Source: an optimization exercise on an open RTL-to-GDS flow (aim: small area). Production flows keep margins and buffers that such runs may drop. At most, simulation tests tie the RTL to the original design; equivalence was not proved. The series may have gaps, and a smaller design here may also do less where the tests do not look. For runs 2 and 3, only the layout was checked, not whether the RTL still works.

### Supply network, run 1

Pins as bars on the die edge. Tap cells in grey.
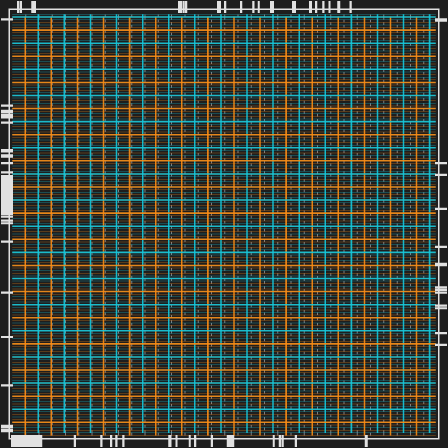
### Placement by cell class, run 1

(1.5 px per um) Fill, decap, tap and diode cells in grey.
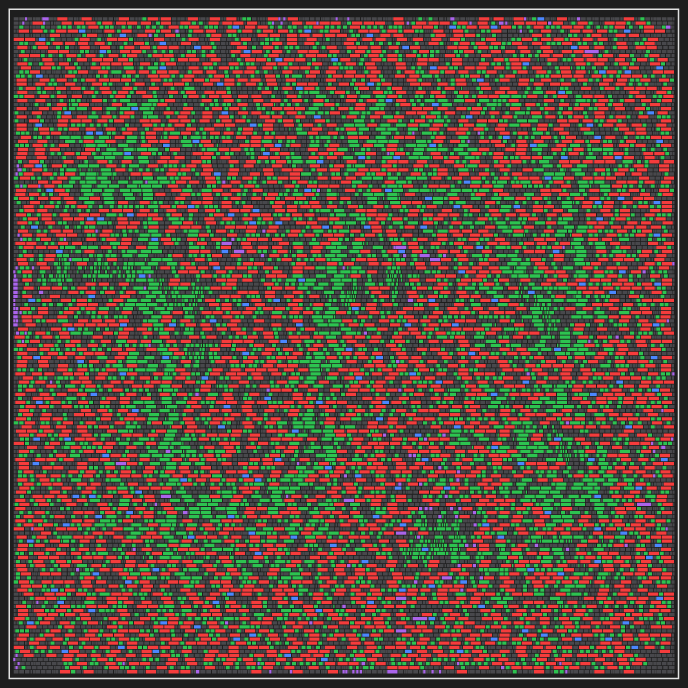
### Metal layers overlaid, run 1

(1 px per um) Only two layers are drawn.
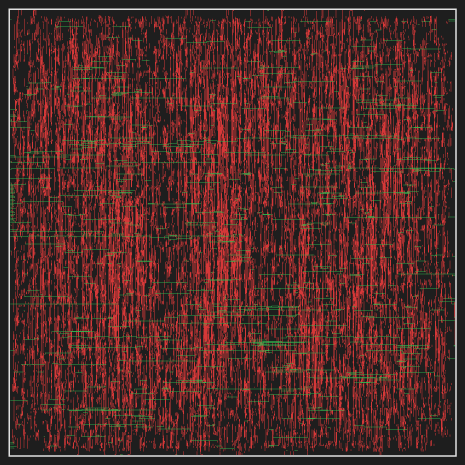
## flow/design.v in outline (module list and top-level ports)
// module axis_fir_15: 3162 lines
// module fa_cell: 4 lines
// module hold1: 3 lines
module axis_fir_15 #
    (
        parameter integer C_S00_AXIS_TDATA_WIDTH    = 64,
        parameter integer C_M00_AXIS_TDATA_WIDTH    = 64
    )
    (
        input wire  s00_axis_aclk, s00_axis_aresetn,
        input wire  s00_axis_tlast, s00_axis_tvalid,
        input wire [C_S00_AXIS_TDATA_WIDTH-1 : 0] s00_axis_tdata,
        input wire [(C_S00_AXIS_TDATA_WIDTH/8)-1: 0] s00_axis_tstrb,
        output logic  s00_axis_tready,
        input wire  m00_axis_aclk, m00_axis_aresetn,
        input wire  m00_axis_tready,
        output logic  m00_axis_tvalid, m00_axis_tlast,
        output logic [C_M00_AXIS_TDATA_WIDTH-1 : 0] m00_axis_tdata,
        output logic [(C_M00_AXIS_TDATA_WIDTH/8)-1: 0] m00_axis_tstrb
    );
  // ...
==> flow/flow/run.sh <==
#!/bin/bash
set -euo pipefail
export BUFFER_PORTS_ARGS="-buffer_cell sky130_fd_sc_hd__buf_1"
export CTS_ARGS="-sink_clustering_enable -repair_clock_nets -buf_list sky130_fd_sc_hd__clkbuf_8 -sink_clustering_size 16 -sink_clustering_max_diameter 60 -dont_use_dummy_load"
bash standard.sh > standard.log 2>&1
==> flow/standard.sh <==
#!/bin/bash
# synth_recipe.tcl (not shown) runs the flow's synth.tcl, then flattens the netlist and writes it again
# the make line also repeats each setting of config.mk as NAME=value (left out here)
make -C /OpenROAD-flow-scripts/flow DESIGN_CONFIG=/design/flow/config.mk WORK_HOME=/design/flow/orfs CLKGATE_MAP_FILE= SYNTH_SCRIPT=/design/flow/synth_recipe.tcl "${@:-finish}"
==> flow/config.mk <==
export PLATFORM = sky130hd
export DESIGN_NAME = axis_fir_15
export DESIGN_NICKNAME = axis_fir_15
export VERILOG_FILES = /design/flow/design.v
export SDC_FILE = /design/flow/constraint.sdc
export NUM_CORES = 8
export LEC_CHECK = 0
export CAP_MARGIN = 20
export CORE_MARGIN = 2
export CORE_UTILIZATION = 60
export CTS_BUF_LIST = sky130_fd_sc_hd__clkbuf_8
export CTS_CLUSTER_DIAMETER = 60
export CTS_CLUSTER_SIZE = 16
export SLEW_MARGIN = 20
export SYNTH_HIERARCHICAL = 1
==> flow/constraint.sdc <==
create_clock -name core_clock -period 12.0 [get_ports {s00_axis_aclk}]
set_input_delay 2.4000 -clock core_clock [delete_from_list [all_inputs] [get_ports {s00_axis_aclk}]]
set_output_delay 2.4000 -clock core_clock [all_outputs]
set_load 0.01 [all_outputs]
==> summary.txt, run 1 <==
Worst Clk Skew=80.67 ps; Syn Area/Cell=14.36 um2; Initial Util=60.53%; data required time of the worst path=12890 ps; TritonCTS Buffers=232; DR pass1 iterations=5; max FFs per register=3264; # DRC=0; Die Height=445.2 um; worst-case reg-to-reg path depth=20; PostCTS Resize Cnt=0; flop2flop setup slack=3950 ps; Longest Clk Path Bufs=3; Ports=154; chip width=445.2 um; Tot GR Track Use=26.91%; GPL Wtd Cong=0.8307; grt ovf=0; drt total wl=268.3 mm; input/output buffers=119; outcome=no timing/DRC/antenna violations; Final Hold Fails=0; post-layout util=64.48%
About 'Supply network':
[cyan] VDD
[orange] VSS
met1 rails: 162
met5 straps: 32
tap cells: 2526

About 'Placement by cell class':
[purple] other buffers and delay cells | cells: 198 | share of their area: 1.0%
[green] all other logic | cells: 4770 | share of their area: 41%
[red] flip-flops | cells: 3322 | share of their area: 55%
[blue] cells driving clock nets | cells: 232 | share of their area: 2.6%

About 'Metal layers overlaid':
[green] met3 | wire length: 11900 um
[red] met2 | wire length: 124 mm

==> run 1: stage by stage <==
step	hold slack [ps]	area, um2	std cells
6_report	429.9	124400	11057
5_1_grt	437.0	124400	11056
4_1_cts	411.9	124300	11046
3_5_place_dp	454.7	121200	10814
3_3_place_gp	454.1	121100	10812
2_1_floorplan	443.4	116900	8136
==> run 1: final cells by class <==
type | instances | area [um2]
antenna | 9 | 22.52
sequential | 3322 | 66500
multi-input combinational | 4582 | 49560
inverter | 188 | 720.7
tap | 2526 | 3161
timing repair buffer | 198 | 1266
clock buffer | 232 | 3193
fill | 14595 | 68560
==> run 1: cell families (layout without fill, tap and decap cells) <==
logic type | Yosys count | after routing | share of synthesized area [%]
adders and majority gates | 948 | 948 | 15.67
buffers and inverters | 232 | 618 | 0.8440
DFF | 3322 | 3322 | 56.93
AOI/OAI and AO/OA | 3459 | 3459 | 25.69
xor gates and xnor gates | 42 | 42 | 0.3149
and+or+nand+nor | 133 | 133 | 0.5462
other | 0 | 9 | 0
==> run 1: layout by cell type, fill, tap and decap left out, drive strengths merged, types with 7 or more instances in the layout <==
cell,synthesis,layout
a211oi,7,7
a21o,25,25
a21oi,51,51
a22o,3314,3314
and2,8,8
buf,33,198
clkbuf,11,232
dfxtp,3322,3322
diode,0,9
fa,859,859
ha,89,89
inv,188,186
nand2,34,34
nand3,12,12
nand4,7,7
nor2,41,41
nor3,8,8
o21ai,28,28
xnor2,29,29
xor2,13,13
==> run 1: per-layer routing <==
metal	global-route usage (%)	vias to the layer above	wire length, um
li1	-	32168	-
met1	39.59	36221	125000
met2	41.99	1608	123900
met3	3.512	395	11900
met4	7.576	0	7485
met5	0	-	0
### Supply voltage drop heat map, run 1

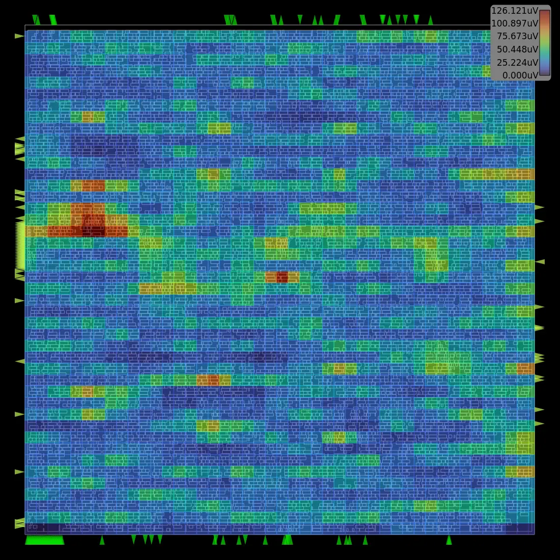

--- run 2: outline of the changes from run 1 ---
flow/design.v: 3172 -> 3165 lines; modules unchanged: 2
  axis_fir_15: edited, 3162 -> 3155 lines
### Supply voltage drop heat map, run 2

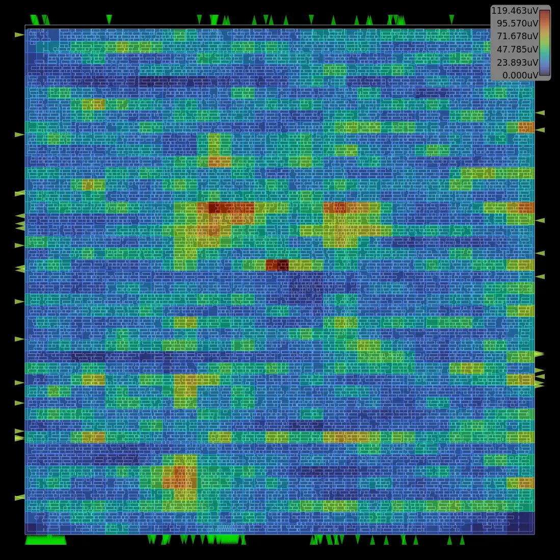

### Clock distribution, run 2

(1.5 px per um)
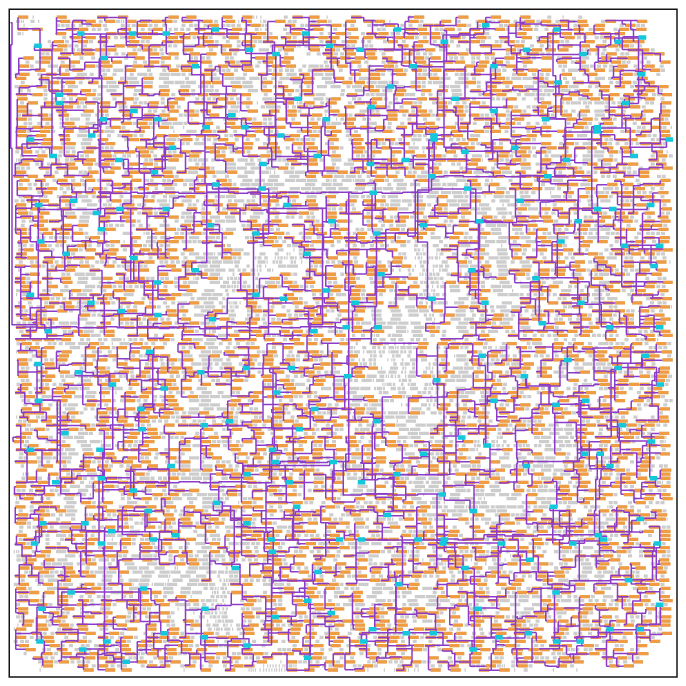
[orange] flip-flops | count: 3322
[purple] clock wires | length: 33.1 mm
[cyan] cells driving clock nets | count: 231
flops lie: all over the die
Worst Clk Skew: 95.84 ps

### Supply network, run 2

Pins as bars on the die edge. Tap cells in grey.
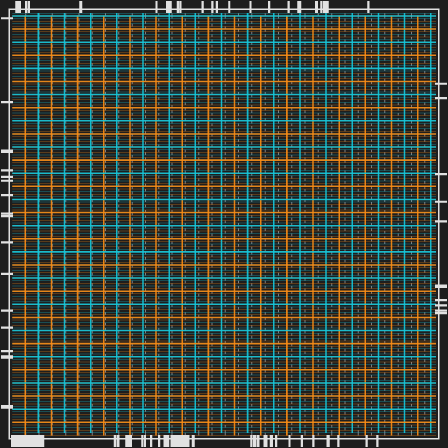
chip width: 444.1 um

==> summary.txt, run 2 <==
most common cell after layout, fill and taps aside=dfxtp_1; worst-case reg-to-reg path depth=23; drt total wl=266.9 mm; Final Hold Fails=0; TritonCTS Buffers=231; # DRC=0; max FFs per register=3264; Commonest cells post-synth=dfxtp_1, a22o_1, fa_1; DR pass1 iterations=5; Ports=154; GPL Wtd Cong=0.8614; Syn Area/Cell=14.47 um2; flop2flop setup slack=1660 ps; Synth top area share=57.23%; most frequent cells in the layout=dfxtp_1, a22o_1, fa_1, clkbuf_8, buf_1; Initial Util=60.34%; outcome=no timing/DRC/antenna violations; input/output buffers=119; register area=66500 um2; PostCTS Resize Cnt=0; grt ovf=0; FF+latch count, synth=3322
## run 2: cell types whose count changed after synthesis, sizes merged, moves of 7 or more
cell   before  now
buf        33   40
inv       188   84
nor2       41   33
and3        4   12
nand4       7   16
a31oi       4   11
ha         89   52
## run 2: cells by family (layout without fill, tap and decap cells)
logic type,Yosys count,count (layout),share of synthesized area (%)
compound gates,3462,3462,25.83
flops,3322,3322,57.23
fa+ha+maj,912,912,15.38
simple gates,148,148,0.6385
buf+inv,140,516,0.5717
xor+xnor,46,46,0.3467
mux,1,1,0.008614
other cells,0,9,0
## run 2: final cells by class
type / instances / share of cell area (%)
Sequential cell: 3322 / 53.75
Multi-Input combinational cell: 4569 / 39.83
Clock buffer: 231 / 2.570
Tap cell: 2526 / 2.554
Timing Repair Buffer: 201 / 1.015
Inverter: 84 / 0.2670
Antenna cell: 9 / 0.01820
## run 2: per-stage QoR
stage	area (um2)	std cells	setup slack (ps)	utilization [%]
5_1_grt	123700	10939	1548	64.25
2_1_floorplan	116300	8031	-75540	-
4_1_cts	123700	10932	1807	64.22
3_3_place_gp	120500	10699	1860	62.55
6_report	123700	10942	1663	64.25
3_5_place_dp	120500	10701	1822	62.57
## run 2: per-layer routing
layer	vias to the layer above	GRT usage, %	wire length (um)
met4	0	7.181	7101
met5	-	0	0
met2	1705	41.30	121300
li1	31923	-	-
met3	360	3.640	13310
met1	35868	40.52	125200
### Metal layers overlaid, run 2

(1 px per um) Only two layers are drawn.
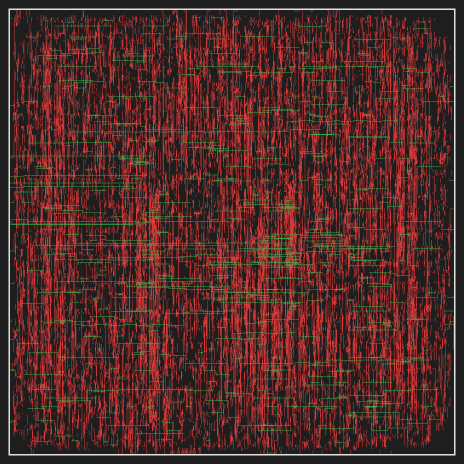

==> run 3, diff against run 2 <==
--- a/flow/config.mk
+++ b/flow/config.mk
@@ -5,11 +5,11 @@
 export SDC_FILE = /design/flow/constraint.sdc
 export NUM_CORES = 8
 export LEC_CHECK = 0
-export CAP_MARGIN = 20
+export CAP_MARGIN = 0
 export CORE_MARGIN = 2
 export CORE_UTILIZATION = 60
 export CTS_BUF_LIST = sky130_fd_sc_hd__clkbuf_8
 export CTS_CLUSTER_DIAMETER = 60
 export CTS_CLUSTER_SIZE = 16
-export SLEW_MARGIN = 20
+export SLEW_MARGIN = 0
 export SYNTH_HIERARCHICAL = 1
### Metal layers overlaid, run 3

(1 px per um) Only two layers are drawn.
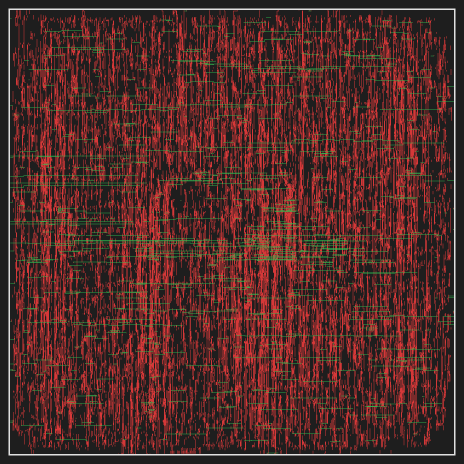
[green] met3 | wire length: 13100 um
[red] met2 | wire length: 123 mm

### Supply voltage drop heat map, run 3

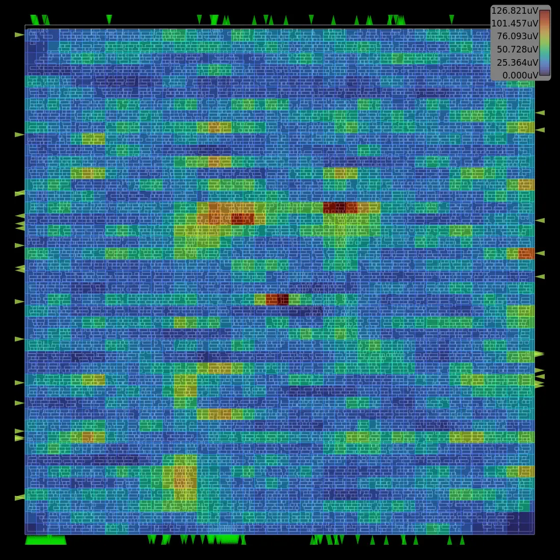

==> summary.txt, run 3 <==
outcome=no timing/DRC/antenna violations; GPL Wtd Cong=0.8614; grt ovf=0; Vias=69660; Worst-path clk slew=90 ps; register area=66500 um2; # DRC=0; TritonCTS Buffers=233; die footprint=197200 um2; PostCTS Resize Cnt=0; most frequent cells in the layout=dfxtp_1, a22o_1, fa_1, clkbuf_8, buf_1; vias in the first global route=69108; met3 global-route usage=3.494%; max FFs per register=3264; post-synth top area cell=dfxtp_1; data required time of the worst path=12890 ps; Warnings, synthesis=10; Tot GR Track Use=27.07%; most common cell after layout, fill and taps aside=dfxtp_1; RSZ-0062 raised after global routing=no; Slew Limit Headroom=9.736%; measured slew at the worst slew-check pin=1354 ps; Final Hold Fails=0; first-pass GRT wire length=421.2 mm; worst-case reg-to-reg path depth=23; Starting DRT DRC Count=6219; worst hold path class=reg2reg; H-tree depth=4; multi-input logic area=49280 um2; FF+latch count, synth=3322; Commonest cells post-synth=dfxtp_1, a22o_1, fa_1; flop2flop setup slack=1600 ps; min Tclk post-route=10400 ps; Area contributors post-synth=dfxtp_1, a22o_1, fa_1, ha_1, inv_1; Longest Clk Path Bufs=3; Ports=154; Syn Area/Cell=14.47 um2; Initial Util=60.34%; FILL cells=14543; setup tns final=0 ps; Die Height=444.1 um; chip width=444.1 um; DR pass1 iterations=5; grt peak-use layer=met2; dpl hpwl=161.3 mm; met1 Track Usage GR=40.76%; Synth top area share=57.23%; asr flop ratio synth=0%; drt total wl=267.6 mm; input/output buffers=119; GR Layer Usage met2=41.79%; # rows=161
### Clock distribution, run 3

(1.5 px per um)
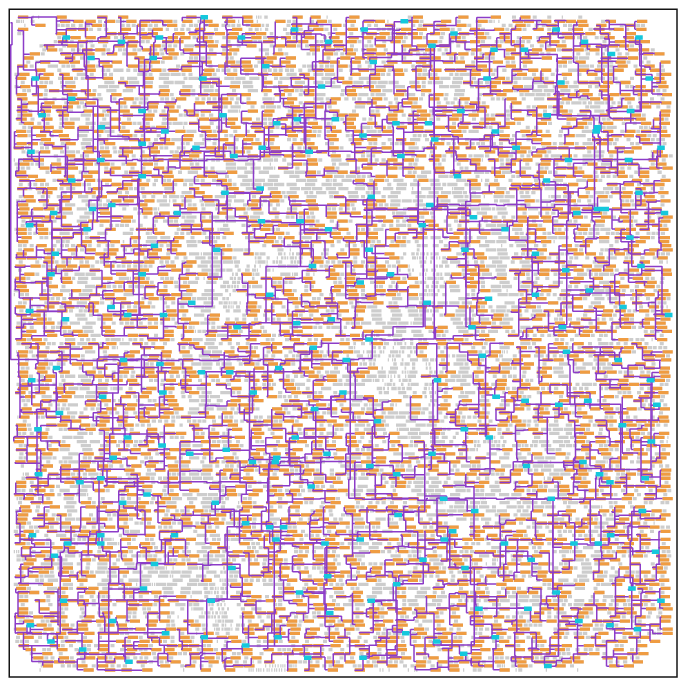
worst-skew pair later-pin latency: 1040 ps
Worst Clk Skew: 80.70 ps

## run 3: cell count changes in the layout (fill, tap and decap cells not counted)
cell / change
buf_12: -1
buf_16: -2
buf_4: +1
buf_6: -1
clkbuf_8: +2
diode_2: -3
## run 3: critical path: stages, from the launching register on
cell and delay, ps:
dfxtp_1 490, fa_1 470, fa_1 490, fa_1 430
fa_1 600, fa_1 470, fa_1 520, inv_1 60
fa_1 520, fa_1 580, fa_1 460, fa_1 430
fa_1 560, fa_1 430, ha_1 390, o211ai_1 130
o21ai_2 310, nand4_1 260, a311oi_1 830, o2111ai_1 300
a21oi_1 840, a31oi_1 250, xnor2_1 190, a22o_1 230
## run 3: area by class of cell
class | instances | share of cell area (%)
diodes | 6 | 0.01214
clock buffers | 233 | 2.593
inverters | 84 | 0.2671
multi-input cells | 4569 | 39.85
flip-flops and latches | 3322 | 53.77
well taps | 2526 | 2.556
repair buffers | 198 | 0.9520
## run 3: cells by family after synthesis
group	share of synthesized area, %
AO/OA/AOI/OAI	25.83
flip-flops	57.23
adder cells (fa/ha/maj)	15.38
AND/OR/NAND/NOR	0.6385
buffers and inverters	0.5717
XOR/XNOR	0.3467
multiplexers	0.008614
## run 3: per-stage QoR
stage          utilization [%]  hold WS (ps)  area [um2]  worst slack (ps)  std cells
4_1_cts                  64.21         445.0      123700              1762      10932
2_1_floorplan                -         443.4      116300            -75540       8031
3_5_place_dp             62.55         452.1      120500              1825      10699
6_report                 64.22         443.4      123700              1595      10938
3_3_place_gp             62.55         453.9      120500              1860      10699
5_1_grt                  64.22         453.3      123700              1465      10936
## run 3: layer usage
metal,part of all wire (%),vias to the layer above
met4,2.3,0
met2,46,1608
met3,4.9,351
met1,47,35819
met5,0,-
li1,-,31882
### Placement by cell class, run 3

(1.5 px per um) Fill, decap, tap and diode cells in grey.
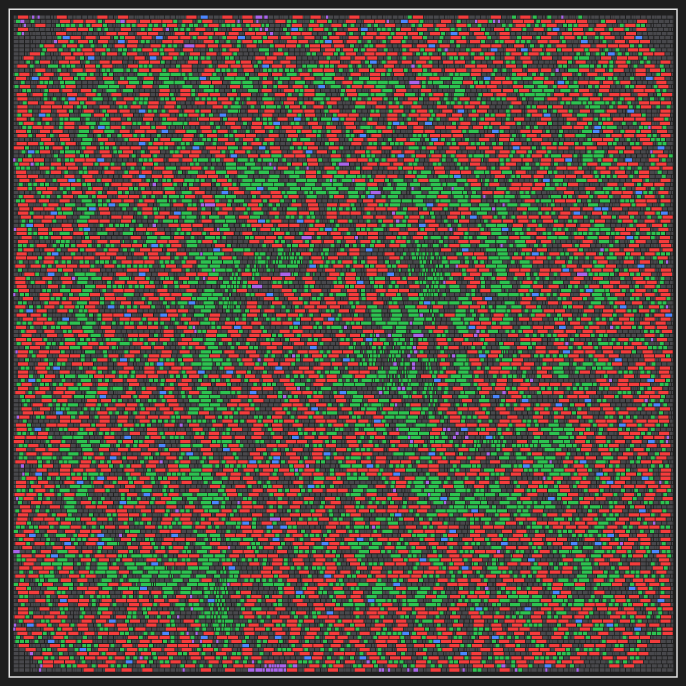

--- run 4: outline of the changes from run 3 ---
flow/design.v: 3165 -> 3148 lines; modules unchanged: 2
  axis_fir_15: edited, 3155 -> 3138 lines
--- a/flow/config.mk
+++ b/flow/config.mk
@@ -6,5 +6,5 @@
 export NUM_CORES = 8
 export LEC_CHECK = 0
-export CAP_MARGIN = 0
+export CAP_MARGIN = 20
 export CORE_MARGIN = 2
 export CORE_UTILIZATION = 60
@@ -12,4 +12,4 @@
 export CTS_CLUSTER_DIAMETER = 60
 export CTS_CLUSTER_SIZE = 16
-export SLEW_MARGIN = 0
+export SLEW_MARGIN = 20
 export SYNTH_HIERARCHICAL = 1
### Placement by cell class, run 4

(1.5 px per um) Fill, decap, tap and diode cells in grey.
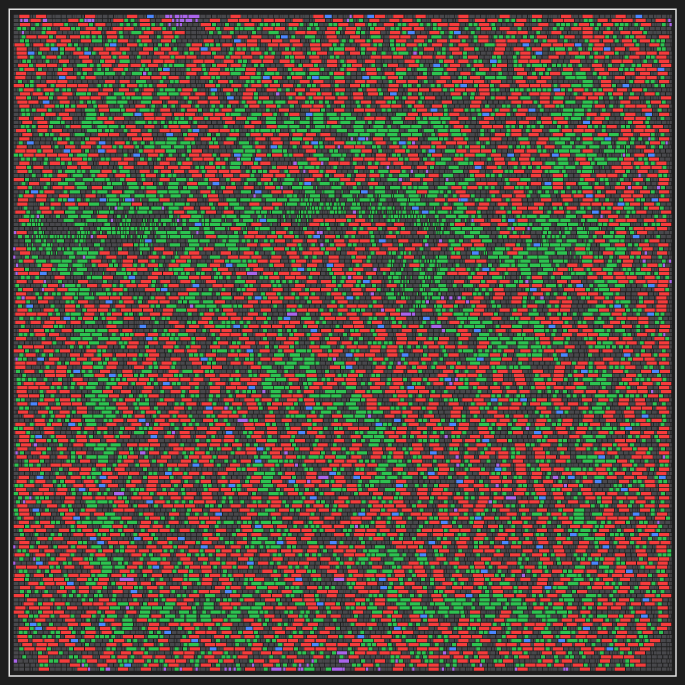
Final Cell Area: 123500 um2
core box area: 192200 um2
post-layout util: 64.24%
# rows: 161

### Metal layers overlaid, run 4

(1 px per um) Only two layers are drawn.
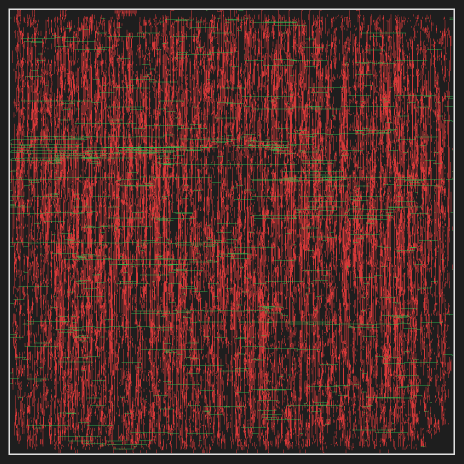
[red] met2 | wire length: 138 mm
[green] met3 | wire length: 11400 um
drt total wl: 279.0 mm
Tot GR Track Use: 28.21%

==> summary.txt, run 4 <==
asr flop ratio synth=0%; Longest Clk Path Bufs=3; setup tns final=0 ps; Inst Count DP=10675; outcome=no timing/DRC/antenna violations; vias in the first global route=69975; dpl hpwl=175.6 mm; most frequent cells in the layout=dfxtp_1, a22o_1, fa_1, clkbuf_8, buf_1; most common cell after layout, fill and taps aside=dfxtp_1; worst-skew pair later-pin latency=1040 ps; CP max stage delay=610 ps; slowest CP cell=fa_1; Warnings, synthesis=10; RSZ-0062 raised after global routing=no; flop2flop setup slack=4260 ps; Worst Clk Skew=87.87 ps; Synth top area share=57.38%; min Tclk post-route=7736 ps; worst-case reg-to-reg path depth=20; Vias=69703; H-tree depth=4; data required time of the worst path=12870 ps; crit-path leading delay family=adder cells; Syn Area/Cell=14.48 um2; register area=66500 um2; first-pass GRT wire length=431.9 mm; TritonCTS Buffers=232; Area after DPL=120200 um2; multi-input logic area=49040 um2; max FFs per register=3264; Ports=154; Starting DRT DRC Count=5462; grt ovf=0; DR pass1 iterations=5; Area contributors post-synth=dfxtp_1, a22o_1, fa_1, ha_1, inv_1; post-synth top area cell=dfxtp_1; # DRC=0; die footprint=196700 um2; measured slew at the worst slew-check pin=1165 ps; Max-Cap Viols=0; met1 Track Usage GR=37.21%; Layout Cells excl Fill=10917; input/output buffers=119; FF+latch count, synth=3322; Final Hold Fails=0; GR Layer Usage met2=47.33%; worst hold path class=reg2reg; Most common cell on crit path=fa_1; PostCTS Resize Cnt=0
### Supply network, run 4

Pins as bars on the die edge. Tap cells in grey.
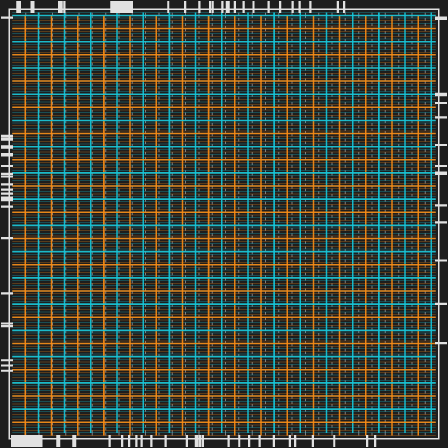
[orange] VSS
[cyan] VDD
met4 straps: 32
met1 rails: 162
Die Height: 443.5 um
chip width: 443.5 um

==> run 4: cells by family after synthesis <==
logic type / share of synthesized area [%]
AO/OA/AOI/OAI: 25.77
XOR/XNOR: 0.2947
adder cells (fa/ha/maj): 15.36
buffers and inverters: 0.5408
flip-flops: 57.38
multiplexers: 0.02591
AND/OR/NAND/NOR: 0.6304
==> run 4: per-layer routing <==
| metal | wire length, um | share of wire (%) |
|---|---|---|
| met1 | 117000 | 42 |
| met5 | 0 | 0 |
| met2 | 137900 | 49 |
| met3 | 11420 | 4.1 |
| met4 | 12630 | 4.5 |
==> run 4: final cells by class <==
class                      instances  area share [%]
antenna                            9         0.01824
clock buffer                     232           2.586
inverter                          89          0.2828
multi-input combinational       4547           39.72
sequential                      3322           53.87
tap                             2526           2.560
timing repair buffer             192          0.9598
==> run 4: worst reg2reg max path: stages, from the launching register on <==
cell       delay (ps)
dfxtp_1           500
fa_1              490
fa_1              510
fa_1              560
fa_1              490
fa_1              530
inv_1              50
fa_1              390
fa_1              500
fa_1              610
inv_1              90
fa_1              440
nor2b_1           180
o2111ai_1         290
nand2_1           300
a21oi_2           150
a21oi_1           580
a31oi_1           310
o221ai_1          290
xor2_1            110
a22o_1            230
==> run 4: per-stage QoR <==
step | hold WS [ps] | util (%) | worst slack [ps]
after floorplan | 443.4 | - | -75560
after detailed placement | 454.3 | 62.54 | 4480
final | 435.7 | 64.24 | 4265
after CTS | 438.3 | 64.21 | 4390
after global placement | 453.9 | 62.54 | 4424
after global routing | 446.2 | 64.24 | 4115
### Supply voltage drop heat map, run 4

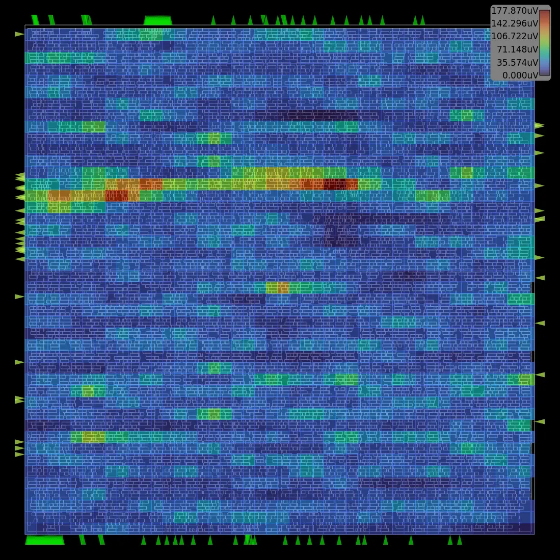

==> run 5, diff against run 4 <==
==> flow/flow/run.sh (replaced) <==
#!/bin/bash
set -euo pipefail
export BUFFER_PORTS_ARGS="-buffer_cell sky130_fd_sc_hd__buf_1"
export CTS_ARGS="-sink_clustering_enable -repair_clock_nets -buf_list sky130_fd_sc_hd__clkbuf_8 -sink_clustering_size 18 -sink_clustering_max_diameter 60 -dont_use_dummy_load"
bash standard.sh > standard.log 2>&1
--- a/flow/config.mk
+++ b/flow/config.mk
@@ -7,7 +7,7 @@
 export LEC_CHECK = 0
 export CAP_MARGIN = 20
 export CORE_MARGIN = 2
-export CORE_UTILIZATION = 60
+export CORE_UTILIZATION = 75
 export CTS_BUF_LIST = sky130_fd_sc_hd__clkbuf_8
 export CTS_CLUSTER_DIAMETER = 60
 export CTS_CLUSTER_SIZE = 16
### Supply voltage drop heat map, run 5

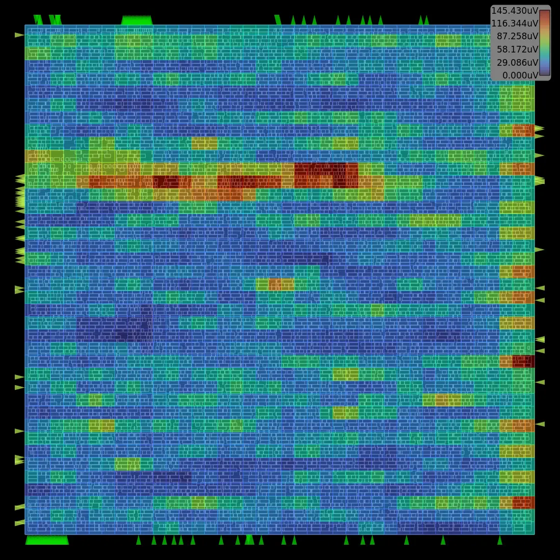

### Placement by cell class, run 5

(1.5 px per um) Fill, decap, tap and diode cells in grey.
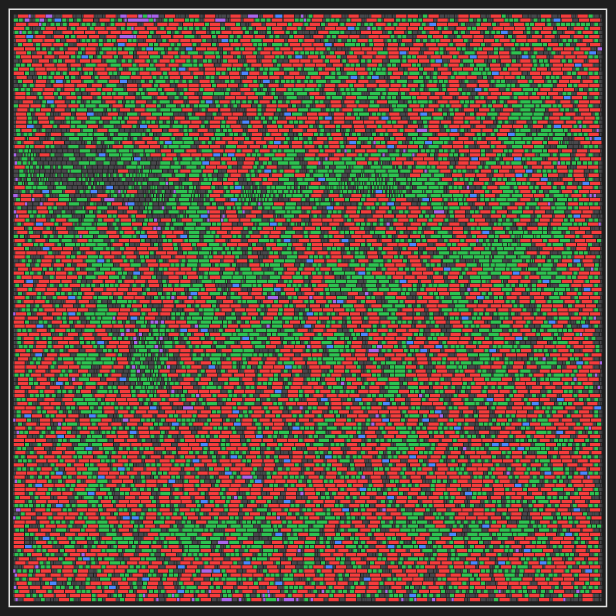
[blue] cells driving clock nets | cells: 210 | share of their area: 2.4%
[purple] other buffers and delay cells | cells: 188 | share of their area: 0.96%
[green] all other logic | cells: 4636 | share of their area: 41%
[red] flip-flops | cells: 3322 | share of their area: 55%

### Metal layers overlaid, run 5

(1 px per um) Only two layers are drawn.
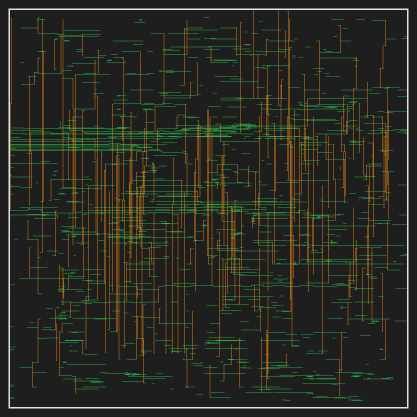
[orange] met4 | wire length: 14800 um
[green] met3 | wire length: 15300 um

==> summary.txt, run 5 <==
Area after DPL=119600 um2; FF+latch count, synth=3322; Worst Clk Skew=94.83 ps; RSZ-0062 raised after global routing=no; DR pass1 iterations=6; dpl hpwl=170.2 mm; H-tree depth=4; TritonCTS Buffers=210; Die Height=397.1 um; asr flop ratio synth=0%; min Tclk post-route=7846 ps; Commonest cells post-synth=dfxtp_1, a22o_1, fa_1; Longest Clk Path Bufs=3; outcome=no timing/DRC/antenna violations; Final Hold Fails=0; GPL Wtd Cong=0.9276; Ports=154; Inst Count DP=10189; Worst-path clk slew=100 ps; Syn Area/Cell=14.48 um2; Layout Cells excl Fill=10402; # DRC=0; first-pass GRT wire length=421.1 mm; worst-case reg-to-reg path depth=20; measured slew at the worst slew-check pin=1259 ps; Slew Limit Headroom=16.06%; data required time of the worst path=12760 ps; Synth top area share=57.38%; Area contributors post-synth=dfxtp_1, a22o_1, fa_1, ha_1, inv_1; vias in the first global route=71495; worst hold path class=reg2reg; core box area=153700 um2; grt ovf=0; setup tns final=0 ps
-- run 5: area by class of cell --
cell class / instances / area (um2) / area share (%)
flip-flops and latches: 3322 / 66500 / 54.29
multi-input cells: 4547 / 49040 / 40.03
clock buffers: 210 / 2890 / 2.359
well taps: 2044 / 2557 / 2.088
repair buffers: 188 / 1155 / 0.9428
inverters: 89 / 349.1 / 0.2850
diodes: 2 / 5.005 / 0.004086
-- run 5: layer usage --
metal / wire length (um) / global-route usage [%]
met3: 15270 / 5.279
met4: 14810 / 16.51
met1: 108900 / 45.43
met2: 130800 / 55.56
met5: 36 / 0
-- run 5: cells by family after synthesis --
logic type	Yosys count	share of synthesized area, %
muxes	3	0.02591
AOI/OAI and AO/OA	3448	25.77
adders and majority gates	904	15.36
buffers and inverters	136	0.5408
xor gates and xnor gates	39	0.2947
DFF	3322	57.38
and+or+nand+nor	153	0.6304
-- run 5: critical path, stage by stage, from the launching register on --
cell       delay (ps)
dfxtp_1           530
fa_1              500
fa_1              500
fa_1              560
fa_1              510
fa_1              470
fa_1              550
inv_1              50
fa_1              450
fa_1              630
inv_1             100
fa_1              450
nor2b_1           210
o2111ai_1         300
nand2_1           300
a21oi_2           160
a21oi_1           460
a31oi_1           300
o221ai_1          280
xor2_1            110
a22o_1            230
-- run 5: per-stage QoR --
stage / util (%) / worst slack (ps)
2_1_floorplan: - / -75560
3_3_place_gp: 77.80 / 4344
3_5_place_dp: 77.80 / 4223
4_1_cts: 79.68 / 4283
5_1_grt: 79.71 / 3984
6_report: 79.71 / 4154
### Supply network, run 5

(1 px per um) Pins as bars on the die edge. Tap cells in grey.
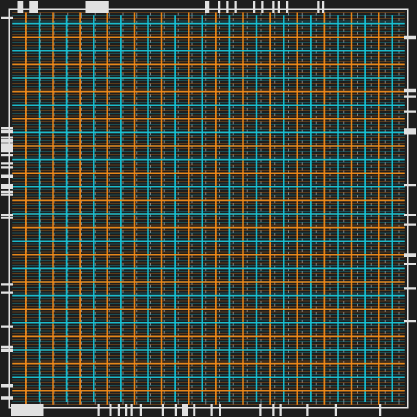

==> run 6, diff against run 5 <==
--- a/flow/design.v
+++ b/flow/design.v
@@ -3130,7 +3130,14 @@
     assign c1805 = acc[40] & 1'b1;
     wire [AW-1:0] ra = {c1803, c1801, c1799, c1797, s1796, c1787, c1785, c1783, c1781, c1779, c1777, c1775, c1773, c1771, c1769, c1767, c1765, c1763, c1761, c1759, c1757, c1755, c1753, c1751, c1749, c1747, c1745, c1743, c1741, c1739, c1737, c1735, c1733, c1731, c1729, c1795, s1794, s1792, s1790, s1726, s1662};
     wire [AW-1:0] rb = {s1804, s1802, s1800, s1798, 1'b1, s1788, s1786, s1784, s1782, s1780, s1778, s1776, s1774, s1772, s1770, s1768, s1766, s1764, s1762, s1760, s1758, s1756, s1754, s1752, s1750, s1748, s1746, s1744, s1742, s1740, s1738, s1736, s1734, s1732, s1730, s1728, 1'b1, 1'b0, 1'b0, 1'b0, 1'b0};
-    wire [AW-1:0] sum = ra + rb;
+    wire [11:0] rc;
+    wire [AW-1:0] sum;
+    assign sum[0] = ra[0] ^ rb[0];
+    assign rc[0] = ra[0] & rb[0];
+    for (genvar j = 1; j < 12; j++) begin : g_rip
+        fa_cell u_r (.a(ra[j]), .b(rb[j]), .c(rc[j-1]), .s(sum[j]), .co(rc[j]));
+    end
+    assign sum[AW-1:12] = ra[AW-1:12] + rb[AW-1:12] + {{(AW-12-1){1'b0}}, rc[11]};
     logic [AW-1:0] acc_d;
     for (genvar j = 0; j < AW; j++) begin : g_acc
         hold1 u_h (.d(sum[j]), .q(acc[j]), .en(load_r), .en_n(hold_r), .y(acc_d[j]));
### Supply network, run 6

(1 px per um) Pins as bars on the die edge. Tap cells in grey.
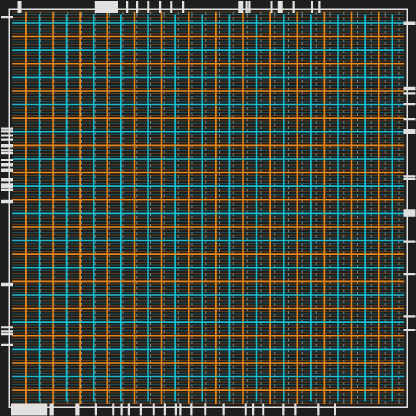
[orange] VSS
[cyan] VDD
signal pins: 154
tap cells: 2044
chip width: 396.5 um
Die Height: 396.5 um
core box area: 153500 um2

### Supply voltage drop heat map, run 6

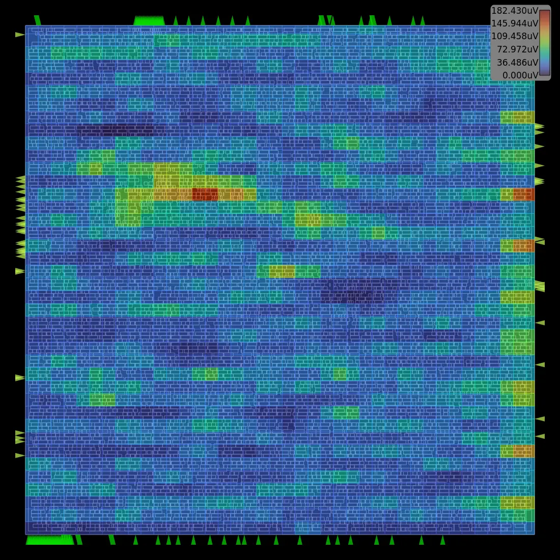

### Metal layers overlaid, run 6

(1 px per um) Only two layers are drawn.
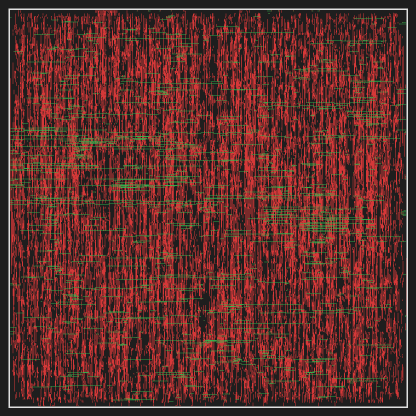
[green] met3 | wire length: 14200 um
[red] met2 | wire length: 128 mm
drt total wl: 268.8 mm
routed len/inst: 26.05 um

==> summary.txt, run 6 <==
outcome=no timing/DRC/antenna violations; DR pass1 iterations=6; compound-gate portion of the synthesized area=25.66%; Area contributors post-synth=dfxtp_1, a22o_1, fa_1, ha_1, inv_1; setup tns final=0 ps; most common cell after layout, fill and taps aside=dfxtp_1; Tot GR Track Use=34.33%; simple-gate share of the synthesized area=0.4993%; H-tree depth=4; GPL Wtd Cong=0.9060; Slew Limit Headroom=18.20%; flop2flop setup slack=1120 ps; worst hold path class=reg2reg; FILL cells=9123; worst-case reg-to-reg path depth=27; input/output buffers=119; Initial Util=75.26%; PostCTS Resize Cnt=0; Starting DRT DRC Count=6328; slowest CP cell=a221oi_2; grt ovf=0; max FFs per register=3264; Synth Area in XOR/XNOR=0.2578%; crit-path leading delay family=adder cells; dpl hpwl=171.7 mm; CP max stage delay=620 ps; Worst-path clk slew=120 ps; Syn Area/Cell=14.61 um2; RSZ-0062 raised after global routing=no; Layout Cells excl Fill=10319; main combinational cell family by area after synthesis=compound AO/OA/AOI/OAI gates; CP Buf/Inv Count=1; first-pass GRT wire length=422.4 mm; stages on the worst setup path=27; Ports=154; worst-skew pair later-pin latency=950 ps; vias in the first global route=71188; hold buffer count at CTS=0; Commonest cells post-synth=dfxtp_1, a22o_1, fa_1; FF+latch count, synth=3322; post-synth top area cell=dfxtp_1; die footprint=157200 um2; # DRC=0; Longest Clk Path Bufs=3; Inst Count DP=10105; # rows=144; TritonCTS Buffers=208; min Tclk post-route=10880 ps; Vias=70215
## run 6: cell type report
class / instances / share of cell area (%)
multi-input cells: 4473 / 39.91
clock buffers: 208 / 2.345
diodes: 5 / 0.01025
inverters: 79 / 0.2552
flip-flops and latches: 3322 / 54.47
well taps: 2044 / 2.095
repair buffers: 188 / 0.9223
## run 6: layer usage
metal / routed length (um) / global-route usage [%]
met5: 0 / 0
met3: 14210 / 4.781
met4: 18100 / 19.66
met1: 108400 / 45.47
met2: 128100 / 54.82
## run 6: worst reg2reg max path: stages (launching register included)
cell and delay, ps:
dfxtp_1 490, fa_1 480, fa_1 500, fa_1 560, fa_1 460, fa_1 530
inv_1 50, fa_1 410, fa_1 460, fa_1 560, fa_1 490, fa_1 400
fa_1 440, fa_1 400, fa_1 430, fa_1 440, fa_1 410, fa_1 410
fa_1 450, fa_1 430, a21o_1 220, a221oi_2 620, nor2_1 90, o21ba_1 260
o22ai_2 250, o41ai_2 90, xor2_1 150, a22o_1 240
## run 6: metrics by stage
step | util, % | setup WS, ps
finish | 79.54 | 1119
global route | 79.53 | 839.0
floorplan | - | -75550
global placement | 77.65 | 1406
CTS | 79.51 | 1119
detailed placement | 77.65 | 1302
## run 6: logic make-up (layout without fill, tap and decap cells)
logic type | count (synthesis) | count (layout)
AO/OA/AOI/OAI | 3406 | 3406
XOR/XNOR | 34 | 34
adder cells (fa/ha/maj) | 908 | 908
buffers and inverters | 115 | 475
flip-flops | 3322 | 3322
multiplexers | 1 | 1
other | 2 | 10
AND/OR/NAND/NOR | 119 | 119
### Clock distribution, run 6

(2 px per um)
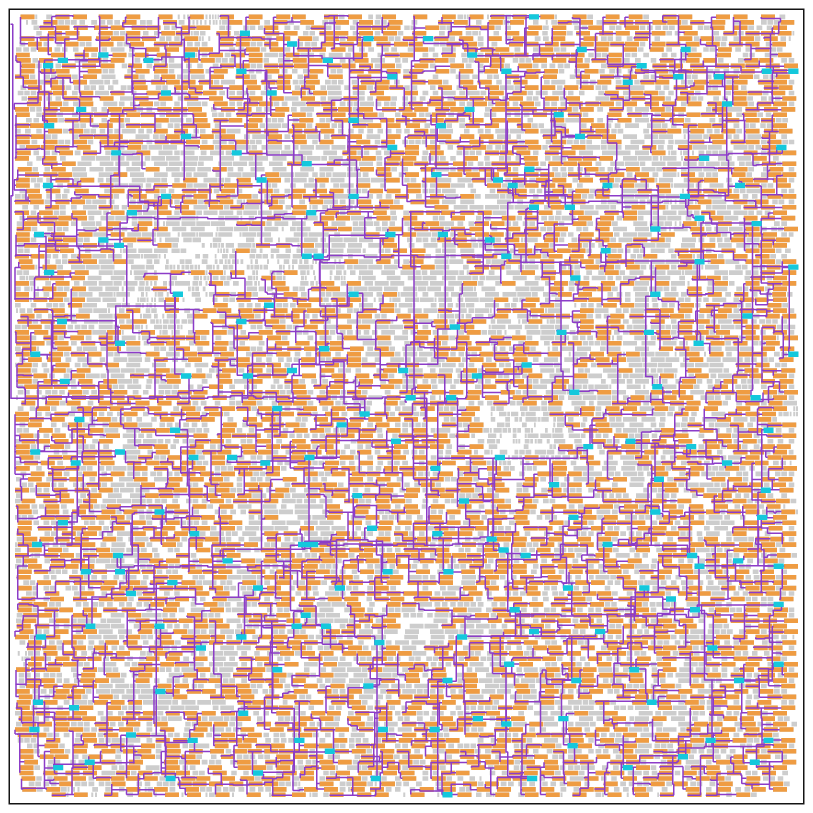

==> run 7, diff against run 6 <==
==> flow/flow/run.sh (replaced) <==
#!/bin/bash
set -euo pipefail
export BUFFER_PORTS_ARGS="-buffer_cell sky130_fd_sc_hd__buf_1"
export CTS_ARGS="-sink_clustering_enable -repair_clock_nets -buf_list sky130_fd_sc_hd__clkbuf_16 -sink_clustering_size 32 -sink_clustering_max_diameter 60 -dont_use_dummy_load"
bash standard.sh > standard.log 2>&1
### Clock distribution, run 7

(2 px per um)
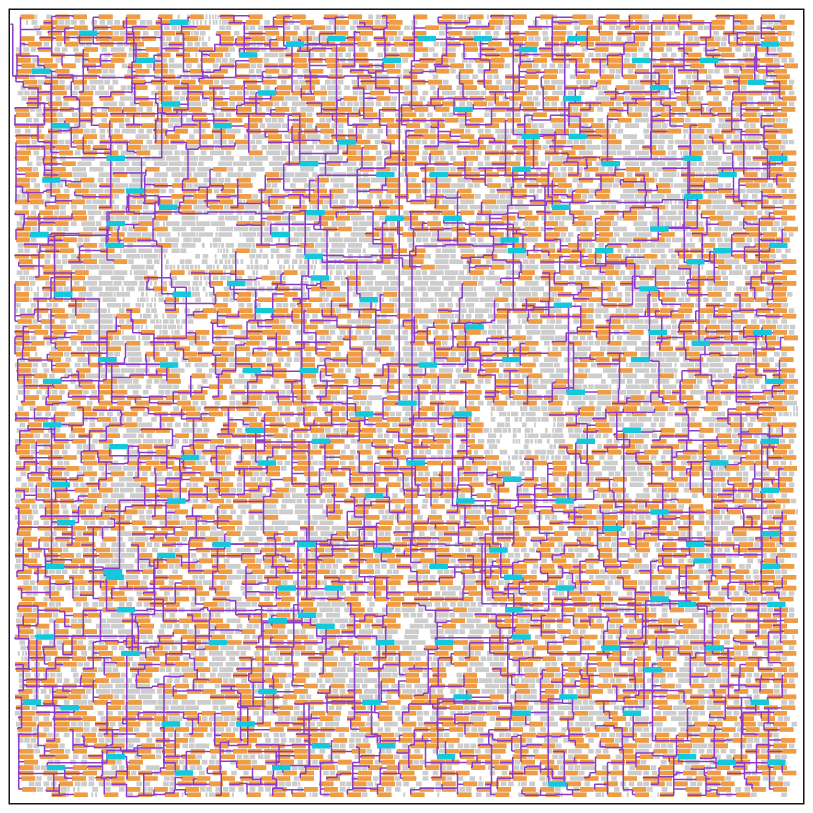
Worst Clk Skew: 84.26 ps
worst-skew pair later-pin latency: 830 ps

### Placement by cell class, run 7

(1.5 px per um) Fill, decap, tap and diode cells in grey.
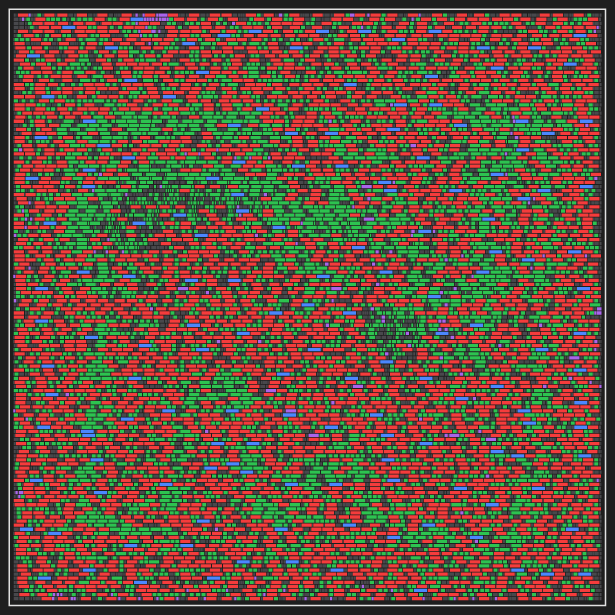
post-layout util: 80.21%
Final Cell Area: 123100 um2
sequential share of cell area: 54.01%
# rows: 144

### Metal layers overlaid, run 7

(1 px per um) Only two layers are drawn.
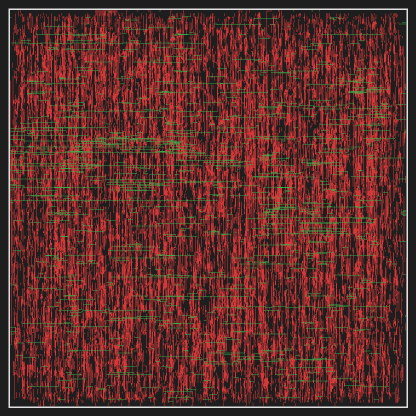
[red] met2 | wire length: 129 mm
[green] met3 | wire length: 13800 um
Vias: 70087
routed len/inst: 26.29 um
drt total wl: 269.9 mm
Tot GR Track Use: 34.43%

==> summary.txt, run 7 <==
Warnings, synthesis=10; TritonCTS Buffers=157; chip width=396.5 um; Longest Clk Path Bufs=3; post-synthesis adder-cell area fraction=15.53%; Area contributors post-synth=dfxtp_1, a22o_1, fa_1, ha_1, inv_1; outcome=no timing/DRC/antenna violations; Initial Util=75.26%; Worst-path clk slew=110 ps; Ports=154; Max-Cap Viols=0; Die Height=396.5 um; first-pass GRT wire length=422.9 mm; input/output buffers=119; setup tns final=0 ps; max FFs per register=3264; dpl hpwl=171.7 mm; Final Hold Fails=0; worst hold path class=reg2reg; Synth Area in XOR/XNOR=0.2578%; grt ovf=0; Syn Area/Cell=14.61 um2; vias in the first global route=70735; most common cell after layout, fill and taps aside=dfxtp_1; GPL Wtd Cong=0.9060; worst-case reg-to-reg path depth=27
run 7: cell families after synthesis:
family	Yosys count
AND/OR/NAND/NOR	119
AO/OA/AOI/OAI	3406
buffers and inverters	115
other	2
adder cells (fa/ha/maj)	908
multiplexers	1
XOR/XNOR	34
flip-flops	3322
run 7: worst max-delay path, cell delays in order (launching register included):
cell and delay [ps]:
dfxtp_1 400, fa_1 480, fa_1 560, fa_1 590
fa_1 460, fa_1 530, inv_1 50, fa_1 410
fa_1 460, fa_1 530, fa_1 460, fa_1 400
fa_1 430, fa_1 400, fa_1 410, fa_1 420
fa_1 410, fa_1 410, fa_1 450, fa_1 430
a21o_1 220, a221oi_2 650, nor2_1 90, o21ba_1 260
o22ai_2 250, o41ai_2 90, xor2_1 150, a22o_1 250
run 7: per-stage QoR:
step / setup slack [ps] / cells
after floorplan: -75550 / 7910
after global placement: 1406 / 10105
after detailed placement: 1302 / 10105
after CTS: 1228 / 10262
after global routing: 940.6 / 10262
final: 1219 / 10263
run 7: per-layer routing:
metal	up-vias	share of wire [%]	wire (um)	track usage, %
li1	31366	-	-	-
met1	35944	40	108600	45.55
met2	2180	48	128600	54.95
met3	597	5.1	13840	4.613
met4	0	7.0	18780	20.21
met5	-	0	0	0
run 7: final cells by class:
cell class / count / area, um2
timing repair buffer: 187 / 1099
clock buffer: 157 / 3929
antenna: 1 / 2.502
inverter: 79 / 311.5
fill: 8919 / 30380
sequential: 3322 / 66500
multi-input combinational: 4473 / 48720
tap: 2044 / 2557
### Supply voltage drop heat map, run 7

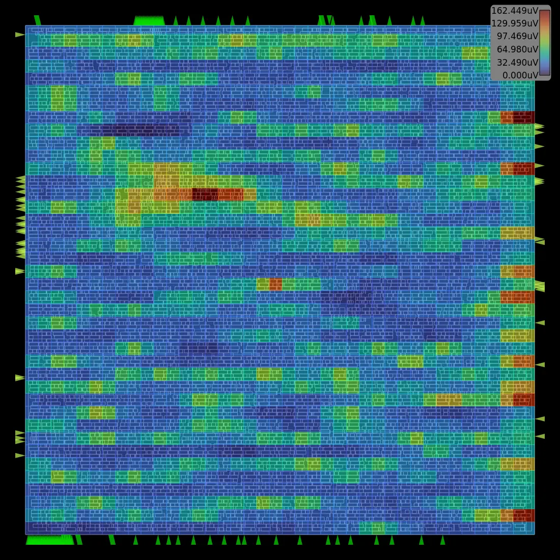

==> run 8, diff against run 7 <==
==> flow/flow/run.sh (replaced) <==
#!/bin/bash
set -euo pipefail
export BUFFER_PORTS_ARGS="-buffer_cell sky130_fd_sc_hd__buf_1"
export CTS_ARGS="-sink_clustering_enable -repair_clock_nets -buf_list {sky130_fd_sc_hd__clkbuf_4 sky130_fd_sc_hd__clkbuf_8} -sink_clustering_buffer sky130_fd_sc_hd__clkbuf_4 -sink_clustering_size 10 -sink_clustering_max_diameter 40 -dont_use_dummy_load"
bash standard.sh > standard.log 2>&1
### Supply voltage drop heat map, run 8

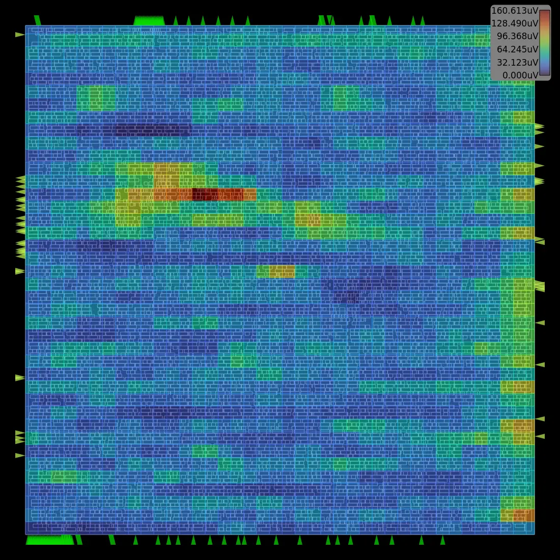

### Metal layers overlaid, run 8

(1 px per um) Only two layers are drawn.
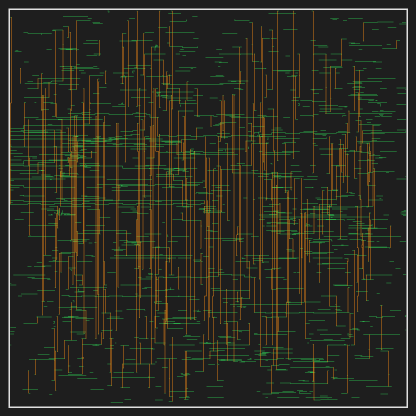
routed len/inst: 25.78 um
Vias: 71496
drt total wl: 271.2 mm
Tot GR Track Use: 34.62%

### Clock distribution, run 8

(2 px per um)
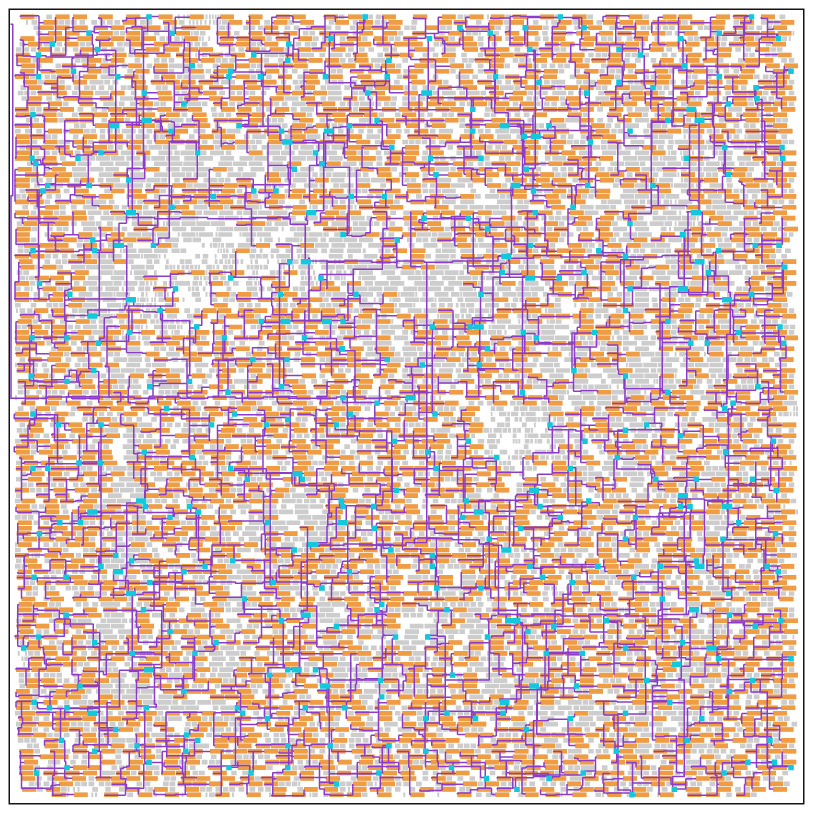
worst-skew pair later-pin latency: 1030 ps

==> summary.txt, run 8 <==
Die Height=396.5 um; Final WS setup=1219 ps; Worst-path clk slew=100 ps; min Tclk post-route=10780 ps; Initial Util=75.26%; Starting DRT DRC Count=6525; Area after DPL=119200 um2; dpl hpwl=171.7 mm; PostCTS Resize Cnt=0; WHS=429.2 ps; Longest Clk Path Bufs=4; RSZ-0062 raised after global routing=no; Area contributors post-synth=dfxtp_1, a22o_1, fa_1, ha_1, inv_1; Final Hold Fails=0; vias in the first global route=72729; DR pass1 iterations=8; worst hold path class=reg2reg; Synth top area share=57.56%; post-layout util=79.91%; chip width=396.5 um; flop2flop setup slack=1220 ps; asr flop ratio synth=0%; Final Cell Area=122700 um2; # rows=144; outcome=no timing/DRC/antenna violations; GPL Wtd Cong=0.9060; post-synth top area cell=dfxtp_1; H-tree depth=5; measured slew at the worst slew-check pin=1241 ps; Layout Cells excl Fill=10521; FILL cells=9088; Worst Clk Skew=80.34 ps; data required time of the worst path=12850 ps; most frequent cells in the layout=dfxtp_1, a22o_1, fa_1, clkbuf_4, buf_1; core box area=153500 um2; worst-case reg-to-reg path depth=27; hold buffer count at CTS=0; first-pass GRT wire length=426.1 mm; Inst Count DP=10105; die footprint=157200 um2; Max-Cap Viols=0; Commonest cells post-synth=dfxtp_1, a22o_1, fa_1; Syn Area/Cell=14.61 um2; FF+latch count, synth=3322; setup tns final=0 ps
==> run 8: cell counts after synthesis <==
Identical to the previous run, type by type.
==> run 8: routing by layer <==
| layer | part of all wire [%] | vias up | global-route usage, % |
|---|---|---|---|
| li1 | - | 31962 | - |
| met1 | 40 | 36460 | 45.51 |
| met2 | 48 | 2403 | 54.96 |
| met3 | 5.3 | 669 | 5.191 |
| met4 | 6.7 | 2 | 20.74 |
| met5 | 0.0066 | - | 0 |
==> run 8: area by class of cell <==
type,instances,area [um2],share of cell area [%]
Clock buffer,411,3392,2.765
Multi-Input combinational cell,4473,48720,39.72
Sequential cell,3322,66500,54.21
Inverter,79,311.5,0.2540
Timing Repair Buffer,190,1181,0.9628
Tap cell,2044,2557,2.085
Antenna cell,2,5.005,0.004080
==> run 8: kinds of logic (layout without fill, tap and decap cells) <==
family / after synthesis / in the layout / synth area share, %
compound gates: 3406 / 3406 / 25.66
xor+xnor: 34 / 34 / 0.2578
fa+ha+maj: 908 / 908 / 15.53
buf+inv: 115 / 680 / 0.4668
flops: 3322 / 3322 / 57.56
mux: 1 / 1 / 0.008664
other cells: 2 / 7 / 0.006501
simple gates: 119 / 119 / 0.4993
==> run 8: worst max-delay path, cell delays in order (launching register included) <==
cell      delay, ps
dfxtp_1         490
fa_1            480
fa_1            500
fa_1            550
fa_1            460
fa_1            530
inv_1            50
fa_1            410
fa_1            470
fa_1            530
fa_1            460
fa_1            400
fa_1            440
fa_1            400
fa_1            410
fa_1            420
fa_1            400
fa_1            410
fa_1            450
fa_1            430
a21o_1          220
a221oi_2        630
nor4b_2         120
o31a_1          300
o21ai_2         160
a31oi_1         120
xnor2_1         160
a22o_1          220
### Placement by cell class, run 8

(1.5 px per um) Fill, decap, tap and diode cells in grey.
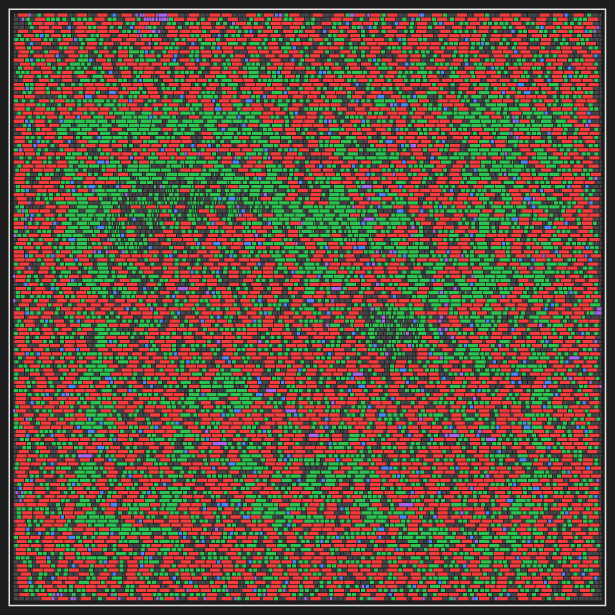

## Run 9: large edit since run 8, in outline
flow/design.v: 3155 -> 2827 lines; modules unchanged: 2
  axis_fir_15: edited, 3145 -> 2817 lines
==> flow/flow/run.sh (replaced) <==
#!/bin/bash
set -euo pipefail
export BUFFER_PORTS_ARGS="-buffer_cell sky130_fd_sc_hd__buf_1"
export CTS_ARGS="-sink_clustering_enable -repair_clock_nets -buf_list sky130_fd_sc_hd__clkbuf_8 -sink_clustering_size 18 -sink_clustering_max_diameter 60 -dont_use_dummy_load"
bash standard.sh > standard.log 2>&1
### Placement by cell class, run 9

(1.5 px per um) Fill, decap, tap and diode cells in grey.
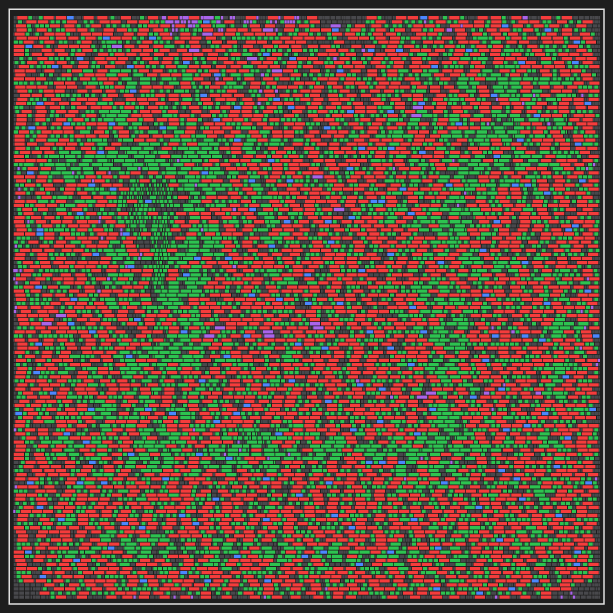
# rows: 143
core box area: 152100 um2
Final Cell Area: 121100 um2
sequential share of cell area: 54.79%

### Supply network, run 9

(1 px per um) Pins as bars on the die edge. Tap cells in grey.
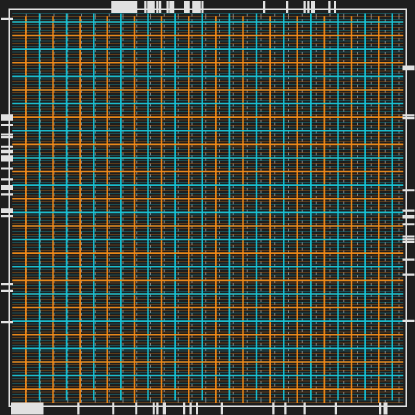
Die Height: 395.5 um
chip width: 395.5 um

### Metal layers overlaid, run 9

(1 px per um) Only two layers are drawn.
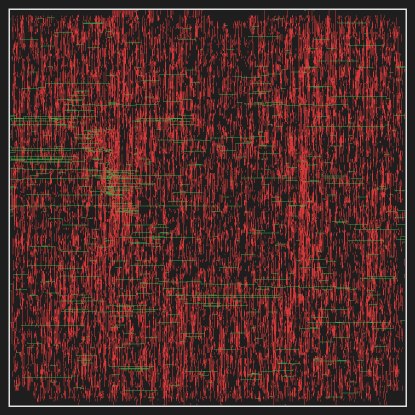
[red] met2 | wire length: 96.5 mm
[green] met3 | wire length: 8080 um
Tot GR Track Use: 26.67%
Vias: 66014
routed len/inst: 20.51 um

==> summary.txt, run 9 <==
outcome=no timing/DRC/antenna violations; Commonest cells post-synth=a22o_1, dfxtp_1, fa_1; drt total wl=208.9 mm; stages on the worst setup path=28; Ports=154; Final Hold Fails=0; Area contributors post-synth=dfxtp_1, a22o_1, fa_1, ha_1, inv_1; vias in the first global route=64848; measured slew at the worst slew-check pin=1196 ps; grt ovf=0; Worst Clk Skew=60.78 ps; CP max stage delay=550 ps; met3 global-route usage=3.695%; Max-Cap Viols=0; Syn Area/Cell=14.70 um2; dpl hpwl=133.7 mm; most frequent cells in the layout=a22o_1, dfxtp_1, fa_1, clkbuf_8, buf_1; Slew Limit Headroom=20.26%; # DRC=0; max FFs per register=3264; post-synth top area cell=dfxtp_1; asr flop ratio synth=0%; GPL Wtd Cong=0.8955; input/output buffers=119; PostCTS Resize Cnt=0; Synth top area share=57.74%; Initial Util=75.58%; DP Worst Slack=491.8 ps; FF+latch count, synth=3315; first-pass GRT wire length=348.1 mm
[run 9: routing by layer]
metal  up-vias  wire length [um]
li1      31031                 -
met1     33514             99860
met2      1198             96460
met3       271              8078
met4         0              4472
met5         -                 0
[run 9: layout make-up]
class | count | area, um2
Sequential cell | 3315 | 66360
Multi-Input combinational cell | 4400 | 48070
Fill cell | 8995 | 30950
Clock buffer | 206 | 2835
Tap cell | 2030 | 2540
Timing Repair Buffer | 160 | 1045
Inverter | 73 | 274.0
Antenna cell | 1 | 2.502
[run 9: kinds of logic (layout without fill, tap and decap cells)]
family	Yosys count	after routing	synth area share, %
XOR/XNOR	23	23	0.1752
flip-flops	3315	3315	57.74
multiplexers	1	1	0.008708
adder cells (fa/ha/maj)	904	904	15.58
other	2	6	0.006534
buffers and inverters	107	439	0.4681
AND/OR/NAND/NOR	72	72	0.3244
AO/OA/AOI/OAI	3395	3395	25.70
[run 9: stage by stage]
stage / std cells / cell area [um2] / hold WS, ps
floorplan: 7822 / 115000 / 443.4
global placement: 9978 / 118300 / 453.7
detailed placement: 9978 / 118300 / 455.2
CTS: 10184 / 121100 / 450.1
global route: 10185 / 121100 / 462.0
finish: 10185 / 121100 / 453.8
### Supply voltage drop heat map, run 9

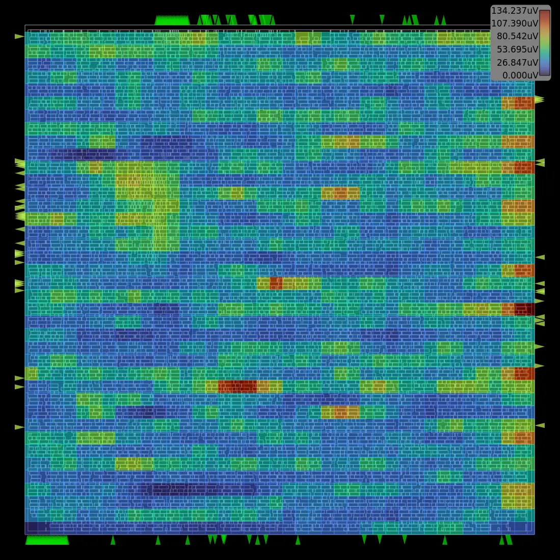

==> run 10, diff against run 9 <==
--- a/flow/config.mk
+++ b/flow/config.mk
@@ -7,7 +7,7 @@
 export LEC_CHECK = 0
 export CAP_MARGIN = 20
 export CORE_MARGIN = 2
-export CORE_UTILIZATION = 75
+export CORE_UTILIZATION = 70
 export CTS_BUF_LIST = sky130_fd_sc_hd__clkbuf_8
 export CTS_CLUSTER_DIAMETER = 60
 export CTS_CLUSTER_SIZE = 16
### Supply voltage drop heat map, run 10

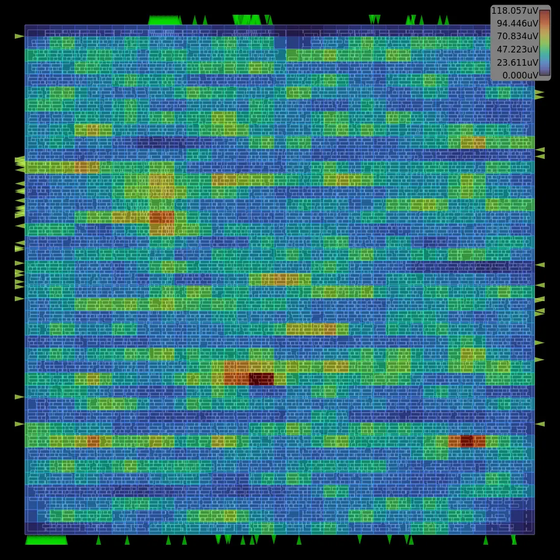

### Clock distribution, run 10

(2 px per um)
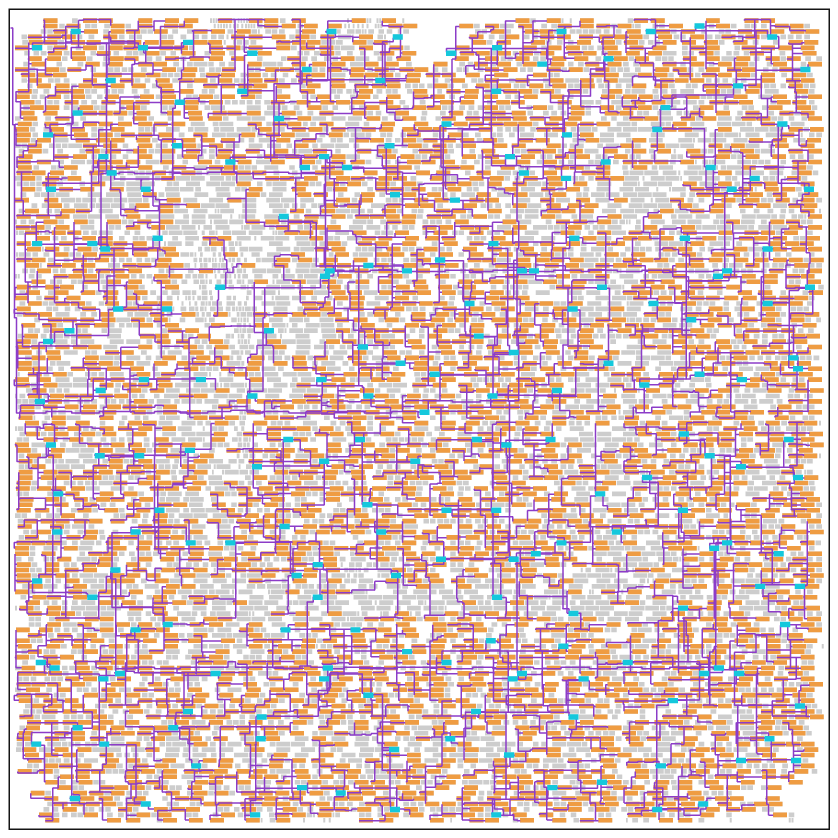
worst-skew pair later-pin latency: 980 ps
Worst Clk Skew: 55.94 ps

### Metal layers overlaid, run 10

(1 px per um) Only two layers are drawn.
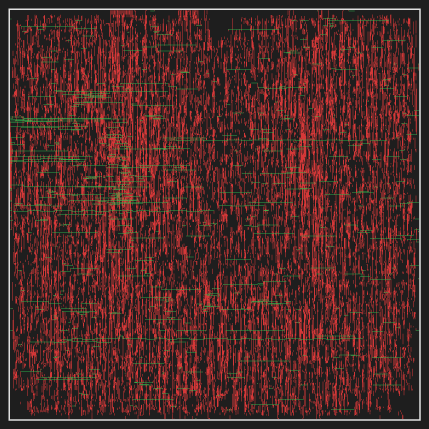
[green] met3 | wire length: 7750 um
[red] met2 | wire length: 97.3 mm
drt total wl: 210.3 mm
Tot GR Track Use: 25.14%
Vias: 66119

==> summary.txt, run 10 <==
input/output buffers=119; dpl hpwl=134.7 mm; Synth Area in XOR/XNOR=0.1753%; data required time of the worst path=12880 ps; Commonest cells post-synth=a22o_1, dfxtp_1, fa_1; core box area=163000 um2; setup tns final=0 ps; worst hold path class=reg2reg; Max-Cap Viols=0; Die Height=409.2 um; Final WS setup=748.0 ps; DP Worst Slack=694.2 ps; FF+latch count, synth=3315; GPL Wtd Cong=0.8677; Longest Clk Path Bufs=3; min Tclk post-route=11250 ps; measured slew at the worst slew-check pin=1150 ps; chip width=409.2 um; hold buffer count at CTS=0; post-synthesis adder-cell area fraction=15.58%; worst-case reg-to-reg path depth=29; Warnings, synthesis=10; compound-gate portion of the synthesized area=25.70%; outcome=no timing/DRC/antenna violations; max FFs per register=3264; Area contributors post-synth=dfxtp_1, a22o_1, fa_1, ha_1, inv_1; main combinational cell family by area after synthesis=compound AO/OA/AOI/OAI gates; # rows=148
-- run 10: cell counts after synthesis --
No cell type changed its count.
-- run 10: final cells by class --
type / count / area (um2)
antenna: 4 / 10.01
clock buffer: 208 / 2863
fill: 10552 / 41560
inverter: 73 / 274.0
multi-input combinational: 4400 / 48070
sequential: 3315 / 66360
tap: 2175 / 2721
timing repair buffer: 168 / 1092
-- run 10: logic make-up (layout without fill, tap and decap cells) --
| group | count (synthesis) | count (layout) |
|---|---|---|
| AOI/OAI and AO/OA | 3395 | 3395 |
| muxes | 1 | 1 |
| other | 2 | 9 |
| and+or+nand+nor | 72 | 72 |
| buffers and inverters | 107 | 449 |
| xor gates and xnor gates | 23 | 23 |
| DFF | 3315 | 3315 |
| adders and majority gates | 904 | 904 |
-- run 10: worst max-delay path: cells and delay by family, from the launching register on --
family,cells,cell delay [ps]
adder cells (fa/ha/maj),20,9050
flip-flops,1,470
buffers and inverters,2,230
AO/OA/AOI/OAI,7,1410
-- run 10: layer usage --
metal / share of wire [%] / vias up / global-route usage (%)
li1: - / 31057 / -
met1: 48 / 33712 / 38.32
met2: 46 / 1089 / 38.29
met3: 3.7 / 261 / 3.683
met4: 2.0 / 0 / 5.939
met5: 0 / - / 0
-- run 10: per-stage QoR --
step	hold slack (ps)	std cells	util [%]
2_1_floorplan	443.4	7822	-
3_3_place_gp	454.2	10130	72.71
3_5_place_dp	455.2	10130	72.71
4_1_cts	450.6	10338	74.47
5_1_grt	460.3	10343	74.50
6_report	449.5	10343	74.50
### Supply network, run 10

(1 px per um) Pins as bars on the die edge. Tap cells in grey.
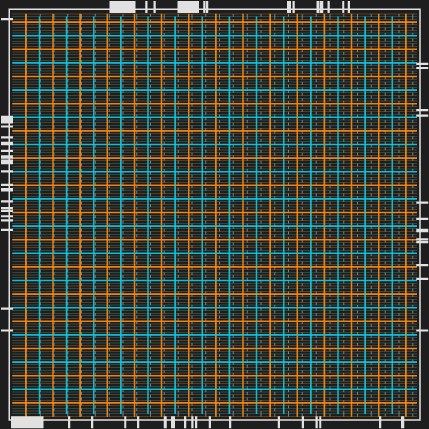

==> run 11, diff against run 10 <==
--- a/flow/design.v
+++ b/flow/design.v
@@ -2802,14 +2802,14 @@
     assign c1805 = acc[40] & 1'b1;
     wire [AW-1:0] ra = {c1803, c1801, c1799, c1797, s1796, c1787, c1785, c1783, c1781, c1779, c1777, c1775, c1773, c1771, c1769, c1767, c1765, c1763, c1761, c1759, c1757, c1755, c1753, c1751, c1749, c1747, c1745, c1743, c1741, c1739, c1737, c1735, c1733, c1731, c1729, c1795, s1794, s1792, s1790, s1726, s1662};
     wire [AW-1:0] rb = {s1804, s1802, s1800, s1798, 1'b1, s1788, s1786, s1784, s1782, s1780, s1778, s1776, s1774, s1772, s1770, s1768, s1766, s1764, s1762, s1760, s1758, s1756, s1754, s1752, s1750, s1748, s1746, s1744, s1742, s1740, s1738, s1736, s1734, s1732, s1730, s1728, 1'b1, 1'b0, 1'b0, 1'b0, 1'b0};
-    wire [13:0] rc;
+    wire [11:0] rc;
     wire [AW-1:0] sum;
     assign sum[0] = ra[0] ^ rb[0];
     assign rc[0] = ra[0] & rb[0];
-    for (genvar j = 1; j < 14; j++) begin : g_rip
+    for (genvar j = 1; j < 12; j++) begin : g_rip
         fa_cell u_r (.a(ra[j]), .b(rb[j]), .c(rc[j-1]), .s(sum[j]), .co(rc[j]));
     end
-    assign sum[AW-1:14] = ra[AW-1:14] + rb[AW-1:14] + {{(AW-14-1){1'b0}}, rc[13]};
+    assign sum[AW-1:12] = ra[AW-1:12] + rb[AW-1:12] + {{(AW-12-1){1'b0}}, rc[11]};
     logic [AW-1:0] acc_d;
     for (genvar j = 0; j < AW; j++) begin : g_acc
         hold1 u_h (.d(sum[j]), .q(acc[j]), .en(load_r), .en_n(hold_r), .y(acc_d[j]));
--- a/flow/config.mk
+++ b/flow/config.mk
@@ -7,7 +7,7 @@
 export LEC_CHECK = 0
 export CAP_MARGIN = 20
 export CORE_MARGIN = 2
-export CORE_UTILIZATION = 70
+export CORE_UTILIZATION = 75
 export CTS_BUF_LIST = sky130_fd_sc_hd__clkbuf_8
 export CTS_CLUSTER_DIAMETER = 60
 export CTS_CLUSTER_SIZE = 16
### Supply network, run 11

(1 px per um) Pins as bars on the die edge. Tap cells in grey.
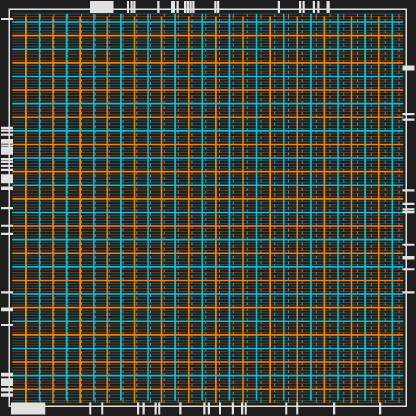
[orange] VSS
[cyan] VDD
met4 straps: 28
tap cells: 2030
met5 straps: 28
Die Height: 395.6 um
chip width: 395.6 um

### Metal layers overlaid, run 11

(1 px per um) Only two layers are drawn.
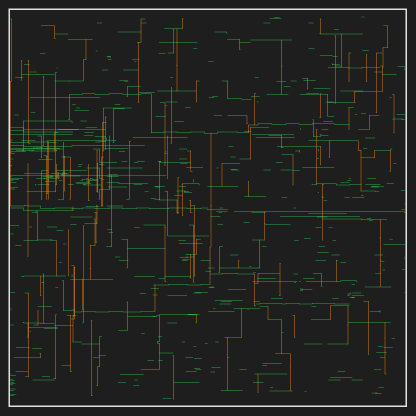
[orange] met4 | wire length: 5290 um
[green] met3 | wire length: 7390 um
drt total wl: 211.3 mm
Tot GR Track Use: 27.07%

### Clock distribution, run 11

(2 px per um)
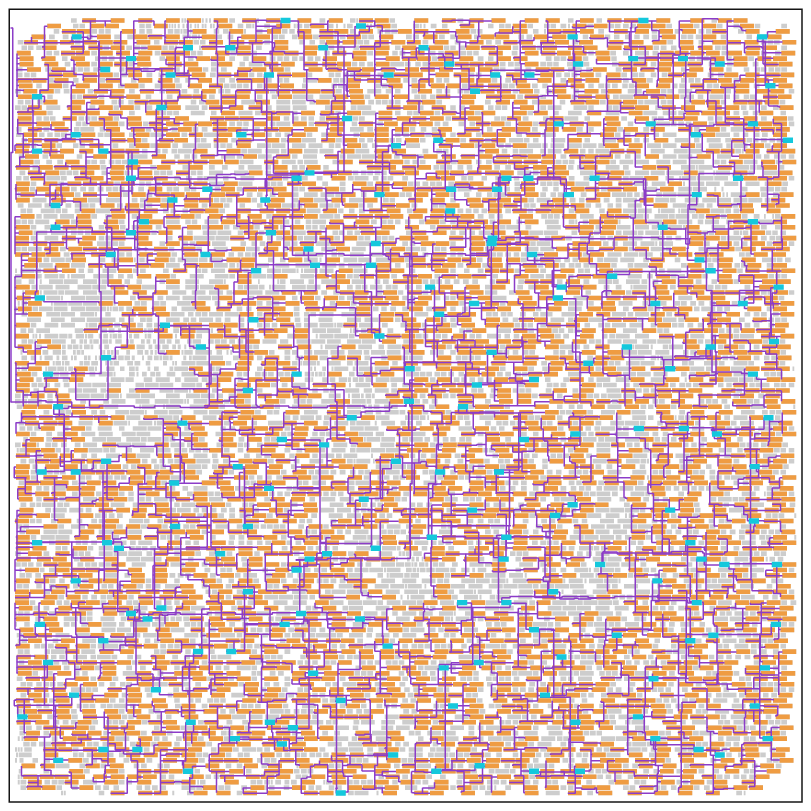
worst-skew pair later-pin latency: 960 ps

==> summary.txt, run 11 <==
max FFs per register=3264; DR pass1 iterations=6; worst hold path class=reg2reg; Vias=66269; min Tclk post-route=10660 ps; Area contributors post-synth=dfxtp_1, a22o_1, fa_1, ha_1, inv_1; Inst Count DP=9982; Slew Limit Headroom=21.42%; Final Hold Fails=0; # DRC=0; worst-case reg-to-reg path depth=27; WHS=445.1 ps; crit-path leading delay family=adder cells; PostCTS Resize Cnt=0; Syn Area/Cell=14.70 um2; dpl hpwl=136.6 mm; measured slew at the worst slew-check pin=1179 ps; outcome=no timing/DRC/antenna violations; die footprint=156500 um2; most common cell after layout, fill and taps aside=dfxtp_1; Longest Clk Path Bufs=3; CP max stage delay=550 ps; GPL Wtd Cong=0.8835; Ports=154; Synth top area share=57.70%; register area=66360 um2; Max-Cap Viols=0; stages on the worst setup path=27; Layout Cells excl Fill=10192; # rows=143; grt ovf=0; multi-input logic area=48140 um2; Starting DRT DRC Count=5278
-- run 11: worst register-to-register path: stages, from the launching register on --
cell and delay, ps:
dfxtp_1 500, fa_1 490, fa_1 500, fa_1 520
fa_1 460, fa_1 460, fa_1 550, inv_1 60
fa_1 400, fa_1 520, fa_1 450, fa_1 400
fa_1 430, fa_1 410, fa_1 450, fa_1 420
fa_1 410, fa_1 390, fa_1 470, fa_1 450
a21oi_2 200, o22ai_2 170, o211ai_2 240, a31oi_4 220
a211o_1 420, a21oi_1 170, o311ai_1 110, a22o_1 260
-- run 11: logic make-up after synthesis --
kind of cell | count (synthesis) | synth area share, %
AOI/OAI and AO/OA | 3399 | 25.76
DFF | 3315 | 57.70
adders and majority gates | 904 | 15.56
buffers and inverters | 112 | 0.4591
and+or+nand+nor | 67 | 0.3057
xor gates and xnor gates | 25 | 0.1904
other | 2 | 0.006530
muxes | 2 | 0.01741
-- run 11: final cells by class --
class | count | share of cell area, %
Inverter | 75 | 0.2321
Timing Repair Buffer | 161 | 0.9129
Multi-Input combinational cell | 4402 | 39.69
Sequential cell | 3315 | 54.71
Antenna cell | 2 | 0.004126
Tap cell | 2030 | 2.094
Clock buffer | 207 | 2.349
-- run 11: per-layer routing --
metal / up-vias / GRT usage [%] / wire length (um)
li1: 31102 / - / -
met1: 33674 / 39.69 / 96900
met2: 1150 / 42.94 / 101700
met3: 341 / 3.682 / 7387
met4: 2 / 7.238 / 5293
met5: - / 0 / 12
-- run 11: through the flow --
stage | area [um2] | setup WS (ps)
5_1_grt | 121300 | 998.7
3_5_place_dp | 118400 | 1287
3_3_place_gp | 118400 | 1443
4_1_cts | 121300 | 1261
6_report | 121300 | 1344
2_1_floorplan | 115000 | -33680
### Supply voltage drop heat map, run 11

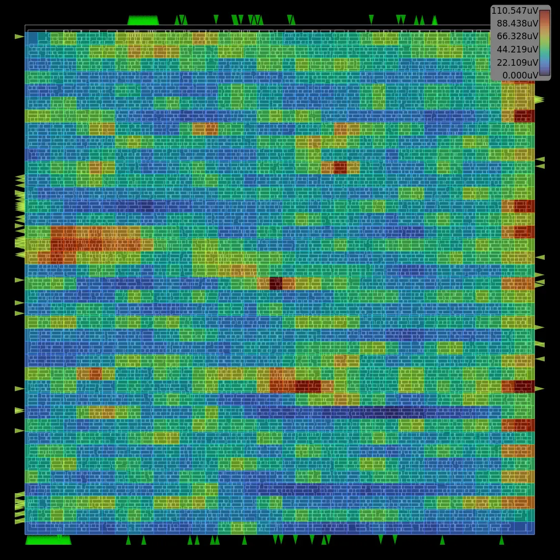

==> run 12, diff against run 11 <==
--- a/flow/design.v
+++ b/flow/design.v
@@ -2802,14 +2802,14 @@
     assign c1805 = acc[40] & 1'b1;
     wire [AW-1:0] ra = {c1803, c1801, c1799, c1797, s1796, c1787, c1785, c1783, c1781, c1779, c1777, c1775, c1773, c1771, c1769, c1767, c1765, c1763, c1761, c1759, c1757, c1755, c1753, c1751, c1749, c1747, c1745, c1743, c1741, c1739, c1737, c1735, c1733, c1731, c1729, c1795, s1794, s1792, s1790, s1726, s1662};
     wire [AW-1:0] rb = {s1804, s1802, s1800, s1798, 1'b1, s1788, s1786, s1784, s1782, s1780, s1778, s1776, s1774, s1772, s1770, s1768, s1766, s1764, s1762, s1760, s1758, s1756, s1754, s1752, s1750, s1748, s1746, s1744, s1742, s1740, s1738, s1736, s1734, s1732, s1730, s1728, 1'b1, 1'b0, 1'b0, 1'b0, 1'b0};
-    wire [11:0] rc;
+    wire [13:0] rc;
     wire [AW-1:0] sum;
     assign sum[0] = ra[0] ^ rb[0];
     assign rc[0] = ra[0] & rb[0];
-    for (genvar j = 1; j < 12; j++) begin : g_rip
+    for (genvar j = 1; j < 14; j++) begin : g_rip
         fa_cell u_r (.a(ra[j]), .b(rb[j]), .c(rc[j-1]), .s(sum[j]), .co(rc[j]));
     end
-    assign sum[AW-1:12] = ra[AW-1:12] + rb[AW-1:12] + {{(AW-12-1){1'b0}}, rc[11]};
+    assign sum[AW-1:14] = ra[AW-1:14] + rb[AW-1:14] + {{(AW-14-1){1'b0}}, rc[13]};
     logic [AW-1:0] acc_d;
     for (genvar j = 0; j < AW; j++) begin : g_acc
         hold1 u_h (.d(sum[j]), .q(acc[j]), .en(load_r), .en_n(hold_r), .y(acc_d[j]));
==> flow/flow/run.sh (replaced) <==
#!/bin/bash
set -euo pipefail
export BUFFER_PORTS_ARGS="-buffer_cell sky130_fd_sc_hd__buf_1"
export CTS_ARGS="-sink_clustering_enable -repair_clock_nets -buf_list sky130_fd_sc_hd__clkbuf_8 -sink_clustering_size 19 -sink_clustering_max_diameter 60 -dont_use_dummy_load"
bash standard.sh > standard.log 2>&1
### Supply voltage drop heat map, run 12

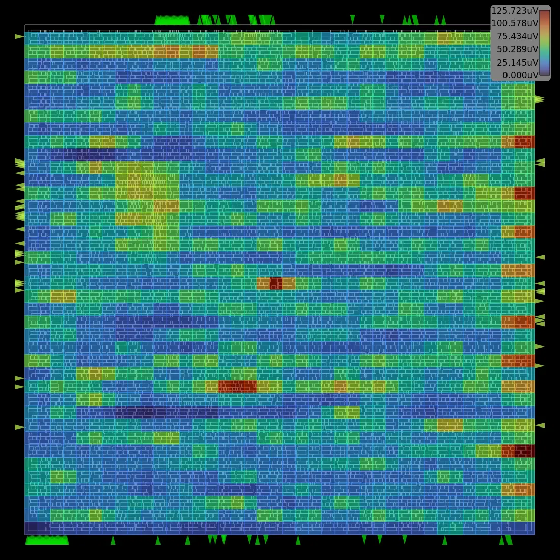

### Placement by cell class, run 12

(1.5 px per um) Fill, decap, tap and diode cells in grey.
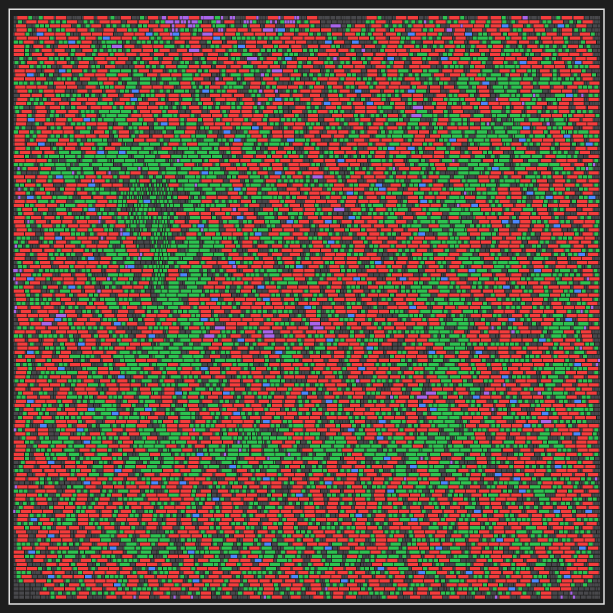
[blue] cells driving clock nets | cells: 200 | share of their area: 2.3%
[green] all other logic | cells: 4473 | share of their area: 41%
[purple] other buffers and delay cells | cells: 161 | share of their area: 0.90%
[red] flip-flops | cells: 3315 | share of their area: 56%
sequential share of cell area: 54.82%
Final Cell Area: 121100 um2

==> summary.txt, run 12 <==
# DRC=0; Vias=66057; die footprint=156400 um2; chip width=395.5 um; GPL Wtd Cong=0.8955; worst-case reg-to-reg path depth=28; Starting DRT DRC Count=5537; Slew Limit Headroom=16.07%; routed len/inst=20.49 um; worst hold path class=reg2reg; data required time of the worst path=12810 ps; Warnings, synthesis=10; # rows=143; core box area=152100 um2; flop2flop setup slack=490 ps; DR pass1 iterations=8; Most common cell on crit path=fa_1; Final Hold Fails=0; TritonCTS Buffers=200; vias in the first global route=64755; PostCTS Resize Cnt=0; Commonest cells post-synth=a22o_1, dfxtp_1, fa_1; Synth top area share=57.74%; Initial Util=75.58%; slowest CP cell=fa_1; Area contributors post-synth=dfxtp_1, a22o_1, fa_1, ha_1, inv_1; first-pass GRT wire length=347.5 mm; input/output buffers=119; dpl hpwl=133.7 mm; hold buffer count at CTS=0; Layout Nets=9134; post-synth top area cell=dfxtp_1; outcome=no timing/DRC/antenna violations; layout cells sized above 1=3.154%; FILL cells=8995; max FFs per register=3264; RSZ-0062 raised after global routing=no; min Tclk post-route=11510 ps; WHS=445.8 ps; FF+latch count, synth=3315; Tot GR Track Use=26.64%; most frequent cells in the layout=a22o_1, dfxtp_1, fa_1, clkbuf_8, buf_1; CP max stage delay=550 ps; Clk Tree Root Cell=clkbuf_8; asr flop ratio synth=0%; drt total wl=208.6 mm; grt ovf=0; Die Height=395.5 um
### Clock distribution, run 12

(2 px per um)
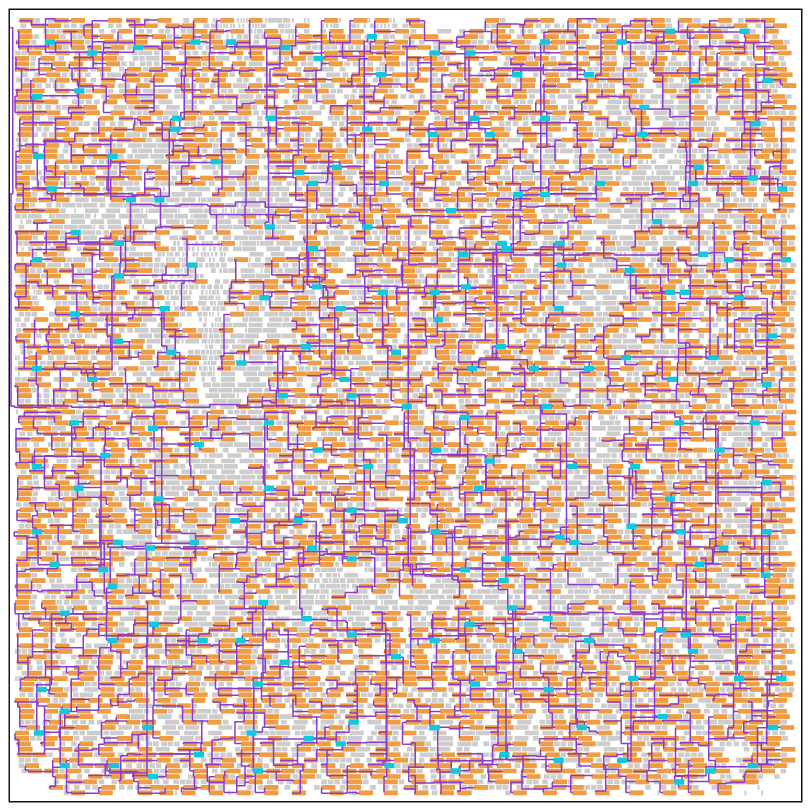
[orange] flip-flops | count: 3315
[cyan] cells driving clock nets | count: 200
[purple] clock wires | length: 29.3 mm
routed clock nets: 201
flops lie: all over the die
worst-skew pair later-pin latency: 940 ps
Worst Clk Skew: 85.50 ps

[run 12: changes by cell type after synthesis, moves of 4 or more]
cell      previous run  this run
a21o_1              17         4
nor2_1               8        18
o21ai_0              5        13
clkbuf_1             7         0
xor2_1              13         7
a21oi_1             27        32
o21ai_1              6         1
a211o_1              5         1
a211oi_1             1         5
xnor2_1             12        16
[run 12: kinds of logic after synthesis]
kind of cell    after synthesis  synth area share [%]
compound gates             3395                 25.70
flops                      3315                 57.74
fa+ha+maj                   904                 15.58
buf+inv                     107                0.4681
simple gates                 72                0.3244
xor+xnor                     23                0.1752
other cells                   2              0.006534
mux                           1              0.008708
[run 12: metal layers]
layer / GRT usage [%] / wire [um]
met1: 41.47 / 99630
met2: 40.02 / 96360
met3: 3.736 / 8295
met4: 6.016 / 4300
met5: 0 / 13
[run 12: cell type report]
class,instances,area [um2],share of cell area (%)
timing repair buffer,161,1061,0.8764
antenna,2,5.005,0.004134
inverter,73,274.0,0.2263
sequential,3315,66360,54.82
tap,2030,2540,2.098
multi-input combinational,4400,48070,39.71
clock buffer,200,2753,2.274
[run 12: critical path, delay by kind of cell (launching register included)]
family / cells / cell delay, ps
AO/OA/AOI/OAI: 7 / 1750
adder cells (fa/ha/maj): 20 / 9040
flip-flops: 1 / 500
buffers and inverters: 1 / 50
[run 12: per-stage QoR]
stage	cells	instance area, um2	setup slack [ps]	util (%)
global route	10180	121100	136.0	79.60
global placement	9978	118300	677.1	77.77
finish	10181	121100	487.7	79.61
detailed placement	9978	118300	491.8	77.77
CTS	10178	121000	452.4	79.58
floorplan	7822	115000	-33680	-

==> port drivers added, routing unchanged <==
Ports are ideal in the flow. The routed layouts listed here were re-timed in OpenROAD.
Step 1: set_driving_cell puts a clkbuf_16 on s00_axis_aclk and a buf_2 on each other input, an assumption about the parent block.
Step 2 adds t to the input delays and takes it off the output delays; t is the mean of the earliest and latest rising clock arrival at the registers after step 1. Input paths then give back, and output paths get back, about the clock's delay inside the block.
Slacks: ideal / step 1 / step 2; pairs: ideal / step 1.
run | t, ns | setup WS [ns] | clock arrival spread, ns
run 1 | 1.086 | 3.949 / 3.949 / 3.949 | 0.082 / 0.082
run 2 | 1.081 | 1.663 / 1.663 / 1.663 | 0.096 / 0.096
run 3 | 1.087 | 1.595 / 1.595 / 1.595 | 0.082 / 0.082
run 4 | 1.083 | 4.265 / 4.265 / 4.265 | 0.089 / 0.089
run 5 | 0.992 | 4.154 / 4.154 / 4.084 | 0.105 / 0.105
run 6 | 0.996 | 1.119 / 1.119 / 1.119 | 0.077 / 0.077
run 7 | 0.875 | 1.219 / 1.219 / 1.219 | 0.086 / 0.086
run 8 | 1.064 | 1.219 / 1.219 / 1.219 | 0.090 / 0.090
run 9 | 0.987 | 0.507 / 0.507 / 0.507 | 0.070 / 0.071
run 10 | 1.049 | 0.748 / 0.748 / 0.748 | 0.071 / 0.072
run 11 | 0.996 | 1.344 / 1.344 / 1.344 | 0.084 / 0.083
run 12 | 0.983 | 0.488 / 0.488 / 0.488 | 0.091 / 0.091
After both steps setup and hold are still met in every run listed. For run 5, which loses most, drivers alone change the setup slack by 0.000 ns; drivers and shift together by -0.070 ns.
